This is an optimization exercise on Yosys and OpenROAD, whose aim is small area and a short achievable clock period, not a production implementation.
At most, simulation tests tie the RTL to the original design; equivalence was not proved.
The series may have gaps, and a smaller design here may also do less where the tests do not look.
The RTL of runs 2 to 7 was laid out without a check of its function.

--- run.sh ---
#!/bin/bash
# synth_recipe.tcl (not shown) runs the flow's synth.tcl, then flattens the netlist and writes it again
# the make line also repeats each setting of config.mk as NAME=value (left out here)
make -C /OpenROAD-flow-scripts/flow DESIGN_CONFIG=/design/flow/config.mk WORK_HOME=/design/flow/orfs CLKGATE_MAP_FILE= SYNTH_SCRIPT=/design/flow/synth_recipe.tcl finish
--- config.mk ---
export PLATFORM = sky130hd
export DESIGN_NAME = cnn_accelerator
export DESIGN_NICKNAME = cnn_accelerator
export VERILOG_FILES = /design/flow/design.v
export SDC_FILE = /design/flow/constraint.sdc
export NUM_CORES = 4
export LEC_CHECK = 0
export CAP_MARGIN = 20
export CORE_MARGIN = 2
export CORE_UTILIZATION = 40
export SLEW_MARGIN = 20
--- constraint.sdc ---
create_clock -name core_clock -period 6.0 [get_ports {clk}]
set_input_delay 1.2000 -clock core_clock [delete_from_list [all_inputs] [get_ports {clk}]]
set_output_delay 1.2000 -clock core_clock [all_outputs]
set_load 0.01 [all_outputs]
--- design.v ---
module kernel_rom (
    input [1:0] kernel_size,
    input [5:0] addr,   
    output reg signed [7:0] kernel_val
);
    always @(*) begin
        case (kernel_size)
            2'b00: begin  
                case (addr)
                    0, 6: kernel_val = 1;
                    1, 7: kernel_val = 0;
                    2, 8: kernel_val = -1;
                    3, 5: kernel_val = 2;
                    4: kernel_val = 0;
                    default: kernel_val = -2;
                endcase
            end
            2'b01: begin  
                case (addr)
                    0, 4, 20, 24: kernel_val = 1;
                    1, 3, 21, 23: kernel_val = 2;
                    2, 22: kernel_val = 4;
                    5, 15: kernel_val = 3;
                    10, 14: kernel_val = 6;
                    6, 18: kernel_val = -1;
                    7, 17: kernel_val = -2;
                    8, 16: kernel_val = -4;
                    default: kernel_val = 0;
                endcase
            end
            2'b10: begin  
                kernel_val = (addr[0] == 1'b0) ? 1 : -1;
            end
            default: kernel_val = 0;
        endcase
    end
endmodule
module pe (
    input clk,
    input reset,
    input signed [7:0] pixel,
    input signed [7:0] weight,
    input signed [15:0] partial_sum_in,
    output reg signed [15:0] partial_sum_out
);
    always @(posedge clk or posedge reset) begin
        if (reset)
            partial_sum_out <= 0;
        else
            partial_sum_out <= partial_sum_in + (pixel * weight);
    end
endmodule
module systolic_array (
    input clk,
    input reset,
    input [1:0] kernel_size,
    input [7:0] pixel_in,
    output reg signed [15:0] conv_result
);
    reg [5:0] index;
    wire signed [7:0] kernel_val;
    reg signed [15:0] partial_sum;
    wire signed [15:0] pe_sum;
    kernel_rom kr (
        .kernel_size(kernel_size),
        .addr(index),
        .kernel_val(kernel_val)
    );
    pe pe_inst (
        .clk(clk),
        .reset(reset),
        .pixel(pixel_in),
        .weight(kernel_val),
        .partial_sum_in(partial_sum),
        .partial_sum_out(pe_sum)
    );
    always @(posedge clk or posedge reset) begin
        if (reset) begin
            index <= 0;
            partial_sum <= 0;
            conv_result <= 0;
        end else begin
            if ((kernel_size == 2'b00 && index < 9) ||
                (kernel_size == 2'b01 && index < 25) ||
                (kernel_size == 2'b10 && index < 49)) begin
                partial_sum <= pe_sum;
                index <= index + 1;
            end else begin
                conv_result <= partial_sum;
                index <= 0;
                partial_sum <= 0;
            end
        end
    end
endmodule
module cnn_accelerator (
    input clk,
    input reset,
    input [7:0] pixel_in,
    input [1:0] kernel_size,
    output reg detected
);
    wire signed [15:0] conv_result;
    systolic_array sa (
        .clk(clk),
        .reset(reset),
        .kernel_size(kernel_size),
        .pixel_in(pixel_in),
        .conv_result(conv_result)
    );
    always @(posedge clk or posedge reset) begin
        if (reset)
            detected <= 0;
        else begin
            case (kernel_size)
                2'b00: detected <= (conv_result > 16'sd200);
                2'b01: detected <= (conv_result > 16'sd500);
                2'b10: detected <= (conv_result > 16'sd1000);
                default: detected <= 0;
            endcase
        end
    end
endmodule
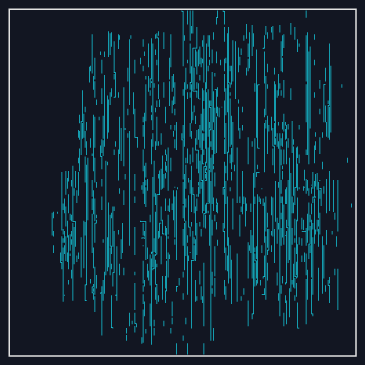
run_1/m2.png
(3 px per µm)
longest straight run	60.9 µm
share of all routed wire	50%
main direction	vertical

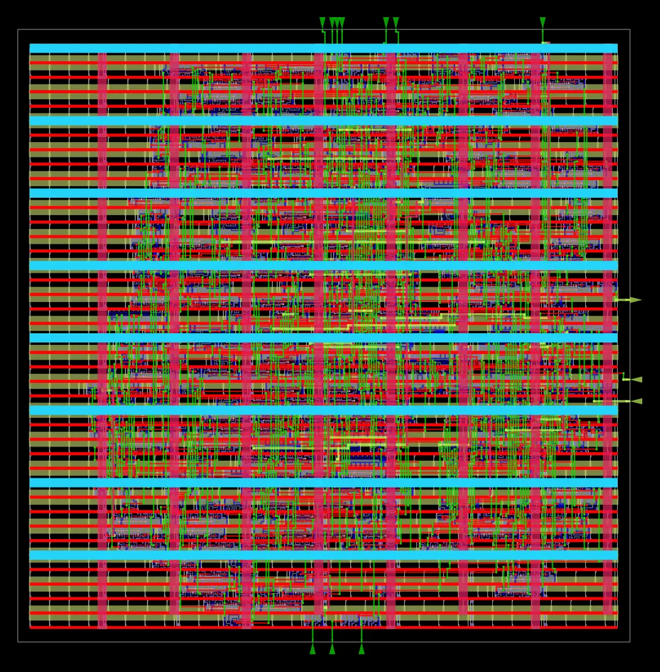
run_1/top_view.png
final core utilization: 50.6%
Detailed Route WL: 10500 µm
y dimension of the die: 115 µm
die width: 115 µm

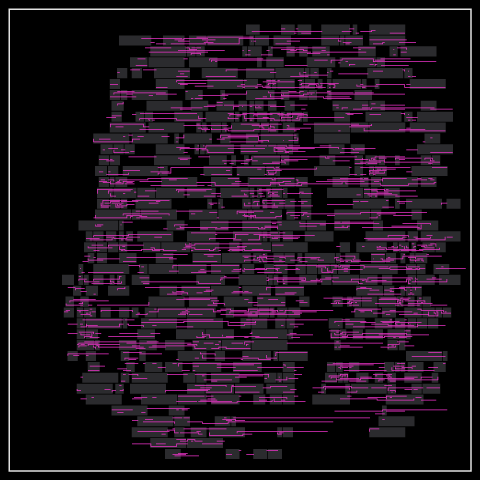
run_1/m1.png
(4 px per µm) Cells faint in the background.
longest straight run	34.0 µm
main direction	horizontal

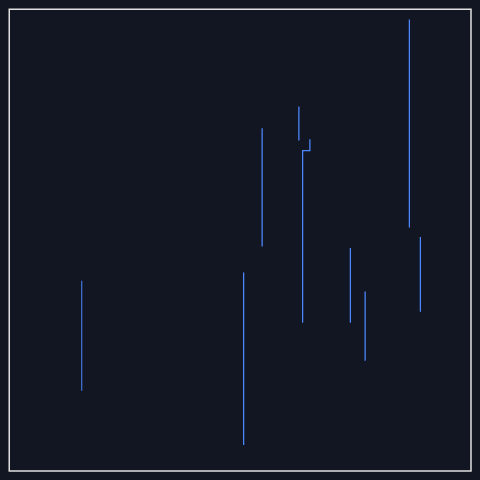
run_1/m4.png
(4 px per µm)
nets with wire on the layer	9
main direction	vertical
wire length on this layer	260 µm
longest straight run	51.7 µm
share of all routed wire	2.5%

==> out/metrics.csv, run 1 <==
metric,value,unit
seq_cell_count,55,
antenna_cells_inserted,0,
cts-buffers-inserted,5,
drtAntennaViolNets,0,
syn_area_per_cell,11.4,µm²
fmaxAchievable,0.172,GHz
synth_largest_type_area_fraction,27.9,%
clk-insertion-delay-late,300,ps
core_area,12000,µm²
r2r_cells,24,
synth_xor_area_share,3.73,%
post-place-ws,-792,ps
globalRoute.totalOverflow,0,
nonClockInverterCount,46,
crit_chain,buf_6 -> nor3b_2 -> a21boi_4 -> o31ai_4 -> clkinvlp_4 -> buf_4 -> and2_4 -> ha_1 -> inv_1 -> fa_1 -> inv_2 -> fa_1 -> fa_1 -> fa_1 -> ha_4 -> a21oi_4 -> o21bai_2 -> a2111oi_4 -> nor2_2 -> o311ai_1,
timing.critical_path.buf_inv,5,
grt.met3_usage,3.16,%
min_path_type,reg -> reg,
leading_cell_types_by_total_area_after_synthesis,"dfrtp_1 (28%), fa_1 (27%), ha_1 (11%)",
grtUsageMet2,30.2,%
dominant_synthesized_flop_cell,dfrtp_1,
floorplan.initialDensity,41.1,%
multi_input_gates,318,
run_status,"complete, no violations",
simple_gate_area_share_of_the_yosys_netlist,13.1,%
final_number_of_setup_violating_endpoints,0,
route.detailed.vias_per_inst,5.14,
placed_cell_area,5630,µm²
drtPass1Iterations,5,
hold-path-cell-count,1,
fillers,1052,
cts_root_buf,clkbuf_16,
synthAdderAreaFrac,37.9,%
worst_r2r_endpoint,sa.pe_inst.partial_sum_out[14],
final_hold_viol_count,0,
critical_path.startpoint_type,input port,
max_stage_delay,550,ps
grt_use_met1,23.4,%
final_cell_area,6080,µm²
clkbuf_count,6,
fin_tns_setup,0,ps
non_clock_buffer_area_share,10.0,%
synth.lib_cells_used.distinct,55,
gpl.final_weighted_congestion,0.851,
cp_common_cell,fa_1,
critical_path_required,6200,ps
num_io_pins,13,
fp-row-count,40,
area_dominant_class,multi-input gates,
syn2layout_area_growth,23.2,%
grt_start_max_net_pins,56,
fraction_of_synthesis_flops_using_an_asynchronous_set_or_reset_pin,100,%
numClockSinks,55,
cap_viol_max_count,0,
layout.clock.cell_area_share,2.61,%
synth_most_common_cell,fa_1,
synth-edff-count,0,
multi_input_area_share,58.8,%
timing.reg2reg.setup_slack,300,ps
grt_antenna_before_repair,0,
drt_first_iter_violations,198,
synth-warning-count,4,
nNetsFinal,622,
synth.area.mux_share,3.83,%
final.signal_buffer_count,74,
cts_max_path_buffers,2,
final.setup_skew,4.94,ps
critical-path-slowest-cell,fa_1,
syn-cell-area,4930,µm²
regToRegStartpoint,sa.index[0],
timing.hold.ws,428,ps
synth_common_cells,"fa_1 (66), dfrtp_1 (55), ha_1 (44), inv_1 (41), nor2_1 (24)",
timing_worst_setup_path_type,in -> reg,
drcViolationCount,0,
synth_largest_area_cell,dfrtp_1,
netlist_instances,434,
final-max-slew-violation-count,0,
setup.worst_path.end_class,flip-flop,
yosysSeqAreaShare,27.9,%
io_buffer_count,12,
placed_cells,626,
whs_endpoint,detected,
min_from,sa.conv_result[15],
run 1: cells by family after synthesis:
family | after synthesis
simple gates | 117
fa+ha+maj | 110
buf+inv | 61
flops | 55
compound gates | 53
xor+xnor | 21
mux | 17
run 1: worst max-delay path by stage:
stage	end	slack, ps	depth (start not counted)	startpoint
2_1_floorplan	sa.pe_inst.partial_sum_out[14]	20	18	kernel_size[1]
3_3_place_gp	sa.pe_inst.partial_sum_out[14]	-730	18	kernel_size[1]
3_5_place_dp	sa.pe_inst.partial_sum_out[14]	-790	18	kernel_size[0]
4_1_cts	sa.pe_inst.partial_sum_out[14]	-1	17	kernel_size[1]
5_1_grt	sa.pe_inst.partial_sum_out[14]	-5	21	kernel_size[0]
6_report	sa.pe_inst.partial_sum_out[14]	190	20	kernel_size[0]
run 1: layer usage:
| layer | share of wire [%] | up-vias |
|---|---|---|
| met4 | 2.5 | 0 |
| met2 | 50 | 49 |
| met5 | 0 | - |
| met3 | 2.9 | 21 |
| li1 | - | 1574 |
| met1 | 45 | 1684 |
run 1: cell usage in the layout (no fill, tap or decap), drive strengths merged, types with 2 or more instances in the layout:
cell and instances:
nand3 4, dfrtp 55, nor2b 4, and2 17, xnor2 15, o31a 3, a31oi 5, o21ai 5
o31ai 2, ha 44, inv 46, and3 20, a211oi 3, a21oi 11, a22oi 2, mux2 15
a2111oi 2, nand2 20, fa 66, nor3 3, mux2i 2, a2bb2oi 2, nand2b 14, nor3b 2
or3 2, buf 64, clkdlybuf4s50 10, nor2 24, xor2 6, nand3b 2, clkbuf 6, a221oi 3
a211o 2, a21o 4
run 1: state kept, by name, summed over array words and instances, names as in the netlist:
signal and flops:
sa.pe_inst.partial_sum_out 16, sa.partial_sum 16, detected 1, sa.index 6, sa.conv_result 16
run 1: repair_timing:
item	in CTS	in global routing
endpoints found under the hold margin	0	0
setup buffers	6	6
resized for setup	31	21
setup endpoints to repair	6	5
hold buffers	0	0
gates cloned	1	0
pin swaps	22	27
run_1/m3.png
(4 px per µm) Cells faint in the background.
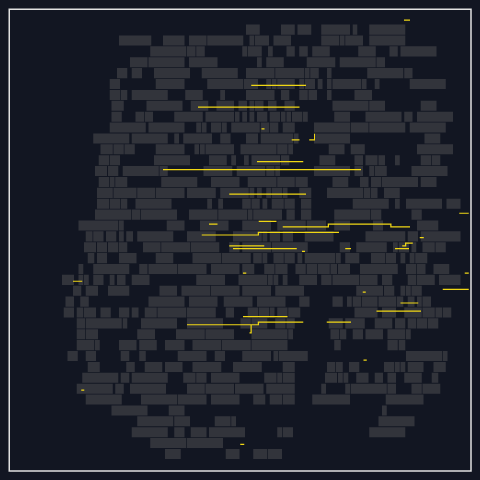

==> run 1 -> run 2 <==
==> design.v (replaced) <==
module kernel_rom (
    input [1:0] kernel_size,
    input [5:0] addr,
    output reg [3:0] wcode
);
    localparam [3:0] W0  = 4'b0011,
                     WP1 = 4'b0000, WN1 = 4'b0100,
                     WP2 = 4'b0001, WN2 = 4'b0101,
                     WP4 = 4'b0010, WN4 = 4'b0110,
                     WP3 = 4'b1000, WP6 = 4'b1001;
    always @(*) begin
        case (kernel_size)
            2'b00: begin  
                case (addr)
                    0, 6: wcode = WP1;
                    1, 7: wcode = W0;
                    2, 8: wcode = WN1;
                    3, 5: wcode = WP2;
                    4: wcode = W0;
                    default: wcode = WN2;
                endcase
            end
            2'b01: begin  
                case (addr)
                    0, 4, 20, 24: wcode = WP1;
                    1, 3, 21, 23: wcode = WP2;
                    2, 22: wcode = WP4;
                    5, 15: wcode = WP3;
                    10, 14: wcode = WP6;
                    6, 18: wcode = WN1;
                    7, 17: wcode = WN2;
                    8, 16: wcode = WN4;
                    default: wcode = W0;
                endcase
            end
            2'b10: wcode = addr[0] ? WN1 : WP1;  
            default: wcode = W0;
        endcase
    end
endmodule
module pe (
    input signed [15:0] acc,
    input signed [10:0] term,
    input dbl,
    input neg,
    output signed [15:0] sum_out
);
    wire signed [15:0] t1 = term;
    wire signed [15:0] t2 = dbl ? (t1 <<< 1) : 16'sd0;
    assign sum_out = acc + t1 + t2 + {15'd0, neg};
endmodule
module systolic_array (
    input clk,
    input reset,
    input [1:0] kernel_size,
    input [7:0] pixel_in,
    output reg [2:0] cmp_q
);
    reg [5:0] index;
    reg wr_q;
    reg [9:0] term_q;
    reg neg_q, dbl_q;
    reg signed [15:0] ps_q, ps_d;
    wire [3:0] wcode;
    kernel_rom kr (.kernel_size(kernel_size), .addr(index), .wcode(wcode));
    wire run = (kernel_size == 2'b00 && index < 9) ||
               (kernel_size == 2'b01 && index < 25) ||
               (kernel_size == 2'b10 && index < 49);
    wire signed [9:0] px = {{2{pixel_in[7]}}, pixel_in};
    reg signed [9:0] sh;
    always @(*) begin
        case (wcode[1:0])
            2'd0: sh = px;
            2'd1: sh = px <<< 1;
            2'd2: sh = px <<< 2;
            default: sh = 10'sd0;
        endcase
    end
    wire [9:0] term_d = wcode[2] ? ~sh : sh;
    wire signed [15:0] partial_sum = wr_q ? 16'sd0 : ps_q;
    wire signed [15:0] pe_sum;
    pe pe_inst (.acc(ps_d), .term({term_q[9], term_q}), .dbl(dbl_q), .neg(neg_q),
                .sum_out(pe_sum));
    always @(posedge clk or posedge reset) begin
        if (reset) begin
            index <= 0;
            wr_q <= 0;
            term_q <= 0;
            neg_q <= 0;
            dbl_q <= 0;
            ps_q <= 0;
            ps_d <= 0;
            cmp_q <= 0;
        end else begin
            term_q <= term_d;
            neg_q <= wcode[2];
            dbl_q <= wcode[3];
            ps_q <= pe_sum;
            ps_d <= partial_sum;
            wr_q <= !run;
            if (run) begin
                index <= index + 1;
            end else begin
                index <= 0;
                cmp_q <= {partial_sum > 16'sd1000, partial_sum > 16'sd500,
                          partial_sum > 16'sd200};
            end
        end
    end
endmodule
module cnn_accelerator (
    input clk,
    input reset,
    input [7:0] pixel_in,
    input [1:0] kernel_size,
    output reg detected
);
    wire [2:0] cmp;
    systolic_array sa (
        .clk(clk),
        .reset(reset),
        .kernel_size(kernel_size),
        .pixel_in(pixel_in),
        .cmp_q(cmp)
    );
    always @(posedge clk or posedge reset) begin
        if (reset)
            detected <= 0;
        else begin
            case (kernel_size)
                2'b00: detected <= cmp[0];
                2'b01: detected <= cmp[1];
                2'b10: detected <= cmp[2];
                default: detected <= 0;
            endcase
        end
    end
endmodule
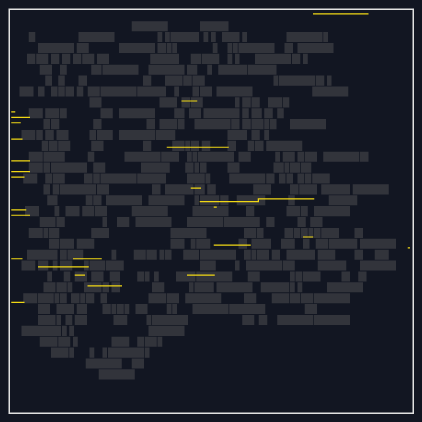
run_2/m3.png
(4 px per µm) Cells faint in the background.
longest straight run	15.2 µm
share of all routed wire	2.0%
wire length on this layer	147 µm
nets with wire on the layer	20

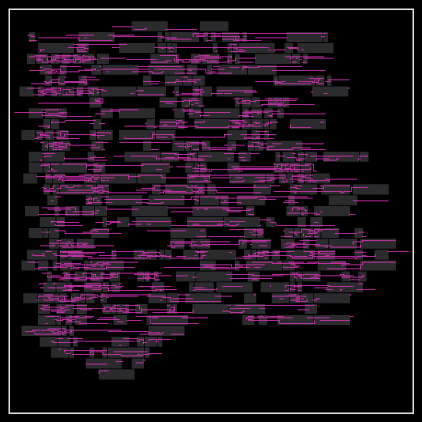
run_2/m1.png
(4 px per µm) Cells faint in the background.
Vias: 2582
Detailed Route WL: 7260 µm

==> run 2 against run 1 <==
Compared with the run above: synthesized cell count down 16%; critical path depth down 14; critical path type unchanged; highest routed layer unchanged; routed wire length down 31%; sequential cell count unchanged; synthesized area down 24%.
==> out/metrics.csv, run 2 <==
metric,value,unit
dominant_synthesized_flop_cell,dfrtp_1,
hold-path-cell-count,2,
final-max-slew-violation-count,0,
netlist_instances,363,
worst_r2r_endpoint,sa.ps_q[13],
fmaxAchievable,0.292,GHz
synth_largest_area_cell,dfrtp_1,
wl_met2,3420,µm
cts_root_buf,clkbuf_8,
placed_cells,473,
wl_on_met1,3620,µm
floorplan.initialDensity,40.8,%
timing_worst_setup_path_type,in -> reg,
whs_endpoint,detected,
synth.lib_cells_used.distinct,69,
cts_max_path_buffers,2,
yosysSeqAreaShare,36.9,%
mostFrequentLayoutCell,dfrtp_1,
simple_gate_area_share_of_the_yosys_netlist,17.8,%
synth.area.mux_share,1.41,%
syn_area_per_cell,10.3,µm²
most-common-layout-cells,"dfrtp_1 (55), inv_1 (28), a21oi_1 (23)",
fin_tns_setup,0,ps
fraction_of_synthesis_flops_using_an_asynchronous_set_or_reset_pin,100,%
drt_first_iter_violations,99,
synth_most_common_cell,dfrtp_1,
die_w,101,µm
gpl.final_weighted_congestion,0.804,
final.setup_skew,11.3,ps
routed.top_layer,met4,
final_number_of_setup_violating_endpoints,0,
drtAntennaViolNets,0,
core_area,9150,µm²
reg_top3,"sa.ps_d (16), sa.ps_q (16), sa.term_q (10)",
dr_wl_met3,146,µm
run_status,"complete, no violations",
timing.reg2reg.setup_slack,2710,ps
globalRoute.totalOverflow,0,
setup.worst_path.end_class,flip-flop,
regToRegStartpoint,sa.dbl_q,
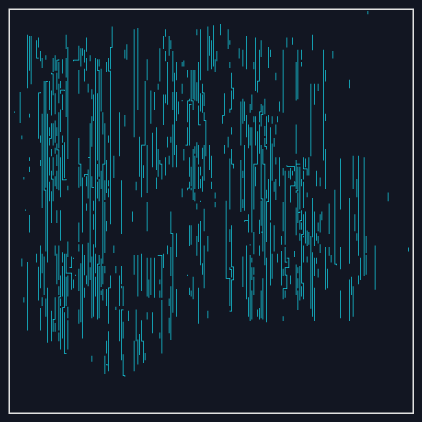
run_2/m2.png
(4 px per µm)
share of all routed wire	47%
wire length on this layer	3420 µm
main direction	vertical

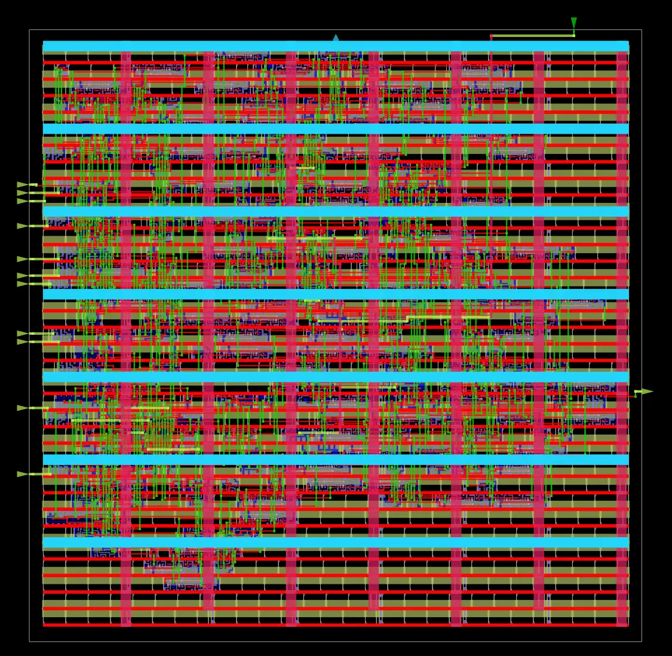
run_2/top_view.png
number of top-level pins: 13
Row Count: 35
area of the die: 10100 µm²
area of all placed cells without fillers: 3970 µm²
final non-filler cell total: 480

## run 2: worst max-delay path, stage by stage
cell and delay (ps):
clkdlybuf4s50_1 580, or4_4 610, a21oi_1 140, o31a_2 350
o21ai_0 400, o221ai_1 340
## run 2: area by class of cell
cell class,instances,area [µm²]
fillers,880,5180
flip-flops and latches,55,1380
clock buffers,6,82.6
inverters,29,109
clock inverters,1,5.00
repair buffers,13,128
multi-input cells,265,2130
well taps,111,139
## run 2: logic make-up (layout without fill, tap and decap cells)
group	count (synthesis)	in the layout
and+or+nand+nor	114	114
AOI/OAI and AO/OA	87	87
DFF	55	55
buffers and inverters	43	49
adders and majority gates	36	36
xor gates and xnor gates	23	23
muxes	5	5
## run 2: worst max path at each step
| stage | depth (start not counted) | slack, ps | endpoint | startpoint |
|---|---|---|---|---|
| after floorplan | 9 | 3160 | sa.term_q[6] | kernel_size[0] |
| after global placement | 6 | 2370 | sa.term_q[7] | kernel_size[0] |
| after detailed placement | 6 | 2310 | sa.term_q[5] | kernel_size[0] |
| after CTS | 6 | 2630 | sa.term_q[5] | kernel_size[0] |
| after global routing | 6 | 2350 | sa.term_q[5] | kernel_size[0] |
| final | 6 | 2580 | sa.term_q[5] | kernel_size[0] |
## run 2: stage by stage
stage | setup slack [ps] | hold slack (ps) | utilization, % | instance area, µm²
after floorplan | 3160 | 444 | - | 3730
after global placement | 2370 | 490 | 42.4 | 3880
after detailed placement | 2310 | 501 | 42.4 | 3880
after CTS | 2630 | 516 | 43.4 | 3970
after global routing | 2350 | 548 | 43.4 | 3970
final | 2580 | 513 | 43.4 | 3970
## run 2: routing by layer
| layer | vias up | GRT usage (%) |
|---|---|---|
| met2 | 33 | 25.0 |
| li1 | 1275 | - |
| met1 | 1268 | 22.4 |
| met5 | - | 0 |
| met4 | 0 | 3.48 |
| met3 | 6 | 2.08 |
run_2/gates.png
(6 px per µm)
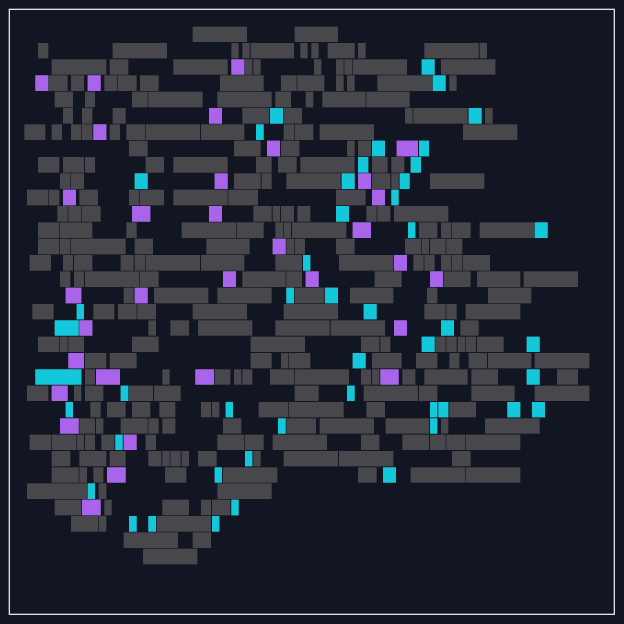

==> run 2 -> run 3 <==
--- a/config.mk
+++ b/config.mk
@@ -7,2 +7,3 @@
 export LEC_CHECK = 0
+export ABC_CLOCK_PERIOD_IN_PS = 2500
 export CAP_MARGIN = 20
@@ -10,2 +11,3 @@
 export CORE_UTILIZATION = 40
+export SETUP_SLACK_MARGIN = 3.5
 export SLEW_MARGIN = 20
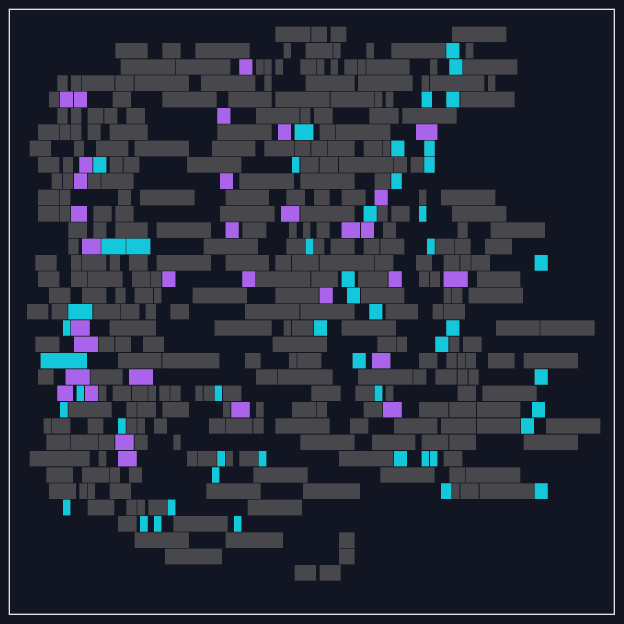
run_3/gates.png
(6 px per µm)
color	family	cells	most used
cyan	nor cells	49	nor2_1
purple	and/or cells	32	and2_1
share of the final layout cell area in multi-input gates: 54.4%
leading cell type in the layout, fill and taps excluded: dfrtp_1
final non-filler cell total: 499

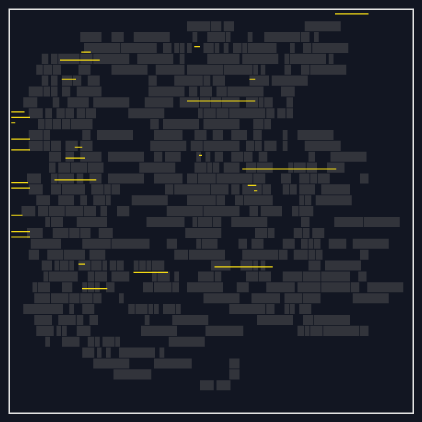
run_3/m3.png
(4 px per µm) Cells faint in the background.
met3 Resource Use GR: 1.73%
Vias: 2685
Detailed Route WL: 7760 µm

==> run 3 against run 2 <==
Compared with the run above: first-iteration DRC count decreased by 2.0%; maximum frequency up 23%; largest cell class unchanged; via count rose by 4.0%; synthesized cell count unchanged.
==> out/metrics.csv, run 3 <==
metric,value,unit
synth-warning-count,3,
syn-cell-area,3730,µm²
cts_root_buf,clkbuf_8,
synth_common_cells,"dfrtp_1 (55), inv_1 (29), a21oi_1 (23), nor2_1 (21), ha_1 (20)",
timing.critical_path.buf_inv,0,
cpLargestDelayFamily,compound AO/OA/AOI/OAI gates,
regToRegStartpoint,sa.dbl_q,
drtPass1Iterations,5,
core_area,9150,µm²
route.detailed.wl_per_inst,15.5,µm
timing.reg2reg.setup_slack,3210,ps
fmaxAchievable,0.359,GHz
syn_area_per_cell,10.3,µm²
nNetsFinal,435,
most-common-layout-cells,"dfrtp_1 (50), inv_1 (26), a21oi_1 (21)",
timing_worst_setup_path_type,reg -> reg,
fin_crit_share,46.4,%
tritoncts,done,
clk-insertion-delay-late,320,ps
worst_ep_arrival_time,3030,ps
num_io_pins,13,
hold-path-cell-count,2,
final_period_minus_worst_setup_slack,2790,ps
crit_chain,and2_1 -> fa_1 -> ha_4 -> nor2b_2 -> o211ai_1 -> a31oi_2 -> a221o_1 -> o41ai_2 -> xnor2_1,
die_area,10100,µm²
final_number_of_setup_violating_endpoints,0,
drt_first_iter_violations,97,
min_from,sa.cmp_q[2],
clkSlewWorstSetupHoldPaths,100,ps
worst-path-stages,9,
syn2layout_area_growth,17.0,%
first_pass_grt_wire_length,13100,µm
area_occupied_by_multi_input_gates,2380,µm²
netlist_instances,363,
cts-buffers-inserted,5,
cts_max_path_buffers,2,
r2r_cells,9,
critPathMaxFanout,7,
yosysSeqAreaShare,36.9,%
fillers,838,
grt_antenna_before_repair,0,
min_path_type,reg -> reg,
slew_headroom,54.5,%
drtAntennaViolNets,0,
synth-edff-count,0,
cts.htree.levels,2,
grt_start_max_net_pins,56,
fin_tns_setup,0,ps
io_buffer_count,12,
synth_largest_area_cell,dfrtp_1,
grt_pass1_vias,2736,
setup.worst_path.end_class,flip-flop,
final.setup_skew,12.2,ps
hold_buf_cts,0,
critical_path.startpoint_type,flip-flop,
gpl.final_weighted_congestion,0.825,
route.detailed.vias_per_inst,5.38,
critical_path_required,6240,ps
worst_r2r_endpoint,sa.ps_q[15],
run_status,"complete, no violations",
max_stage_delay,520,ps
synth_most_common_cell,dfrtp_1,
antenna_cells_inserted,0,
final-max-slew-violation-count,0,
critical-path-slowest-cell,fa_1,
seq_area,1380,µm²
whs_endpoint,detected,
timing.hold.ws,504,ps
fp-row-count,35,
synth.lib_cells_used.distinct,69,
synth_largest_type_area_fraction,36.9,%
dominant_synthesized_flop_cell,dfrtp_1,
floorplan.initialDensity,40.8,%
dp_hpwl,5440,µm
fraction_of_synthesis_flops_using_an_asynchronous_set_or_reset_pin,100,%
setup_repair_after_global_routing_missed_its_margin,true,
final_hold_viol_count,0,
globalRoute.totalOverflow,0,
reg_top3,"sa.ps_d (16), sa.ps_q (16), sa.term_q (10)",
drcViolationCount,0,
leading_cell_types_by_total_area_after_synthesis,"dfrtp_1 (37%), fa_1 (8.6%), ha_1 (6.7%)",
cap_viol_max_count,0,
yosys_reg_bits,55,
grtUsageTotal,16.1,%
numClockSinks,55,
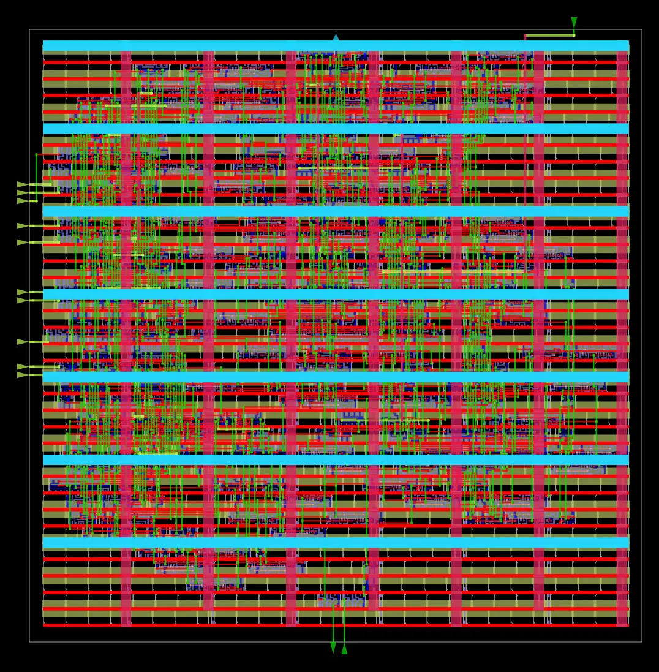
run_3/top_view.png
y dimension of the die: 101 µm
die width: 101 µm
area of all placed cells without fillers: 4370 µm²
final core utilization: 47.7%

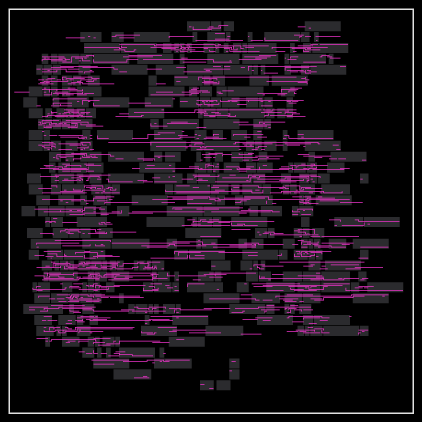
run_3/m1.png
(4 px per µm) Cells faint in the background.
met1 usage: 22.4%

==> run 3: final cells by class <==
type | instances | share of cell area [%]
well taps | 111 | 3.18
flip-flops and latches | 55 | 31.7
clock inverters | 3 | 0.516
inverters | 29 | 2.58
repair buffers | 29 | 6.07
multi-input cells | 267 | 54.4
clock buffers | 5 | 1.58
==> run 3: stage by stage <==
step	utilization (%)	cell area, µm²	cells	setup WS [ps]
finish	47.7	4370	499	3210
global route	47.7	4370	499	3090
CTS	45.9	4200	492	3130
detailed placement	43.0	3940	473	2480
global placement	43.0	3940	473	2570
floorplan	-	3800	363	3220
==> run 3: tightest hold or removal path, stage by stage (launching register included) <==
cell     delay, ps
dfrtp_1        350
nand2_1         50
o21ai_0         70
==> run 3: logic make-up (layout without fill, tap and decap cells) <==
logic type                 count (synthesis)  after routing  synth area share [%]
muxes                                      5              5                  1.41
xor gates and xnor gates                  23             23                  5.40
AOI/OAI and AO/OA                         87             87                  17.2
buffers and inverters                     43             66                  6.00
DFF                                       55             55                  36.9
and+or+nand+nor                          114            116                  17.8
adders and majority gates                 36             36                  15.3
==> run 3: worst max-delay path by stage <==
stage	from	endpoint	slack [ps]
3_5_place_dp	kernel_size[0]	sa.term_q[3]	2480
2_1_floorplan	kernel_size[0]	sa.term_q[1]	3220
4_1_cts	sa.dbl_q	sa.ps_q[15]	3130
5_1_grt	sa.dbl_q	sa.ps_q[15]	3090
3_3_place_gp	kernel_size[0]	sa.term_q[2]	2570
6_report	sa.dbl_q	sa.ps_q[15]	3210
==> run 3: timing repair <==
item | in CTS | in global routing
setup buffers | 11 | 5
gates cloned | 0 | 2
resized for setup | 35 | 24
endpoints found under the hold margin | 0 | 0
pin swaps | 20 | 18
setup endpoints to repair | 24 | 19
==> run 3: layer usage <==
layer  share of wire (%)  routed length (µm)  global-route usage (%)  up-vias
met2                  49                3790                    26.4       38
li1                    -                   -                       -     1318
met4                 1.8                 136                    5.27        0
met3                 1.9                 150                    1.73       10
met5                   0                   0                       0        -
met1                  47                3680                    22.4     1319
run_3/m2.png
(4 px per µm)
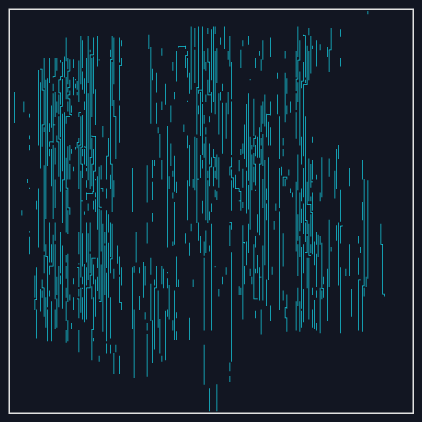

==> run 3 -> run 4 <==
--- a/config.mk
+++ b/config.mk
@@ -7,3 +7,3 @@
 export LEC_CHECK = 0
-export ABC_CLOCK_PERIOD_IN_PS = 2500
+export ABC_CLOCK_PERIOD_IN_PS = 2000
 export CAP_MARGIN = 20
@@ -11,3 +11,3 @@
 export CORE_UTILIZATION = 40
-export SETUP_SLACK_MARGIN = 3.5
+export SETUP_SLACK_MARGIN = 4.0
 export SLEW_MARGIN = 20
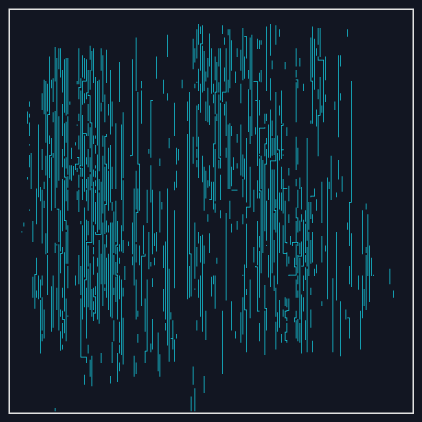
run_4/m2.png
(4 px per µm)
wire length on this layer	4440 µm
share of all routed wire	52%
longest straight run	41.1 µm
main direction	vertical
nets with wire on the layer	394

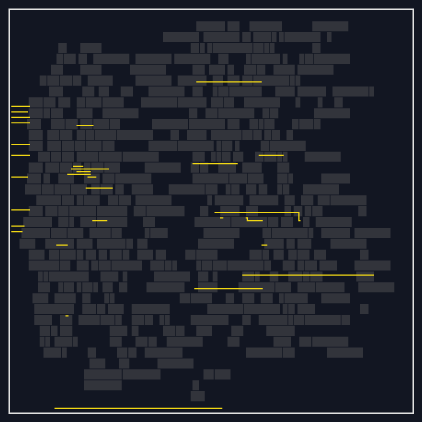
run_4/m3.png
(4 px per µm) Cells faint in the background.
longest straight run	41.6 µm
share of all routed wire	2.7%
wire length on this layer	232 µm
met3 Resource Use GR: 2.43%
Vias: 2841
Detailed Route WL: 8590 µm

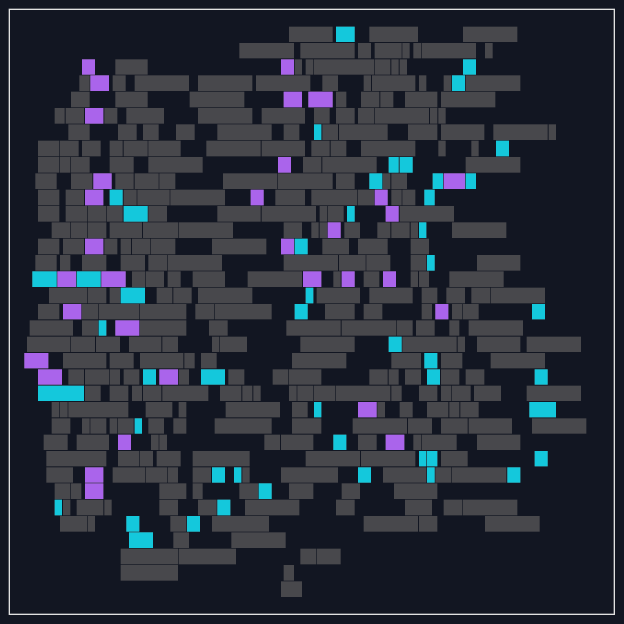
run_4/gates.png
(6 px per µm)
final non-filler cell total: 522
share of the final layout cell area in multi-input gates: 54.3%

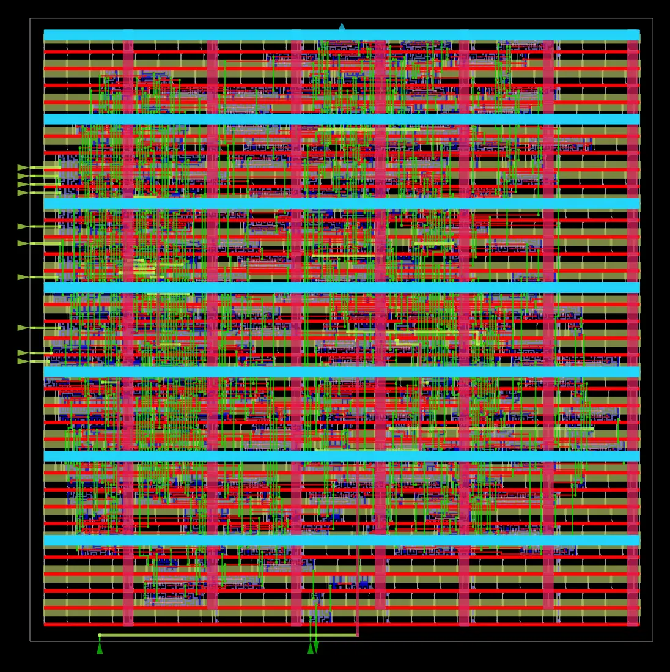
run_4/top_view.png
final core utilization: 53.1%
area of all placed cells without fillers: 4860 µm²

==> run 4 against run 3 <==
Compared with the run above: synthesized area unchanged; critical path type unchanged; setup slack worse by 8.8 ps; highest routed layer unchanged; synthesized cell count unchanged.
==> out/metrics.csv, run 4 <==
metric,value,unit
fin_tns_setup,0,ps
fp-row-count,35,
dominant_synthesized_flop_cell,dfrtp_1,
synth_largest_area_cell,dfrtp_1,
cts-buffers-inserted,5,
most-common-layout-cells,"dfrtp_1 (47), inv_1 (26), buf_4 (25)",
clk-insertion-delay-late,310,ps
critical-path-slowest-cell,fa_1,
grtUsageTotal,17.6,%
placed_cells,473,
gpl.final_weighted_congestion,0.884,
cts_root_buf,clkbuf_8,
min_path_type,reg -> reg,
timing_worst_setup_path_type,reg -> reg,
timing.critical_path.buf_inv,1,
layout-drive-gt1-share,40.4,%
hold-path-cell-count,1,
setup_repair_after_global_routing_missed_its_margin,true,
cts_max_path_buffers,2,
final_period_minus_worst_setup_slack,2800,ps
cpLargestDelayFamily,adder cells,
number_of_nets_in_the_synthesized_netlist,411,
cap_viol_max_count,0,
mostFrequentLayoutCell,dfrtp_1,
route.detailed.vias_per_inst,5.44,
timing.hold.ws,511,ps
grt_start_max_net_pins,56,
syn_area_per_cell,10.3,µm²
critPathMaxFanout,6,
nNetsFinal,458,
synth_most_common_cell,dfrtp_1,
final-max-slew-violation-count,0,
final.setup_skew,7.77,ps
dp_hpwl,5440,µm
slew_headroom,67.5,%
worst-path-stages,9,
drt_first_iter_violations,78,
max_stage_delay,590,ps
worst_ep_arrival_time,3030,ps
drtAntennaViolNets,0,
setup.worst_path.end_class,flip-flop,
syn2layout_area_growth,30.1,%
floorplan.initialDensity,40.8,%
crit_chain,buf_4 -> and2_4 -> fa_1 -> ha_4 -> and3_1 -> nor2b_1 -> a221o_1 -> o41ai_2 -> xnor2_1,
setup_slack,3200,ps
r2r_cells,9,
io_buffer_count,12,
drcViolationCount,0,
clkSlewWorstSetupHoldPaths,100,ps
synth.lib_cells_used.distinct,69,
reg_top3,"sa.ps_d (16), sa.ps_q (16), sa.term_q (10)",
cts.htree.levels,2,
leading_cell_types_by_total_area_after_synthesis,"dfrtp_1 (37%), fa_1 (8.6%), ha_1 (6.7%)",
synth-warning-count,3,
synth-edff-count,0,
final_hold_viol_count,0,
grt_pass1_vias,2856,
critical_path.startpoint_type,flip-flop,
first_pass_grt_wire_length,14100,µm
netlist_instances,363,
die_w,101,µm
route.detailed.wl_per_inst,16.4,µm
post-place-ws,2530,ps
fillers,783,
yosysSeqAreaShare,36.9,%
drtPass1Iterations,4,
die_h,101,µm
core_area,9150,µm²
grt_antenna_before_repair,0,
synth_common_cells,"dfrtp_1 (55), inv_1 (29), a21oi_1 (23), nor2_1 (21), ha_1 (20)",
syn-cell-area,3730,µm²
num_io_pins,13,
numClockSinks,55,
worst_pin_slew,487,ps
globalRoute.totalOverflow,0,
critical_path_required,6240,ps
die_area,10100,µm²
run_status,"complete, no violations",
tritoncts,done,
antenna_cells_inserted,0,
fin_crit_share,46.6,%
fraction_of_synthesis_flops_using_an_asynchronous_set_or_reset_pin,100,%
yosys_reg_bits,55,
synth_largest_type_area_fraction,36.9,%
fmaxAchievable,0.358,GHz
final_number_of_setup_violating_endpoints,0,
[run 4: layout make-up]
cell class	instances	area [µm²]	share of cell area [%]
clock buffers	5	68.8	1.42
multi-input cells	267	2640	54.3
inverters	29	115	2.37
well taps	111	139	2.86
flip-flops and latches	55	1390	28.5
repair buffers	52	492	10.1
clock inverters	3	20.0	0.412
[run 4: worst paths after layout]
| path | from | endpoint | slack, ps |
|---|---|---|---|
| max | sa.dbl_q | sa.ps_q[15] | 3200 |
| max in group asynchronous | reset | sa.dbl_q | 4270 |
| min | sa.ps_q[7] | sa.ps_d[7] | 510 |
| min reg2reg | sa.ps_q[7] | sa.ps_d[7] | 510 |
| min in group asynchronous | reset | sa.ps_d[13] | 1360 |
| max reg2reg | sa.dbl_q | sa.ps_q[15] | 3200 |
[run 4: per-layer routing]
metal	global-route usage (%)	vias to the layer above	part of all wire [%]
li1	-	1366	-
met5	0	-	0
met3	2.43	9	2.7
met4	4.53	0	1.2
met1	23.4	1423	44
met2	30.4	43	52
[run 4: metrics by stage]
| stage | area [µm²] |
|---|---|
| after floorplan | 3870 |
| after global placement | 4000 |
| after detailed placement | 4000 |
| after CTS | 4560 |
| after global routing | 4860 |
| final | 4860 |
[run 4: timing repair]
item | CTS | global route
hold buffers | 0 | 0
resized for setup | 75 | 54
cloned | 2 | 0
setup buffers | 27 | 12
setup endpoints to repair | 39 | 36
pin swaps | 32 | 23
[run 4: cell families (layout without fill, tap and decap cells)]
logic type,count (synthesis),in the layout,synth area share (%)
and+or+nand+nor,114,116,17.8
AOI/OAI and AO/OA,87,87,17.2
adders and majority gates,36,36,15.3
muxes,5,5,1.41
buffers and inverters,43,89,6.00
xor gates and xnor gates,23,23,5.40
DFF,55,55,36.9
run_4/m1.png
(4 px per µm) Cells faint in the background.
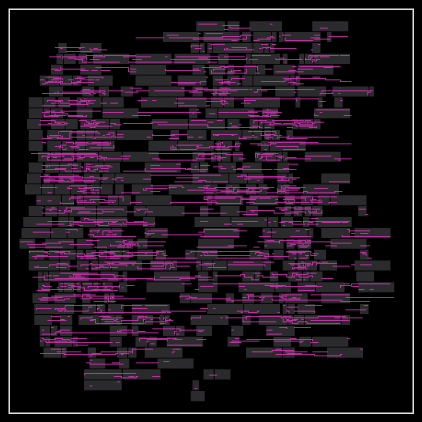

==> run 4 -> run 5 <==
--- a/design.v
+++ b/design.v
@@ -41,11 +41,17 @@
 module pe (
-    input signed [15:0] acc,
-    input signed [10:0] term,
+    input [15:0] acc,
+    input [10:0] term,
     input dbl,
     input neg,
-    output signed [15:0] sum_out
+    output [7:0] sum_lo,
+    output [7:0] sum_hi,
+    output c8
 );
-    wire signed [15:0] t1 = term;
-    wire signed [15:0] t2 = dbl ? (t1 <<< 1) : 16'sd0;
-    assign sum_out = acc + t1 + t2 + {15'd0, neg};
+    wire [15:0] a = acc;
+    wire [15:0] b = {{5{term[10]}}, term};
+    wire [15:0] c = dbl ? {{4{term[10]}}, term, 1'b0} : 16'd0;
+    wire [15:0] s = a ^ b ^ c;
+    wire [15:0] k = (a & b) | (a & c) | (b & c);
+    assign {c8, sum_lo} = {1'b0, s[7:0]} + {1'b0, k[6:0], neg};
+    assign sum_hi = s[15:8] + k[14:7];
 endmodule
@@ -56,9 +62,12 @@
     input [7:0] pixel_in,
-    output reg [2:0] cmp_q
+    output [1:0] level
 );
     reg [5:0] index;
-    reg wr_q;
+    reg run_q, live_q, wrp_q;
+    reg [1:0] lvl_q;
     reg [9:0] term_q;
     reg neg_q, dbl_q;
-    reg signed [15:0] ps_q, ps_d;
+    reg [7:0] ps_hi, ps_lo;
+    reg ps_c8;
+    reg signed [15:0] ps_d;
     wire [3:0] wcode;
@@ -79,6 +88,21 @@
     wire [9:0] term_d = wcode[2] ? ~sh : sh;
-    wire signed [15:0] partial_sum = wr_q ? 16'sd0 : ps_q;
-    wire signed [15:0] pe_sum;
+    wire [15:0] ps_full = {ps_hi + {7'd0, ps_c8}, ps_lo};
+    wire [15:0] partial_sum = run_q ? ps_full : 16'd0;
+    wire [7:0] sum_lo, sum_hi;
+    wire c8;
     pe pe_inst (.acc(ps_d), .term({term_q[9], term_q}), .dbl(dbl_q), .neg(neg_q),
-                .sum_out(pe_sum));
+                .sum_lo(sum_lo), .sum_hi(sum_hi), .c8(c8));
+    wire gt200 = ps_d > 16'sd200;
+    wire gt500 = ps_d > 16'sd500;
+    wire gt1000 = ps_d > 16'sd1000;
+    assign level = wrp_q ? {gt500, gt1000 | (gt200 & ~gt500)} : lvl_q;
+    always @(posedge clk) begin
+        term_q <= term_d;
+        neg_q <= wcode[2];
+        dbl_q <= wcode[3];
+        ps_lo <= sum_lo;
+        ps_hi <= sum_hi;
+        ps_c8 <= c8;
+        ps_d <= partial_sum;
+    end
     always @(posedge clk or posedge reset) begin
@@ -86,23 +110,15 @@
             index <= 0;
-            wr_q <= 0;
-            term_q <= 0;
-            neg_q <= 0;
-            dbl_q <= 0;
-            ps_q <= 0;
-            ps_d <= 0;
-            cmp_q <= 0;
+            run_q <= 0;
+            live_q <= 0;
+            wrp_q <= 0;
+            lvl_q <= 0;
         end else begin
-            term_q <= term_d;
-            neg_q <= wcode[2];
-            dbl_q <= wcode[3];
-            ps_q <= pe_sum;
-            ps_d <= partial_sum;
-            wr_q <= !run;
-            if (run) begin
+            live_q <= 1'b1;
+            run_q <= run & live_q;
+            wrp_q <= !run;
+            lvl_q <= level;
+            if (run)
                 index <= index + 1;
-            end else begin
+            else
                 index <= 0;
-                cmp_q <= {partial_sum > 16'sd1000, partial_sum > 16'sd500,
-                          partial_sum > 16'sd200};
-            end
         end
@@ -117,3 +133,3 @@
 );
-    wire [2:0] cmp;
+    wire [1:0] lvl;
     systolic_array sa (
@@ -123,3 +139,3 @@
         .pixel_in(pixel_in),
-        .cmp_q(cmp)
+        .level(lvl)
     );
@@ -130,5 +146,5 @@
             case (kernel_size)
-                2'b00: detected <= cmp[0];
-                2'b01: detected <= cmp[1];
-                2'b10: detected <= cmp[2];
+                2'b00: detected <= |lvl;
+                2'b01: detected <= lvl[1];
+                2'b10: detected <= &lvl;
                 default: detected <= 0;
--- a/config.mk
+++ b/config.mk
@@ -7,3 +7,3 @@
 export LEC_CHECK = 0
-export ABC_CLOCK_PERIOD_IN_PS = 2000
+export ABC_CLOCK_PERIOD_IN_PS = 2500
 export CAP_MARGIN = 20
@@ -11,3 +11,3 @@
 export CORE_UTILIZATION = 40
-export SETUP_SLACK_MARGIN = 4.0
+export SETUP_SLACK_MARGIN = 3.5
 export SLEW_MARGIN = 20
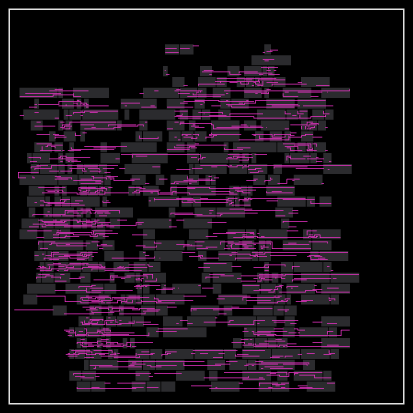
run_5/m1.png
(4 px per µm) Cells faint in the background.
nets with wire on the layer	393
share of all routed wire	49%
longest straight run	31.3 µm
main direction	horizontal
wire length on this layer	3240 µm
met1 usage: 19.8%
Detailed Route WL: 6550 µm

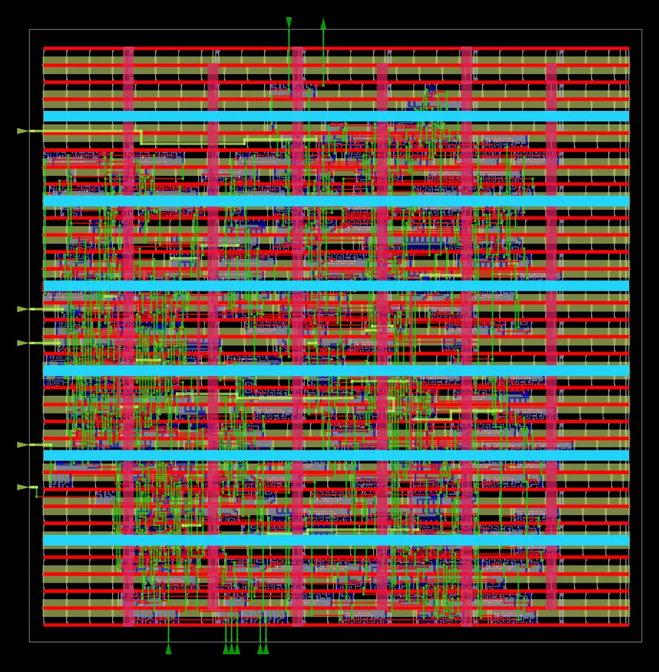
run_5/top_view.png
y dimension of the die: 98.2 µm
final core utilization: 46.7%
die width: 98.2 µm
Row Count: 34
area of the die: 9650 µm²

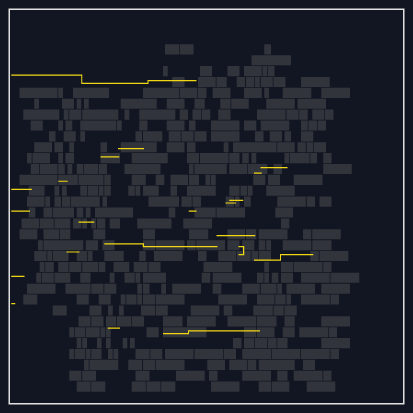
run_5/m3.png
(4 px per µm) Cells faint in the background.
share of all routed wire	2.8%
nets with wire on the layer	12
longest straight run	18.4 µm
wire length on this layer	182 µm
met3 Resource Use GR: 4.37%
Vias: 2445

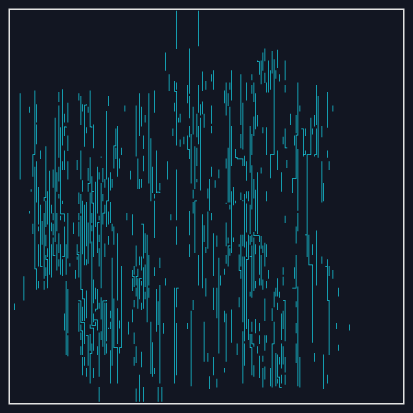
run_5/m2.png
(4 px per µm)
wire length on this layer	3010 µm
share of all routed wire	46%
longest straight run	30.9 µm
met2 usage: 22.8%

==> run 5 against run 4 <==
Compared with the run above: cell count fell by 7.1%; critical path depth down 2; clock-buffer cell count grew 6; clock skew barely moved; maximum frequency grew 14%; die area decreased by 4.7%; synthesized cell count decreased by 2.2%.
==> out/metrics.csv, run 5 <==
metric,value,unit
run_status,"complete, no violations",
grt_antenna_before_repair,0,
first_pass_grt_wire_length,11400,µm
final.setup_skew,7.93,ps
compound_gate_fraction_of_synth_area,14.1,%
setup_repair_after_global_routing_missed_its_margin,true,
fin_crit_share,40.9,%
cts_root_buf,clkbuf_8,
yosysSeqAreaShare,33.8,%
grt_pass1_vias,2404,
final_period_minus_worst_setup_slack,2450,ps
drcViolationCount,0,
numClockSinks,57,
clkSlewWorstSetupHoldPaths,60,ps
hold_buf_cts,0,
route.detailed.vias_per_inst,5.04,
final-max-slew-violation-count,0,
worst_ep_arrival_time,2650,ps
synth_xor_area_share,9.37,%
nNetsFinal,424,
cts.htree.levels,3,
reg_top3,"sa.ps_d (16), sa.term_q (10)",
final_hold_viol_count,0,
gpl.final_weighted_congestion,0.812,
drtPass1Iterations,4,
cts-buffers-inserted,9,
synth.area.mux_share,3.17,%
cts_max_path_buffers,2,
fin_tns_setup,0,ps
synth_largest_type_area_fraction,25.4,%
regToRegStartpoint,sa.dbl_q,
critPathMaxFanout,9,
synth-warning-count,3,
synth_largest_area_cell,dfxtp_1,
synthAdderAreaFrac,16.7,%
leading_cell_types_by_total_area_after_synthesis,"dfxtp_1 (25%), ha_1 (10%), dfrtp_1 (8.5%)",
largest_register_ffs,16,
simple_gate_area_share_of_the_yosys_netlist,18.3,%
globalRoute.totalOverflow,0,
floorplan.initialDensity,40.9,%
route.detailed.wl_per_inst,13.5,µm
regMostFlops,sa.ps_d,
tritoncts,done,
fraction_of_synthesis_flops_using_an_asynchronous_set_or_reset_pin,21.1,%
critical_path.startpoint_type,input port,
combinational_family_with_the_most_area_after_synthesis,simple AND/OR/NAND/NOR gates,
syn_area_per_cell,10.0,µm²
min_path_type,reg -> reg,
number_of_nets_in_the_synthesized_netlist,407,
drtAntennaViolNets,0,
synth_most_common_cell,dfxtp_1,
antenna_cells_inserted,0,
critical_path_required,6200,ps
syn2layout_area_growth,14.1,%
most-common-layout-cells,"dfxtp_1 (43), xnor2_1 (31), and2_1 (27), ha_1 (27), nor2_1 (26)",
yosys_reg_bits,57,
fmaxAchievable,0.407,GHz
cap_viol_max_count,0,
clk-insertion-delay-late,340,ps
dominant_synthesized_flop_cell,dfxtp_1,
timing_worst_setup_path_type,in -> reg,
hold-path-cell-count,1,
synth_common_cells,"dfxtp_1 (45), xnor2_1 (31), ha_1 (29), and2_1 (28), nor2_1 (26)",
synth-edff-count,0,
final_number_of_setup_violating_endpoints,0,
num_io_pins,13,
syn-cell-area,3550,µm²
dp_hpwl,4830,µm
grt_start_max_net_pins,22,
synth.lib_cells_used.distinct,62,
setup.worst_path.end_class,flip-flop,
mostFrequentLayoutCell,dfxtp_1,
r2r_cells,9,
slew_headroom,50.9,%
min_from,sa.ps_lo[4],
netlist_instances,355,
core_area,8680,µm²
timing.critical_path.from,kernel_size[0],
worst_pin_slew,737,ps
layout-drive-gt1-share,14.6,%
drt_first_iter_violations,52,
io_buffer_count,12,
grtUsageTotal,14.7,%
-- run 5: changes by cell type after synthesis, sizes merged, moves of 10 or more --
cell	previous run	this run
inv	29	13
xnor2	19	31
dfxtp	0	45
and2	15	28
a21oi	23	13
nand2	14	25
nor2b	17	5
dfrtp	55	12
-- run 5: per-layer routing --
layer	wire length (µm)	track usage, %	up-vias
met1	3240	19.8	1150
met2	3010	22.8	28
met4	113	5.06	0
met3	181	4.37	11
li1	-	-	1256
met5	0	0	-
-- run 5: logic make-up after synthesis --
logic type / Yosys count
buffers and inverters: 25
xor gates and xnor gates: 38
AOI/OAI and AO/OA: 61
adders and majority gates: 41
other: 1
DFF: 57
muxes: 11
and+or+nand+nor: 121
-- run 5: what timing repair did --
action | CTS | global route
setup buffers | 3 | 3
resized for setup | 18 | 11
pin swaps | 10 | 8
endpoints found under the setup margin | 15 | 14
-- run 5: layout make-up --
class | instances | area [µm²]
Clock inverter | 5 | 78.8
Multi-Input combinational cell | 273 | 2270
Clock buffer | 11 | 141
Tap cell | 108 | 135
Sequential cell | 57 | 1210
Fill cell | 828 | 4620
Timing Repair Buffer | 18 | 175
Inverter | 13 | 48.8
-- run 5: path summary, 6_finish.rpt --
check	to	slack, ps
max	sa.term_q[4]	3550
min	sa.ps_d[4]	430
max reg2reg	sa.ps_lo[7]	3570
min reg2reg	sa.ps_d[4]	430
max in group asynchronous	sa.index[1]	4500
min in group asynchronous	detected	1170
-- run 5: per-stage QoR --
| step | area, µm² | setup slack (ps) | std cells | utilization, % | hold WS [ps] |
|---|---|---|---|---|---|
| floorplan | 3560 | 3340 | 355 | - | 412 |
| global placement | 3710 | 2630 | 463 | 42.7 | 413 |
| detailed placement | 3710 | 2550 | 463 | 42.7 | 420 |
| CTS | 4010 | 3470 | 482 | 46.2 | 436 |
| global route | 4050 | 3490 | 485 | 46.7 | 444 |
| finish | 4050 | 3550 | 485 | 46.7 | 434 |
-- run 5: worst max-delay path, cell delays in order --
cell and delay (ps):
buf_6 110, or3_4 350, o41a_1 450, nand2_1 140, o211ai_1 80, mux2i_1 200, xnor2_1 100
run_5/gates.png
(6 px per µm)
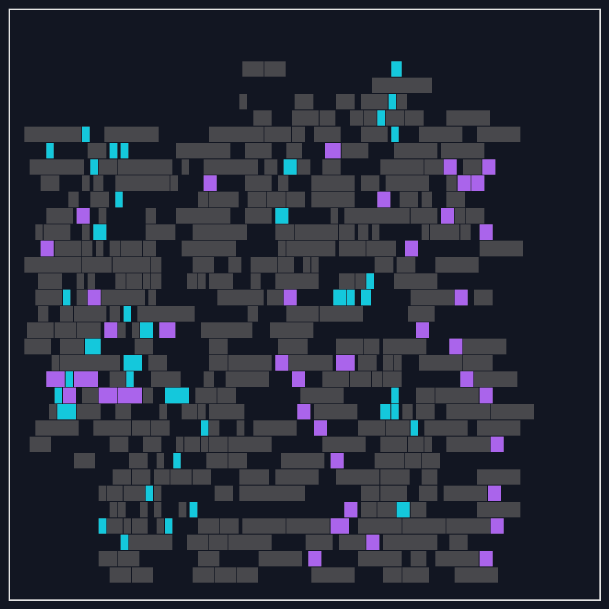

==> run 5 -> run 6 <==
--- a/config.mk
+++ b/config.mk
@@ -7,3 +7,3 @@
 export LEC_CHECK = 0
-export ABC_CLOCK_PERIOD_IN_PS = 2500
+export ABC_CLOCK_PERIOD_IN_PS = 2200
 export CAP_MARGIN = 20
@@ -11,3 +11,3 @@
 export CORE_UTILIZATION = 40
-export SETUP_SLACK_MARGIN = 3.5
+export SETUP_SLACK_MARGIN = 3.8
 export SLEW_MARGIN = 20
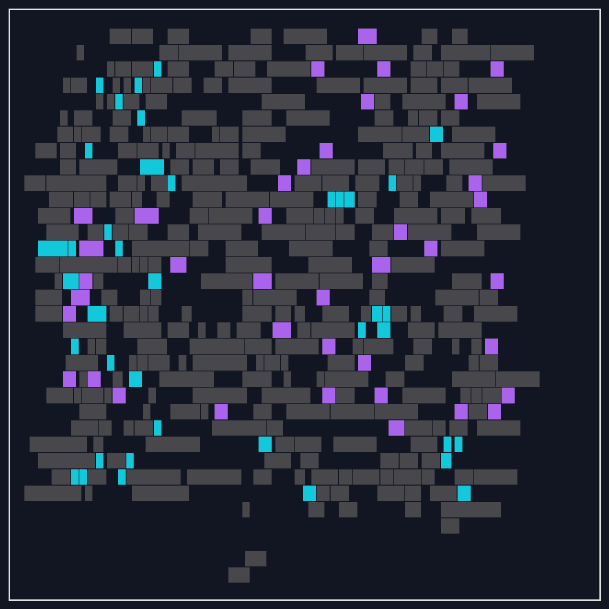
run_6/gates.png
(6 px per µm)
color	family	cells	most used
purple	and/or cells	40	and2_1
cyan	nor cells	39	nor2_1

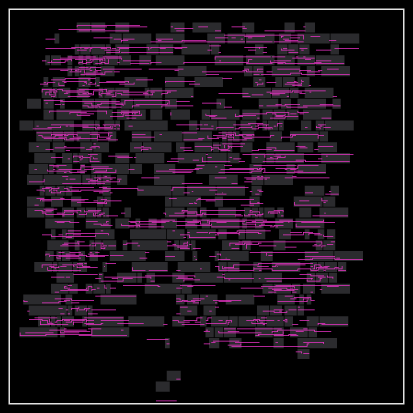
run_6/m1.png
(4 px per µm) Cells faint in the background.
nets with wire on the layer	404
wire length on this layer	3140 µm

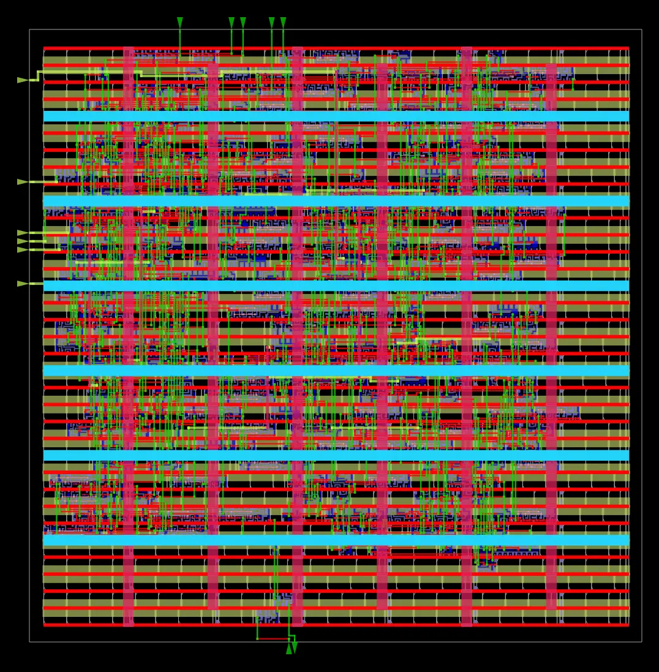
run_6/top_view.png
area of all placed cells without fillers: 4180 µm²
Detailed Route WL: 6780 µm

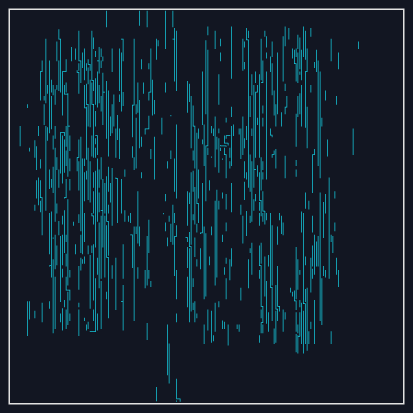
run_6/m2.png
(4 px per µm)
wire length on this layer	3320 µm
nets with wire on the layer	358
longest straight run	36.9 µm
main direction	vertical
met2 usage: 24.7%
Vias: 2497

==> run 6 against run 5 <==
Compared with the run above: routed wire length rose by 3.5%; critical path type is now reg -> reg; synthesized area stayed put; largest cell class unchanged; utilization rose by 1.4 points; still clean.
==> out/metrics.csv, run 6 <==
metric,value,unit
die_h,98.2,µm
regMostFlops,sa.ps_d,
final_hold_viol_count,0,
final_number_of_setup_violating_endpoints,0,
cts_root_buf,clkbuf_8,
fillers,809,
numClockSinks,57,
critical_path_required,6220,ps
core_area,8680,µm²
critical_path.startpoint_type,flip-flop,
dp_hpwl,5000,µm
compound_gate_fraction_of_synth_area,14.1,%
worst_ep_arrival_time,2650,ps
fin_tns_setup,0,ps
timing.hold.ws,432,ps
yosysSeqAreaShare,33.8,%
io_buffer_count,12,
syn-cell-area,3550,µm²
cts-buffers-inserted,9,
clk-insertion-delay-late,330,ps
clkSlewWorstSetupHoldPaths,70,ps
route.detailed.vias_per_inst,5.03,
cts.htree.levels,3,
combinational_family_with_the_most_area_after_synthesis,simple AND/OR/NAND/NOR gates,
layout-drive-gt1-share,20.9,%
timing_worst_setup_path_type,reg -> reg,
first_pass_grt_wire_length,11900,µm
final_period_minus_worst_setup_slack,2440,ps
grt_antenna_before_repair,0,
synth_largest_area_cell,dfxtp_1,
floorplan.initialDensity,40.9,%
synth_common_cells,"dfxtp_1 (45), xnor2_1 (31), ha_1 (29), and2_1 (28), nor2_1 (26)",
grt_start_max_net_pins,22,
cts_max_path_buffers,2,
leading_cell_types_by_total_area_after_synthesis,"dfxtp_1 (25%), ha_1 (10%), dfrtp_1 (8.5%)",
grt_pass1_vias,2575,
hold_buf_cts,0,
gpl.final_weighted_congestion,0.810,
synth.area.mux_share,3.17,%
drtPass1Iterations,6,
antenna_cells_inserted,0,
netlist_instances,355,
dominant_synthesized_flop_cell,dfxtp_1,
worst_r2r_endpoint,sa.ps_lo[7],
synth_largest_type_area_fraction,25.4,%
drcViolationCount,0,
synth_most_common_cell,dfxtp_1,
largest_register_ffs,16,
setup_repair_after_global_routing_missed_its_margin,true,
nNetsFinal,435,
fp-row-count,34,
synth-warning-count,3,
min_path_type,reg -> reg,
cap_viol_max_count,0,
whs_endpoint,sa.ps_d[0],
seq_area,1210,µm²
synth.lib_cells_used.distinct,62,
area_occupied_by_multi_input_gates,2310,µm²
final.setup_skew,13.0,ps
simple_gate_area_share_of_the_yosys_netlist,18.3,%
setup_slack,3560,ps
grtUsageTotal,15.3,%
syn_area_per_cell,10.0,µm²
most-common-layout-cells,"dfxtp_1 (43), xnor2_1 (31), ha_1 (27)",
syn2layout_area_growth,17.5,%
hold-path-cell-count,1,
run_status,"complete, no violations",
min_from,sa.ps_lo[0],
synth_xor_area_share,9.37,%
timing.reg2reg.setup_slack,3560,ps
globalRoute.totalOverflow,0,
drt_first_iter_violations,58,
final-max-slew-violation-count,0,
drtAntennaViolNets,0,
synth-edff-count,0,
yosys_reg_bits,57,
regToRegStartpoint,sa.dbl_q,
tritoncts,done,
critPathMaxFanout,6,
fin_crit_share,40.6,%
number_of_nets_in_the_synthesized_netlist,407,
reg_top3,"sa.ps_d (16), sa.term_q (10)",
mostFrequentLayoutCell,dfxtp_1,
num_io_pins,13,
post-place-ws,2560,ps
synthAdderAreaFrac,16.7,%
fmaxAchievable,0.411,GHz
die_area,9650,µm²
r2r_cells,9,
setup.worst_path.end_class,flip-flop,
## run 6: what timing repair did
item | 4_1_cts | 5_1_grt
buffers inserted | 14 | 3
pin swaps | 16 | 19
gates resized for setup | 29 | 18
endpoints found under the setup margin | 26 | 19
## run 6: routing by layer
layer | global-route usage (%) | wire [µm] | vias to the layer above
met3 | 4.65 | 191 | 12
met5 | 0 | 0 | -
li1 | - | - | 1280
met2 | 24.7 | 3320 | 23
met1 | 19.6 | 3140 | 1182
met4 | 5.48 | 121 | 0
## run 6: how the worst max path moves through the flow
stage	start	end	slack [ps]	cells after the start
after CTS	kernel_size[0]	sa.term_q[3]	3540	7
after global placement	kernel_size[0]	sa.term_q[8]	2630	7
final	sa.dbl_q	sa.ps_lo[7]	3560	9
after detailed placement	kernel_size[0]	sa.term_q[8]	2560	7
after global routing	sa.dbl_q	sa.ps_lo[7]	3510	9
after floorplan	kernel_size[0]	sa.term_q[7]	3340	7
## run 6: metrics by stage
stage	cells	cell area (µm²)	util (%)
finish	496	4180	48.1
global route	496	4180	48.1
CTS	493	4090	47.1
detailed placement	463	3740	43.1
global placement	463	3740	43.1
floorplan	355	3590	-
## run 6: cells by family after synthesis
logic type      count (synthesis)
fa+ha+maj                      41
buf+inv                        25
compound gates                 61
flops                          57
other cells                     1
xor+xnor                       38
mux                            11
simple gates                  121
## run 6: critical path, stage by stage (launching register included)
cell	delay, ps
dfxtp_4	370
and2_4	140
fa_1	480
ha_1	290
a21o_1	170
a21oi_2	150
nor2b_1	70
o21a_1	180
o41a_1	320
xor2_1	150
## run 6: final cells by class
cell class	instances	share of cell area, %
clock inverters	3	0.959
flip-flops and latches	57	29.0
well taps	108	3.24
multi-input cells	273	55.3
repair buffers	29	6.50
clock buffers	13	3.81
inverters	13	1.23
run_6/m3.png
(4 px per µm) Cells faint in the background.
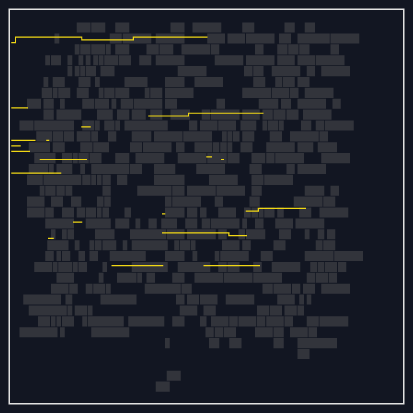

==> run 6 -> run 7 <==
==> design.v (replaced) <==
module kernel_rom (
    input [1:0] kernel_size,
    input [5:0] addr,
    output [4:0] wcode
);
    localparam [4:0] W0  = 5'b00000,
                     WP1 = 5'b00001, WN1 = 5'b01001,
                     WP2 = 5'b00010, WN2 = 5'b01010,
                     WP4 = 5'b00100, WN4 = 5'b01100,
                     WP3 = 5'b10001, WP6 = 5'b10010;
    reg [4:0] w0, w1;
    always @(*) begin
        case (addr)  
            0, 6: w0 = WP1;
            1, 7: w0 = W0;
            2, 8: w0 = WN1;
            3, 5: w0 = WP2;
            4: w0 = W0;
            default: w0 = WN2;
        endcase
        case (addr)  
            0, 4, 20, 24: w1 = WP1;
            1, 3, 21, 23: w1 = WP2;
            2, 22: w1 = WP4;
            5, 15: w1 = WP3;
            10, 14: w1 = WP6;
            6, 18: w1 = WN1;
            7, 17: w1 = WN2;
            8, 16: w1 = WN4;
            default: w1 = W0;
        endcase
    end
    wire [4:0] w2 = addr[0] ? WN1 : WP1;  
    assign wcode = kernel_size == 2'd0 ? w0 :
                   kernel_size == 2'd1 ? w1 :
                   kernel_size == 2'd2 ? w2 : W0;
endmodule
module pe (
    input [15:0] acc,
    input [10:0] term,
    input dbl,
    input neg,
    output [15:0] sum,
    output c11
);
    wire sgn = term[10];
    wire [10:0] a = acc[10:0];
    wire [10:0] b = term;
    wire [10:0] c = dbl ? {term[9:0], 1'b0} : 11'd0;
    wire [10:0] s = a ^ b ^ c;
    wire [10:0] k = (a & b) | (a & c) | (b & c);
    wire [11:0] y = {k, neg};
    assign {c11, sum[10:0]} = {1'b0, s} + {1'b0, y[10:0]};
    wire [2:0] d = {2'b00, k[10]} - {2'b00, sgn} - {2'b00, dbl & sgn};
    assign sum[15:11] = acc[15:11] + {{2{d[2]}}, d};
endmodule
module resolve (
    input [15:0] x,
    input c11,
    output [15:0] s
);
    wire [4:0] h = x[15:11];
    wire [4:0] ch;
    assign ch[0] = c11;
    genvar i;
    generate
        for (i = 1; i < 5; i = i + 1) begin : hc
            assign ch[i] = c11 & (&h[i-1:0]);
        end
    endgenerate
    assign s = {h ^ ch, x[10:0]};
endmodule
module systolic_array (
    input clk,
    input reset,
    input [1:0] kernel_size,
    input [7:0] pixel_in,
    output [1:0] level
);
    reg [5:0] index;
    reg run_q, live_q, wrp_q;
    reg [1:0] lvl_q;
    reg [9:0] term_q;
    reg neg_q, dbl_q;
    reg [15:0] ps_q;
    reg ps_c11;
    reg signed [15:0] ps_d;
    wire [4:0] wcode;
    kernel_rom kr (.kernel_size(kernel_size), .addr(index), .wcode(wcode));
    wire run = (kernel_size == 2'b00 && index < 9) ||
               (kernel_size == 2'b01 && index < 25) ||
               (kernel_size == 2'b10 && index < 49);
    wire [9:0] px = {{2{pixel_in[7]}}, pixel_in};
    wire [9:0] sh = ({10{wcode[0]}} & px) | ({10{wcode[1]}} & {px[8:0], 1'b0}) |
                    ({10{wcode[2]}} & {px[7:0], 2'b0});
    wire [9:0] term_d = sh ^ {10{wcode[3]}};
    wire [15:0] ps_full;
    resolve rs (.x(ps_q), .c11(ps_c11), .s(ps_full));
    wire [15:0] partial_sum = run_q ? ps_full : 16'd0;
    wire [15:0] pe_sum;
    wire c11;
    pe pe_inst (.acc(ps_d), .term({term_q[9], term_q}), .dbl(dbl_q), .neg(neg_q),
                .sum(pe_sum), .c11(c11));
    wire gt200 = ps_d > 16'sd200;
    wire gt500 = ps_d > 16'sd500;
    wire gt1000 = ps_d > 16'sd1000;
    assign level = wrp_q ? {gt500, gt1000 | (gt200 & ~gt500)} : lvl_q;
    always @(posedge clk) begin
        term_q <= term_d;
        neg_q <= wcode[3];
        dbl_q <= wcode[4];
        ps_q <= pe_sum;
        ps_c11 <= c11;
        ps_d <= partial_sum;
    end
    always @(posedge clk or posedge reset) begin
        if (reset) begin
            index <= 0;
            run_q <= 0;
            live_q <= 0;
            wrp_q <= 0;
            lvl_q <= 0;
        end else begin
            live_q <= 1'b1;
            run_q <= run & live_q;
            wrp_q <= !run;
            lvl_q <= level;
            if (run)
                index <= index + 1;
            else
                index <= 0;
        end
    end
endmodule
module cnn_accelerator (
    input clk,
    input reset,
    input [7:0] pixel_in,
    input [1:0] kernel_size,
    output reg detected
);
    wire [1:0] lvl;
    systolic_array sa (
        .clk(clk),
        .reset(reset),
        .kernel_size(kernel_size),
        .pixel_in(pixel_in),
        .level(lvl)
    );
    always @(posedge clk or posedge reset) begin
        if (reset)
            detected <= 0;
        else begin
            case (kernel_size)
                2'b00: detected <= |lvl;
                2'b01: detected <= lvl[1];
                2'b10: detected <= &lvl;
                default: detected <= 0;
            endcase
        end
    end
endmodule
--- a/config.mk
+++ b/config.mk
@@ -10,3 +10,4 @@
 export CORE_MARGIN = 2
-export CORE_UTILIZATION = 40
+export CORE_UTILIZATION = 65
+export CTS_BUF_LIST = sky130_fd_sc_hd__clkbuf_4
 export SETUP_SLACK_MARGIN = 3.8
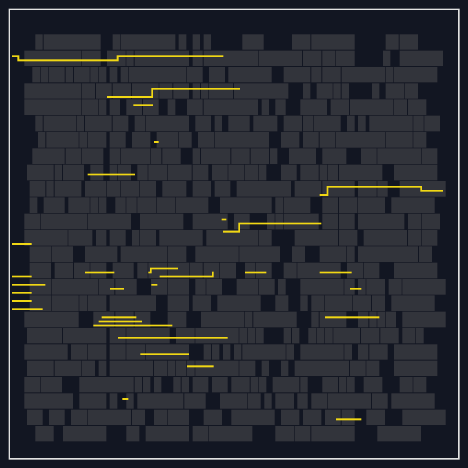
run_7/m3.png
(6 px per µm) Cells faint in the background.
nets with wire on the layer	22
share of all routed wire	3.2%

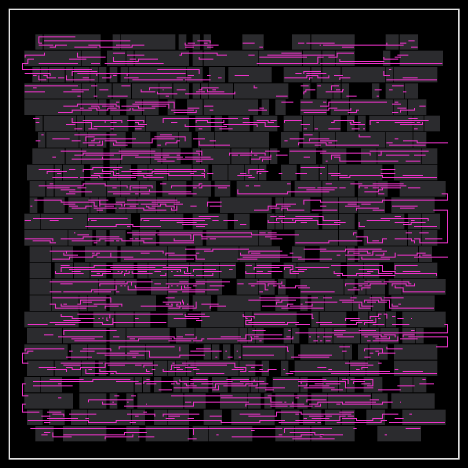
run_7/m1.png
(6 px per µm) Cells faint in the background.
Vias: 2579
Detailed Route WL: 7370 µm
met1 usage: 32.9%

==> run 7 against run 6 <==
Compared with the run above: via count rose by 3.3%; first-iteration DRC count rose by 140%; synthesized area shrank 8.6%; largest cell class unchanged.
==> out/metrics.csv, run 7 <==
metric,value,unit
timing_worst_setup_path_type,reg -> reg,
first_pass_grt_wire_length,10500,µm
antenna_cells_inserted,0,
most-common-layout-cells,"inv_1 (38), buf_4 (38), dfxtp_1 (38)",
setup.worst_path.end_class,flip-flop,
die_h,74.7,µm
fmaxAchievable,0.387,GHz
drt_first_iter_violations,138,
hold_buf_cts,0,
clk-insertion-delay-late,400,ps
fillers,272,
grt_pass1_vias,2366,
yosysSeqAreaShare,37.0,%
netlist_instances,341,
synth-warning-count,3,
synth_largest_type_area_fraction,27.7,%
final_cell_area,4100,µm²
final_period_minus_worst_setup_slack,2590,ps
worst_pin_slew,632,ps
clkSlewWorstSetupHoldPaths,100,ps
globalRoute.totalOverflow,0,
grt_start_max_net_pins,20,
leading_cell_types_by_total_area_after_synthesis,"dfxtp_1 (28%), ha_1 (10%), dfrtp_1 (9.2%)",
number_of_nets_in_the_synthesized_netlist,390,
run_status,"complete, no violations",
num_io_pins,13,
worst_ep_arrival_time,2860,ps
core_area,4790,µm²
synth_common_cells,"dfxtp_1 (45), inv_1 (42), ha_1 (26), xnor2_1 (26), nor2_1 (25)",
cap_viol_max_count,0,
final-max-slew-violation-count,0,
layout-drive-gt1-share,30.1,%
cts.htree.levels,3,
fp-row-count,25,
setup_repair_after_global_routing_missed_its_margin,true,
final_number_of_setup_violating_endpoints,0,
final_hold_viol_count,0,
reg_top3,"sa.ps_d (16), sa.ps_q (16), sa.term_q (10)",
seq_area,1220,µm²
numClockSinks,57,
crit_chain,nand2_2 -> fa_1 -> inv_2 -> ha_4 -> a21o_1 -> a21oi_4 -> o21ai_2 -> a211o_1 -> a2111oi_4 -> nor3_1,
floorplan.initialDensity,67.9,%
min_path_type,reg -> reg,
syn-cell-area,3250,µm²
tritoncts,done,
grtUsageTotal,25.1,%
synth.lib_cells_used.distinct,56,
utilization,85.6,%
final.setup_skew,12.7,ps
grt_antenna_before_repair,0,
yosys_reg_bits,57,
die_w,74.7,µm
drtAntennaViolNets,0,
cts-buffers-inserted,9,
syn2layout_area_growth,26.1,%
syn_area_per_cell,9.53,µm²
critical_path_required,6280,ps
critical-path-slowest-cell,fa_1,
synth_most_common_cell,dfxtp_1,
synth-edff-count,0,
drcViolationCount,0,
critPathMaxFanout,4,
fin_crit_share,43.1,%
synth_largest_area_cell,dfxtp_1,
dominant_synthesized_flop_cell,dfxtp_1,
max_stage_delay,520,ps
gpl.final_weighted_congestion,0.868,
cts_max_path_buffers,2,
placed_cell_area,3490,µm²
route.detailed.vias_per_inst,5.50,
nNetsFinal,446,
fraction_of_synthesis_flops_using_an_asynchronous_set_or_reset_pin,21.1,%
critical_path.startpoint_type,flip-flop,
area_occupied_by_multi_input_gates,2100,µm²
drtPass1Iterations,4,
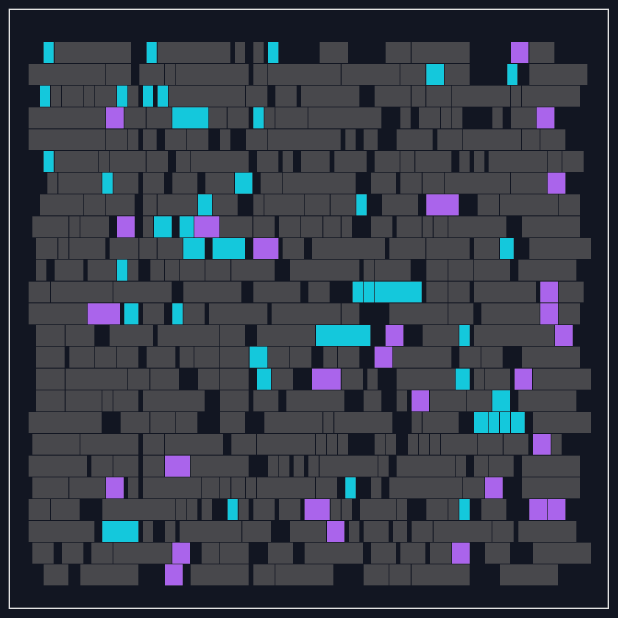
run_7/gates.png
(8 px per µm)
final non-filler cell total: 469
share of the final layout cell area in multi-input gates: 51.2%

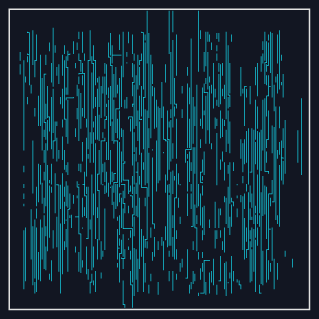
run_7/m2.png
(4 px per µm)
met2 usage: 39.6%

[run 7: cell count changes in the layout (fill, tap and decap cells not counted), moves of 6 or more]
cell	before	now
clkbuf_4	0	11
o2111ai_1	6	0
clkbuf_8	11	0
o211ai_1	10	3
ha_1	27	19
nand3_1	8	2
a222oi_1	0	6
inv_1	10	38
buf_4	14	38
[run 7: critical path: cells and delay by family, from the launching register on]
family / cells / cell delay, ps
AO/OA/AOI/OAI: 5 / 1120
adder cells (fa/ha/maj): 2 / 730
buffers and inverters: 1 / 60
flip-flops: 1 / 380
AND/OR/NAND/NOR: 2 / 170
[run 7: timing repair]
action	CTS	global route
endpoints found under the setup margin	27	26
gates cloned	0	3
setup buffers	12	26
gates resized for setup	27	44
pin swaps	12	16
[run 7: cell type report]
cell class / instances / share of cell area, %
multi-input combinational: 234 / 51.2
sequential: 57 / 29.8
timing repair buffer: 52 / 10.4
inverter: 43 / 3.94
tap: 67 / 2.05
clock buffer: 11 / 2.02
clock inverter: 5 / 0.550
[run 7: logic make-up after synthesis]
logic type / share of synthesized area (%)
simple gates: 15.8
flops: 37.0
compound gates: 12.9
buf+inv: 6.63
fa+ha+maj: 17.1
xor+xnor: 8.90
mux: 1.58
other cells: 0.115
[run 7: worst paths after layout]
| path | from | cells after the start | slack (ps) | end |
|---|---|---|---|---|
| max | sa.dbl_q | 10 | 3410 | sa.ps_c11 |
| max reg2reg | sa.dbl_q | 10 | 3410 | sa.ps_c11 |
| min | sa.ps_q[3] | 1 | 440 | sa.ps_d[3] |
| max in group asynchronous | reset | 2 | 4570 | sa.index[2] |
| min in group asynchronous | reset | 2 | 1110 | sa.live_q |
| min reg2reg | sa.ps_q[3] | 1 | 440 | sa.ps_d[3] |
[run 7: per-stage QoR]
stage / std cells / hold WS [ps] / worst slack [ps]
2_1_floorplan: 341 / 412 / 3490
3_3_place_gp: 412 / 413 / 2590
3_5_place_dp: 412 / 419 / 2530
4_1_cts: 440 / 441 / 3500
5_1_grt: 469 / 453 / 3320
6_report: 469 / 437 / 3410
[run 7: routing by layer]
metal  track usage, %  up-vias  part of all wire (%)
met3             7.10       12                   3.1
met5                0        -                     0
li1                 -     1266                     -
met1             32.9     1253                    44
met2             39.6       48                    51
met4             9.72        0                   1.7
run_7/top_view.png
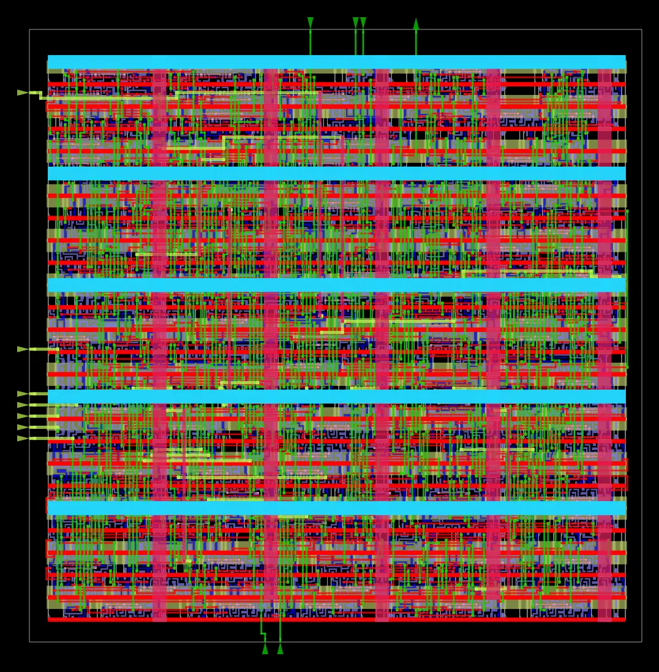

==> run 7 -> run 8 <==
--- a/design.v
+++ b/design.v
@@ -43,2 +43,3 @@
     output [15:0] sum,
+    output c6,
     output c11
@@ -52,3 +53,4 @@
     wire [11:0] y = {k, neg};
-    assign {c11, sum[10:0]} = {1'b0, s} + {1'b0, y[10:0]};
+    assign {c6, sum[5:0]} = {1'b0, s[5:0]} + {1'b0, y[5:0]};
+    assign {c11, sum[10:6]} = {1'b0, s[10:6]} + {1'b0, y[10:6]};
     wire [2:0] d = {2'b00, k[10]} - {2'b00, sgn} - {2'b00, dbl & sgn};
@@ -58,2 +60,3 @@
     input [15:0] x,
+    input c6,
     input c11,
@@ -61,12 +64,32 @@
 );
-    wire [4:0] h = x[15:11];
-    wire [4:0] ch;
-    assign ch[0] = c11;
+    wire [4:0] m = x[10:6];
+    wire [4:0] cm;
+    assign cm[0] = c6;
     genvar i;
     generate
-        for (i = 1; i < 5; i = i + 1) begin : hc
-            assign ch[i] = c11 & (&h[i-1:0]);
+        for (i = 1; i < 5; i = i + 1) begin : mc
+            assign cm[i] = c6 & (&m[i-1:0]);
         end
     endgenerate
-    assign s = {h ^ ch, x[10:0]};
+    wire mo = c6 & (&m);
+    wire [4:0] h = x[15:11];
+    wire both = mo & c11;
+    wire one = mo ^ c11;
+    wire [4:0] t1;
+    assign t1[0] = one;
+    generate
+        for (i = 1; i < 5; i = i + 1) begin : hc
+            assign t1[i] = one & (&h[i-1:0]);
+        end
+    endgenerate
+    wire [4:0] h1 = h ^ t1;
+    wire [4:0] t2;
+    assign t2[0] = 1'b0;
+    assign t2[1] = both;
+    generate
+        for (i = 2; i < 5; i = i + 1) begin : hd
+            assign t2[i] = both & (&h1[i-1:1]);
+        end
+    endgenerate
+    assign s = {h1 ^ t2, m ^ cm, x[5:0]};
 endmodule
@@ -85,3 +108,3 @@
     reg [15:0] ps_q;
-    reg ps_c11;
+    reg ps_c6, ps_c11;
     reg signed [15:0] ps_d;
@@ -97,8 +120,8 @@
     wire [15:0] ps_full;
-    resolve rs (.x(ps_q), .c11(ps_c11), .s(ps_full));
+    resolve rs (.x(ps_q), .c6(ps_c6), .c11(ps_c11), .s(ps_full));
     wire [15:0] partial_sum = run_q ? ps_full : 16'd0;
     wire [15:0] pe_sum;
-    wire c11;
+    wire c6, c11;
     pe pe_inst (.acc(ps_d), .term({term_q[9], term_q}), .dbl(dbl_q), .neg(neg_q),
-                .sum(pe_sum), .c11(c11));
+                .sum(pe_sum), .c6(c6), .c11(c11));
     wire gt200 = ps_d > 16'sd200;
@@ -112,2 +135,3 @@
         ps_q <= pe_sum;
+        ps_c6 <= c6;
         ps_c11 <= c11;
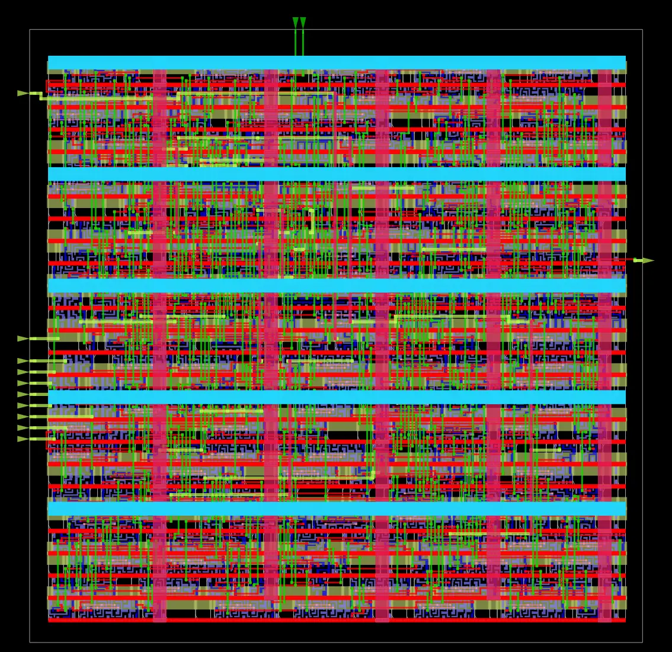
run_8/top_view.png
Row Count: 25
final non-filler cell total: 419

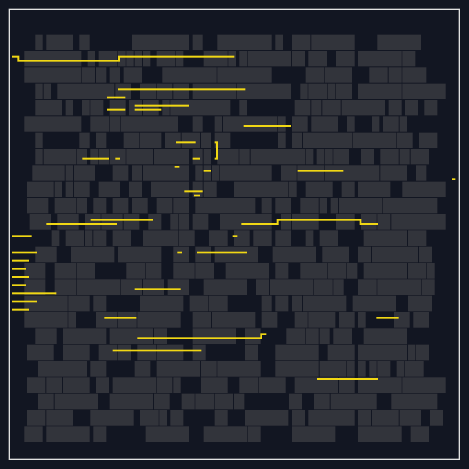
run_8/m3.png
(6 px per µm) Cells faint in the background.
Detailed Route WL: 6130 µm
met3 Resource Use GR: 7.76%

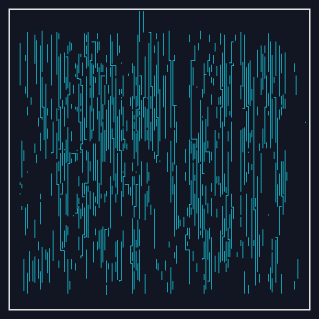
run_8/m2.png
(4 px per µm)
main direction	vertical
share of all routed wire	49%
nets with wire on the layer	347
Vias: 2367
met2 usage: 38.7%

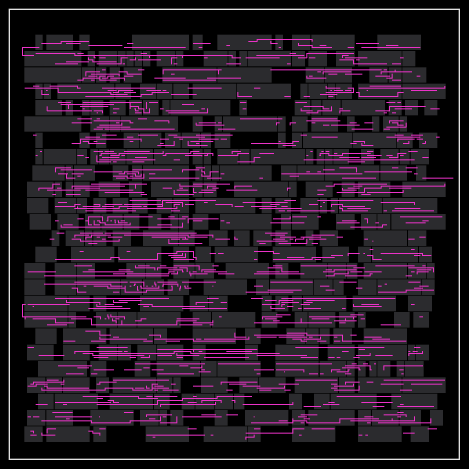
run_8/m1.png
(6 px per µm) Cells faint in the background.
wire length on this layer	2730 µm
nets with wire on the layer	382
main direction	horizontal
share of all routed wire	45%
met1 usage: 28.6%

==> run 8 against run 7 <==
Compared with the run above: cell count fell by 11%; still clean; critical endpoint is now sa.term_q[5]; sequential share of layout area rose by 2.9 points; synthesized area rose by 0.19%; worst hold slack improved by 3.9 ps; maximum frequency rose by 20%; design area fell by 7.5%; synthesized cell count fell by 5.9%; via count fell by 8.2%; non-clock buffer count fell by 27; sequential cell count rose by 1.
==> out/metrics.csv, run 8 <==
metric,value,unit
hold-path-cell-count,1,
worst_ep_arrival_time,2490,ps
die_h,74.8,µm
syn_area_per_cell,10.1,µm²
num_io_pins,13,
dominant_synthesized_flop_cell,dfxtp_1,
antenna_cells_inserted,0,
final_number_of_setup_violating_endpoints,0,
grt_pass1_vias,2219,
grtUsageTotal,23.6,%
hold_buf_cts,0,
synth_common_cells,"dfxtp_1 (46), ha_1 (29), inv_1 (26), and2_1 (25), nor2_1 (19)",
fin_crit_share,35.9,%
r2r_cells,11,
whs_endpoint,sa.ps_d[2],
drtAntennaViolNets,0,
clkSlewWorstSetupHoldPaths,90,ps
globalRoute.totalOverflow,0,
final_period_minus_worst_setup_slack,2160,ps
fillers,328,
route.detailed.wl_per_inst,14.6,µm
critical_path.startpoint_type,input port,
timing.reg2reg.setup_slack,3860,ps
setup_repair_after_global_routing_missed_its_margin,false,
synth_largest_area_cell,dfxtp_1,
mostFrequentLayoutCell,dfxtp_1,
syn-cell-area,3250,µm²
final.setup_skew,6.19,ps
fraction_of_synthesis_flops_using_an_asynchronous_set_or_reset_pin,20.7,%
number_of_nets_in_the_synthesized_netlist,374,
min_from,sa.ps_q[2],
dp_hpwl,4300,µm
cts_max_path_buffers,2,
final-max-slew-violation-count,0,
cts.htree.levels,3,
yosys_reg_bits,58,
most-common-layout-cells,"dfxtp_1 (40), and2_1 (24), inv_1 (23), ha_1 (23)",
grt_antenna_before_repair,0,
run_status,"complete, no violations",
timing.hold.ws,441,ps
timing_worst_setup_path_type,in -> reg,
synth_largest_type_area_fraction,28.3,%
gpl.final_weighted_congestion,0.905,
grt_start_max_net_pins,19,
cts_root_buf,clkbuf_4,
yosysSeqAreaShare,37.5,%
drtPass1Iterations,6,
fin_tns_setup,0,ps
cap_viol_max_count,0,
die_area,5590,µm²
==> run 8: cells by family after synthesis <==
| kind of cell | after synthesis | share of synthesized area [%] |
|---|---|---|
| XOR/XNOR | 34 | 9.15 |
| AO/OA/AOI/OAI | 62 | 14.0 |
| buffers and inverters | 34 | 4.69 |
| flip-flops | 58 | 37.5 |
| other | 1 | 0.115 |
| adder cells (fa/ha/maj) | 42 | 18.8 |
| multiplexers | 5 | 1.54 |
| AND/OR/NAND/NOR | 85 | 14.1 |
==> run 8: what timing repair did <==
item | CTS | global route
setup endpoints to repair | 28 | 27
pin swaps | 10 | 21
gates resized for setup | 35 | 34
buffers inserted | 6 | 7
==> run 8: stage by stage <==
stage	instance area [µm²]	utilization [%]	worst slack, ps
finish	3790	79.2	3840
global route	3790	79.2	3750
CTS	3610	75.5	3800
detailed placement	3410	71.3	2870
global placement	3410	71.3	2950
floorplan	3270	-	3690
==> run 8: critical path, stage by stage <==
cell	delay [ps]
buf_6	120
nor3_4	240
o211ai_1	180
o211a_4	210
a222oi_1	360
xor2_1	180
==> run 8: metal layers <==
layer | global-route usage, % | routed length (µm) | vias to the layer above | share of wire (%)
met4 | 9.72 | 127 | 0 | 2.1
met3 | 7.76 | 253 | 16 | 4.1
met5 | 0 | 0 | - | 0
li1 | - | - | 1161 | -
met2 | 38.7 | 3020 | 59 | 49
met1 | 28.6 | 2730 | 1131 | 45
==> run 8: area by class of cell <==
type	instances	area [µm²]	share of cell area, %
clock inverter	5	23.8	0.627
tap	67	83.8	2.21
sequential	58	1240	32.7
inverter	26	97.6	2.58
multi-input combinational	229	2060	54.4
clock buffer	9	67.6	1.78
timing repair buffer	25	216	5.71
==> run 8: worst max-delay path by stage <==
stage                   startpoint           end  slack [ps]  depth (start not counted)
finish              kernel_size[0]  sa.term_q[5]        3840                          6
global route        kernel_size[0]  sa.term_q[6]        3750                          6
CTS                       sa.dbl_q      sa.ps_c6        3800                          9
detailed placement  kernel_size[0]  sa.term_q[8]        2870                          5
global placement    kernel_size[0]  sa.term_q[5]        2950                          5
floorplan           kernel_size[0]  sa.term_q[3]        3690                          6
==> run 8 -> run 9 <==
--- a/config.mk
+++ b/config.mk
@@ -12,2 +12,3 @@
 export CTS_BUF_LIST = sky130_fd_sc_hd__clkbuf_4
+export PLACE_DENSITY = 0.8
 export SETUP_SLACK_MARGIN = 3.8
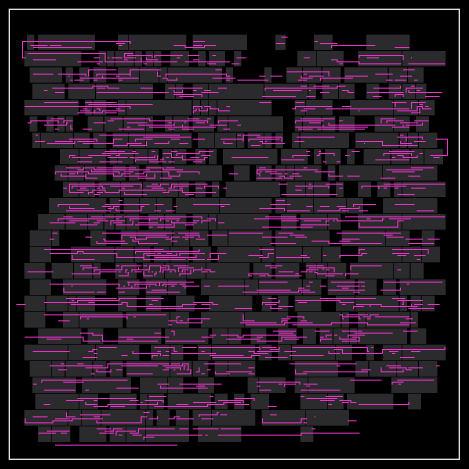
run_9/m1.png
(6 px per µm) Cells faint in the background.
main direction	horizontal
share of all routed wire	44%
Detailed Route WL: 6280 µm
met1 usage: 28.4%
Vias: 2346

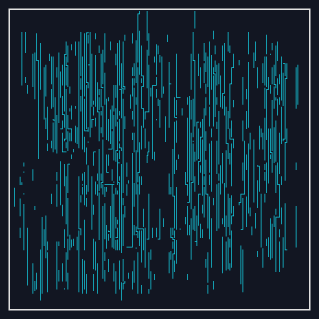
run_9/m2.png
(4 px per µm)
main direction	vertical
nets with wire on the layer	343
wire length on this layer	3190 µm
share of all routed wire	51%

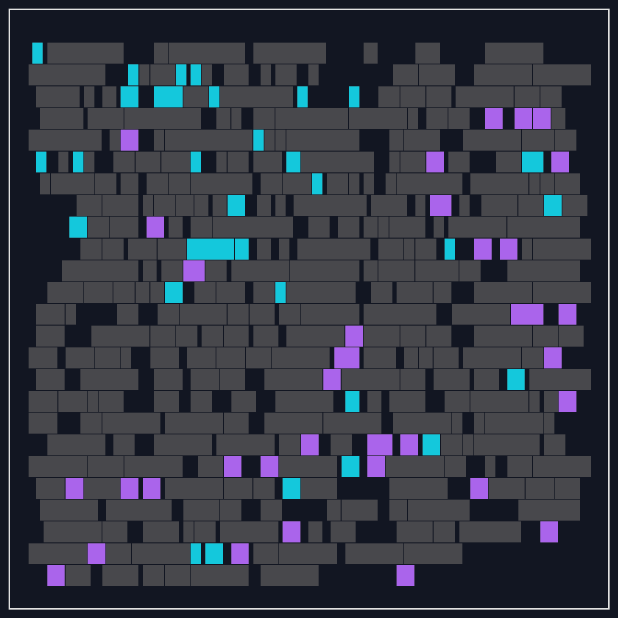
run_9/gates.png
(8 px per µm)
color	family	cells	most used	where
cyan	nor cells	31	nor2_1	all over the die
purple	and/or cells	34	and2_1	all over the die
final non-filler cell total: 424
leading cell type in the layout, fill and taps excluded: dfxtp_1
share of the final layout cell area in multi-input gates: 53.3%

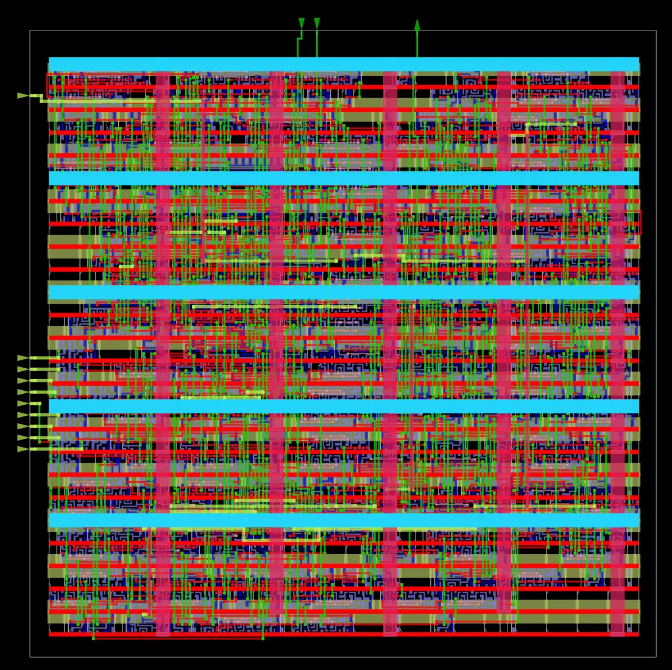
run_9/top_view.png
die width: 74.8 µm
area of the die: 5590 µm²
final core utilization: 80.1%

==> run 9 against run 8 <==
Compared with the run above: critical path depth increased by 1; utilization increased by 0.92 points; routed wire length increased by 2.6%; via count decreased by 0.89%; worst hold slack got worse by 2.3 ps; clock-buffer cell count unchanged; highest routed layer unchanged; synthesized area unchanged; still clean; clock skew increased by 7.0 ps; design area increased by 1.2%; critical endpoint unchanged; maximum frequency increased by 1.0%; die area unchanged.
==> out/metrics.csv, run 9 <==
metric,value,unit
drt_first_iter_violations,109,
critPathMaxFanout,9,
grt_start_max_net_pins,19,
setup.worst_path.end_class,flip-flop,
fraction_of_synthesis_flops_using_an_asynchronous_set_or_reset_pin,20.7,%
final_period_minus_worst_setup_slack,2130,ps
nNetsFinal,406,
io_buffer_count,12,
worst_ep_arrival_time,2480,ps
timing.hold.ws,439,ps
layout-drive-gt1-share,22.4,%
grt_pass1_vias,2279,
final.setup_skew,13.2,ps
core_area,4790,µm²
most-common-layout-cells,"dfxtp_1 (40), and2_1 (25), inv_1 (23)",
drtPass1Iterations,4,
drtAntennaViolNets,0,
netlist_instances,321,
fin_tns_setup,0,ps
run_status,"complete, no violations",
fin_crit_share,35.6,%
gpl.final_weighted_congestion,0.893,
clk-insertion-delay-late,410,ps
clkSlewWorstSetupHoldPaths,100,ps
hold_buf_cts,0,
cts_max_path_buffers,2,
leading_cell_types_by_total_area_after_synthesis,"dfxtp_1 (28%), ha_1 (11%), dfrtp_1 (9.2%)",
reg_top3,"sa.ps_d (16), sa.ps_q (16), sa.term_q (10)",
num_io_pins,13,
synth-edff-count,0,
grt_antenna_before_repair,0,
cts-buffers-inserted,9,
min_path_type,reg -> reg,
synth_largest_area_cell,dfxtp_1,
yosys_reg_bits,58,
floorplan.initialDensity,68.0,%
globalRoute.totalOverflow,0,
synth_common_cells,"dfxtp_1 (46), ha_1 (29), inv_1 (26), and2_1 (25), nor2_1 (19)",
route.detailed.vias_per_inst,5.53,
dominant_synthesized_flop_cell,dfxtp_1,
yosysSeqAreaShare,37.5,%
synth.lib_cells_used.distinct,54,
number_of_nets_in_the_synthesized_netlist,374,
cap_viol_max_count,0,
critical_path_required,6350,ps
cts_root_buf,clkbuf_4,
numClockSinks,58,
final-max-slew-violation-count,0,
synth-warning-count,3,
fmaxAchievable,0.469,GHz
dp_hpwl,4320,µm
syn2layout_area_growth,17.8,%
first_pass_grt_wire_length,9850,µm
drcViolationCount,0,
synth_largest_type_area_fraction,28.3,%
final_hold_viol_count,0,
fp-row-count,25,
setup_repair_after_global_routing_missed_its_margin,true,
cts.htree.levels,3,
tritoncts,done,
syn-cell-area,3250,µm²
final_number_of_setup_violating_endpoints,0,
timing_worst_setup_path_type,in -> reg,
route.detailed.wl_per_inst,14.8,µm
antenna_cells_inserted,0,
grtUsageTotal,23.8,%
syn_area_per_cell,10.1,µm²
synth_most_common_cell,dfxtp_1,
critical_path.startpoint_type,input port,
run 9: final cells by class:
type | count | area [µm²]
clock buffer | 9 | 67.6
multi-input combinational | 230 | 2040
fill | 312 | 953
sequential | 58 | 1240
inverter | 26 | 97.6
timing repair buffer | 28 | 241
clock inverter | 6 | 58.8
tap | 67 | 83.8
run 9: critical path, cell delays in order:
cell	delay [ps]
clkbuf_4	170
nor3_4	60
buf_4	150
a31oi_4	200
o21ai_4	110
a222oi_1	410
xor2_1	170
run 9: stage by stage:
step	instances	area, µm²	setup WS (ps)
detailed placement	392	3410	2900
finish	424	3830	3870
global placement	392	3410	2950
CTS	413	3660	3780
global route	424	3830	3720
floorplan	321	3270	3690
run 9: path summary, 6_finish.rpt:
check | from | end | slack (ps) | depth (start not counted)
hold reg to reg | sa.ps_q[5] | sa.ps_d[5] | 440 | 1
hold / removal | sa.ps_q[5] | sa.ps_d[5] | 440 | 1
setup / recovery | kernel_size[0] | sa.term_q[5] | 3870 | 7
max in group asynchronous | reset | sa.index[3] | 4580 | 2
min in group asynchronous | reset | sa.index[1] | 1080 | 2
setup reg to reg | sa.dbl_q | sa.ps_q[5] | 3870 | 8
run 9: layer usage:
metal | up-vias | wire (µm) | GRT usage (%)
met4 | 0 | 96 | 8.73
met3 | 9 | 248 | 8.17
li1 | 1173 | - | -
met2 | 51 | 3190 | 40.1
met1 | 1113 | 2750 | 28.4
met5 | - | 0 | 0
run 9: cells by family (layout without fill, tap and decap cells):
group           after synthesis  in the layout  synth area share (%)
other cells                   1              1                 0.115
xor+xnor                     34             34                  9.15
compound gates               62             63                  14.0
buf+inv                      34             69                  4.69
simple gates                 85             85                  14.1
mux                           5              5                  1.54
fa+ha+maj                    42             42                  18.8
flops                        58             58                  37.5
run 9: timing repair:
action | in CTS | in global routing
gates resized for setup | 33 | 30
gates cloned | 1 | 0
pin swaps | 8 | 18
setup endpoints to repair | 28 | 27
buffers inserted | 5 | 11
run_9/m3.png
(6 px per µm) Cells faint in the background.
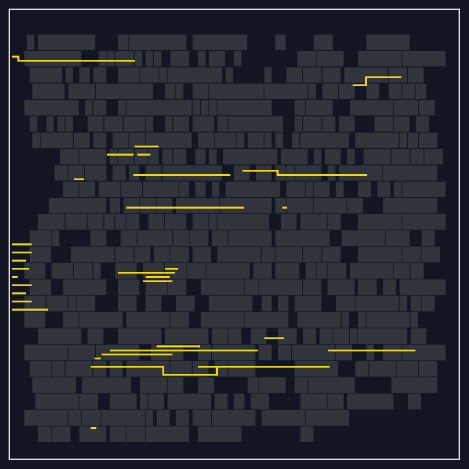

==> run 9 -> run 10 <==
--- a/config.mk
+++ b/config.mk
@@ -12,4 +12,4 @@
 export CTS_BUF_LIST = sky130_fd_sc_hd__clkbuf_4
-export PLACE_DENSITY = 0.8
 export SETUP_SLACK_MARGIN = 3.8
 export SLEW_MARGIN = 20
+export TNS_END_PERCENT = 5
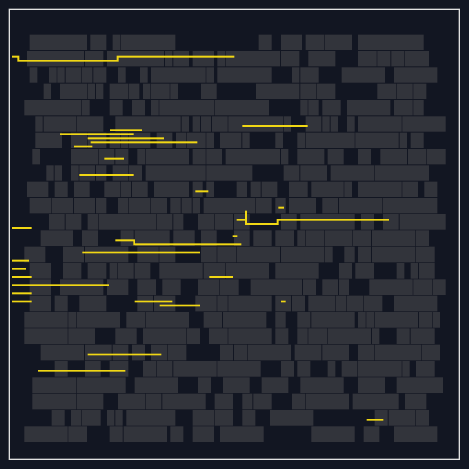
run_10/m3.png
(6 px per µm) Cells faint in the background.
nets with wire on the layer	21
wire length on this layer	259 µm
Detailed Route WL: 6320 µm
Vias: 2322

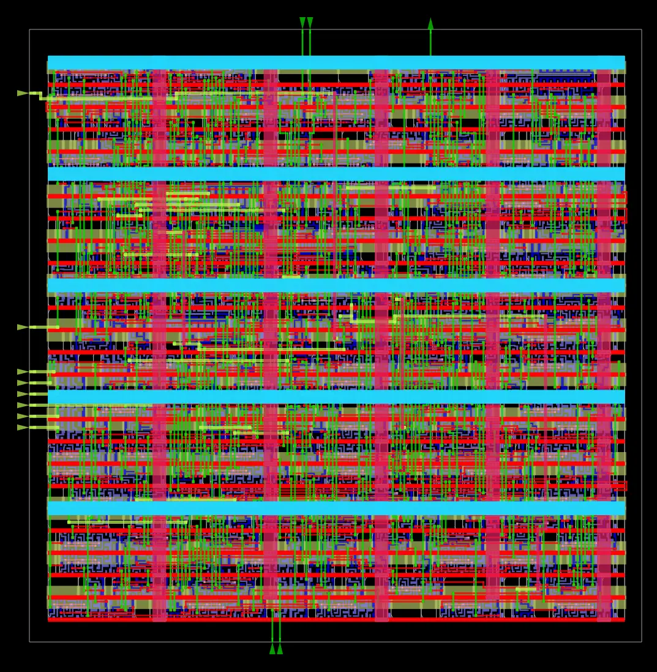
run_10/top_view.png
y dimension of the die: 74.8 µm
final core utilization: 79.7%
final non-filler cell total: 420

==> run 10 against run 9 <==
Compared with the run above: sequential cell count unchanged; worst hold slack better by 6.1 ps; clock-buffer cell count up 1; critical path depth unchanged; maximum frequency down 3.3%; setup slack worse by 73 ps; highest routed layer unchanged; synthesized cell count unchanged; non-clock buffer count down 4.
==> out/metrics.csv, run 10 <==
metric,value,unit
num_io_pins,13,
fmaxAchievable,0.453,GHz
drt_first_iter_violations,88,
dominant_synthesized_flop_cell,dfxtp_1,
syn_area_per_cell,10.1,µm²
leading_cell_types_by_total_area_after_synthesis,"dfxtp_1 (28%), ha_1 (11%), dfrtp_1 (9.2%)",
synth_largest_type_area_fraction,28.3,%
antenna_cells_inserted,0,
route.detailed.wl_per_inst,15.0,µm
most-common-layout-cells,"dfxtp_1 (40), and2_1 (25), inv_1 (23), ha_1 (23)",
cts-buffers-inserted,9,
core_area,4790,µm²
reg_top3,"sa.ps_d (16), sa.ps_q (16), sa.term_q (10)",
number_of_nets_in_the_synthesized_netlist,374,
grt.met3_usage,7.76,%
timing.reg2reg.setup_slack,3790,ps
slew_headroom,56.2,%
fin_crit_share,36.8,%
layout-drive-gt1-share,19.5,%
worst_ep_arrival_time,2540,ps
setup_repair_after_global_routing_missed_its_margin,true,
first_pass_grt_wire_length,9860,µm
grt_antenna_before_repair,0,
area_occupied_by_multi_input_gates,2020,µm²
setup.worst_path.end_class,flip-flop,
fin_tns_setup,0,ps
run_status,"complete, no violations",
dp_hpwl,4190,µm
cts_root_buf,clkbuf_4,
drtPass1Iterations,5,
critical_path_required,6330,ps
grt_pass1_vias,2251,
yosysSeqAreaShare,37.5,%
synth-warning-count,3,
die_w,74.8,µm
io_buffer_count,12,
clk-insertion-delay-late,410,ps
worst_pin_slew,657,ps
tritoncts,done,
timing_worst_setup_path_type,reg -> reg,
globalRoute.totalOverflow,0,
numClockSinks,58,
placed_cells,392,
cts.htree.levels,3,
grt_use_met1,29.0,%
grt_start_max_net_pins,19,
gpl.final_weighted_congestion,0.905,
floorplan.initialDensity,68.0,%
synth_common_cells,"dfxtp_1 (46), ha_1 (29), inv_1 (26), and2_1 (25), nor2_1 (19)",
cap_viol_max_count,0,
syn-cell-area,3250,µm²
final_period_minus_worst_setup_slack,2210,ps
cts_max_path_buffers,2,
drtAntennaViolNets,0,
synth_most_common_cell,dfxtp_1,
fillers,326,
fraction_of_synthesis_flops_using_an_asynchronous_set_or_reset_pin,20.7,%
die_area,5590,µm²
syn2layout_area_growth,17.2,%
hold_buf_cts,0,
grtUsageTotal,24.2,%
final.setup_skew,11.6,ps
yosys_reg_bits,58,
final-max-slew-violation-count,0,
critical_path.startpoint_type,flip-flop,
timing.hold.ws,445,ps
fp-row-count,25,
final_hold_viol_count,0,
critPathMaxFanout,15,
final_number_of_setup_violating_endpoints,0,
grt_busiest_layer,met2,
min_path_type,reg -> reg,
seq_area,1240,µm²
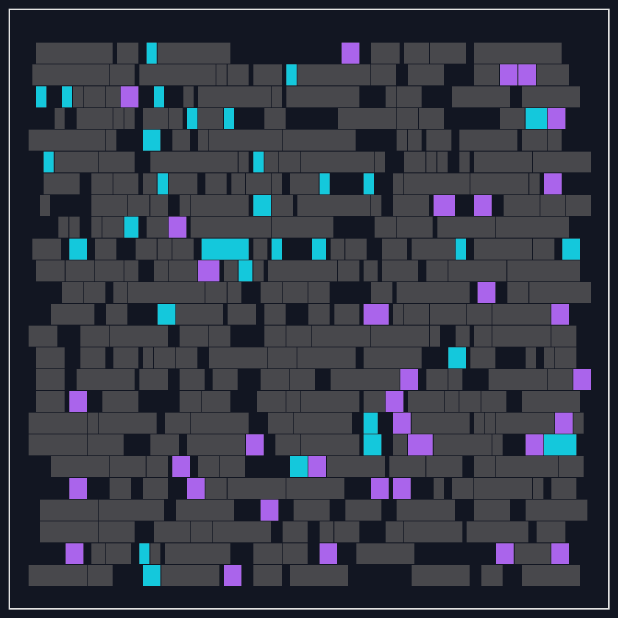
run_10/gates.png
(8 px per µm)
color	family	cells	most used
cyan	nor cells	31	nor2_1
purple	and/or cells	34	and2_1

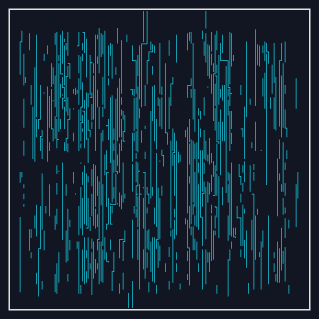
run_10/m2.png
(4 px per µm)
met2 usage: 40.0%

==> run 10: critical path: cells and delay by family (launching register included) <==
family | cells | cell delay [ps]
XOR/XNOR | 1 | 160
buffers and inverters | 1 | 170
flip-flops | 1 | 780
AND/OR/NAND/NOR | 2 | 310
AO/OA/AOI/OAI | 3 | 720
==> run 10: final timing paths <==
check                       startpoint            to  cells past startpoint
setup reg to reg           sa.index[4]  sa.term_q[9]                      7
min in group asynchronous        reset   sa.index[1]                      2
hold reg to reg             sa.ps_q[3]    sa.ps_d[3]                      1
hold / removal              sa.ps_q[3]    sa.ps_d[3]                      1
max in group asynchronous        reset   sa.index[3]                      2
setup / recovery           sa.index[4]  sa.term_q[9]                      7
==> run 10: final cells by class <==
cell class	count	area share [%]
Clock buffer	10	1.97
Timing Repair Buffer	24	5.71
Sequential cell	58	32.5
Inverter	26	2.56
Tap cell	67	2.20
Multi-Input combinational cell	229	53.0
Clock inverter	6	2.13
==> run 10: through the flow <==
step	worst slack [ps]	instance area (µm²)	utilization, %
floorplan	3650	3260	-
global placement	2940	3410	71.2
detailed placement	2900	3410	71.2
CTS	3760	3660	76.4
global route	3730	3810	79.7
finish	3790	3810	79.7
==> run 10: kinds of logic after synthesis <==
kind of cell | Yosys count | share of synthesized area, %
AND/OR/NAND/NOR | 85 | 14.1
AO/OA/AOI/OAI | 62 | 14.0
flip-flops | 58 | 37.5
adder cells (fa/ha/maj) | 42 | 18.8
XOR/XNOR | 34 | 9.15
buffers and inverters | 34 | 4.69
multiplexers | 5 | 1.54
other | 1 | 0.115
==> run 10: per-layer routing <==
layer,wire length [µm],up-vias
li1,-,1161
met2,3200,47
met3,258,8
met5,0,-
met1,2760,1106
met4,93,0
==> run 10: what timing repair did <==
item                                    4_1_cts  5_1_grt
setup buffers                                 4        8
resized for setup                            22       33
endpoints found under the setup margin       28       27
pin swaps                                     5       16

-- what the ideal ports hide --
How much do the figures lean on ideal ports? The routed layouts below were timed once more, with nothing changed but the port constraints. Step 1, drivers: a clkbuf_16 drives clk and a buf_2 each remaining input, both assumed. Step 2, shift: input delay + t, output delay - t, t = (earliest + latest rising clock arrival at the registers) / 2. This alone moves slack from input paths to output paths. Slacks: ideal / step 1 / step 2; pairs: ideal / step 1.
run | t (ns) | setup slack, ns | clock arrival spread, ns | worst slew at a driven data input, ns | pins driven straight from the clock port
run 1 | 0.336 | 0.193 / 0.200 / -0.136 | 0.006 / 0.007 | 0.05 | 1
run 2 | 0.331 | 2.578 / 2.590 / 2.259 | 0.011 / 0.012 | 0.03 | 1
run 3 | 0.344 | 3.214 / 3.214 / 3.204 | 0.013 / 0.012 | 0.04 | 1
run 4 | 0.332 | 3.205 / 3.205 / 3.205 | 0.007 / 0.008 | 0.06 | 1
run 5 | 0.368 | 3.546 / 3.546 / 3.178 | 0.009 / 0.008 | 0.04 | 1
run 6 | 0.357 | 3.564 / 3.561 / 3.203 | 0.013 / 0.013 | 0.05 | 1
run 7 | 0.421 | 3.414 / 3.414 / 3.348 | 0.013 / 0.013 | 0.06 | 1
run 8 | 0.423 | 3.844 / 3.840 / 3.417 | 0.007 / 0.007 | 0.04 | 1
run 9 | 0.428 | 3.866 / 3.860 / 3.439 | 0.013 / 0.013 | 0.04 | 1
run 10 | 0.428 | 3.792 / 3.789 / 3.393 | 0.012 / 0.012 | 0.04 | 1
With both steps, setup timing fails in run 1, where it was met with ideal ports.
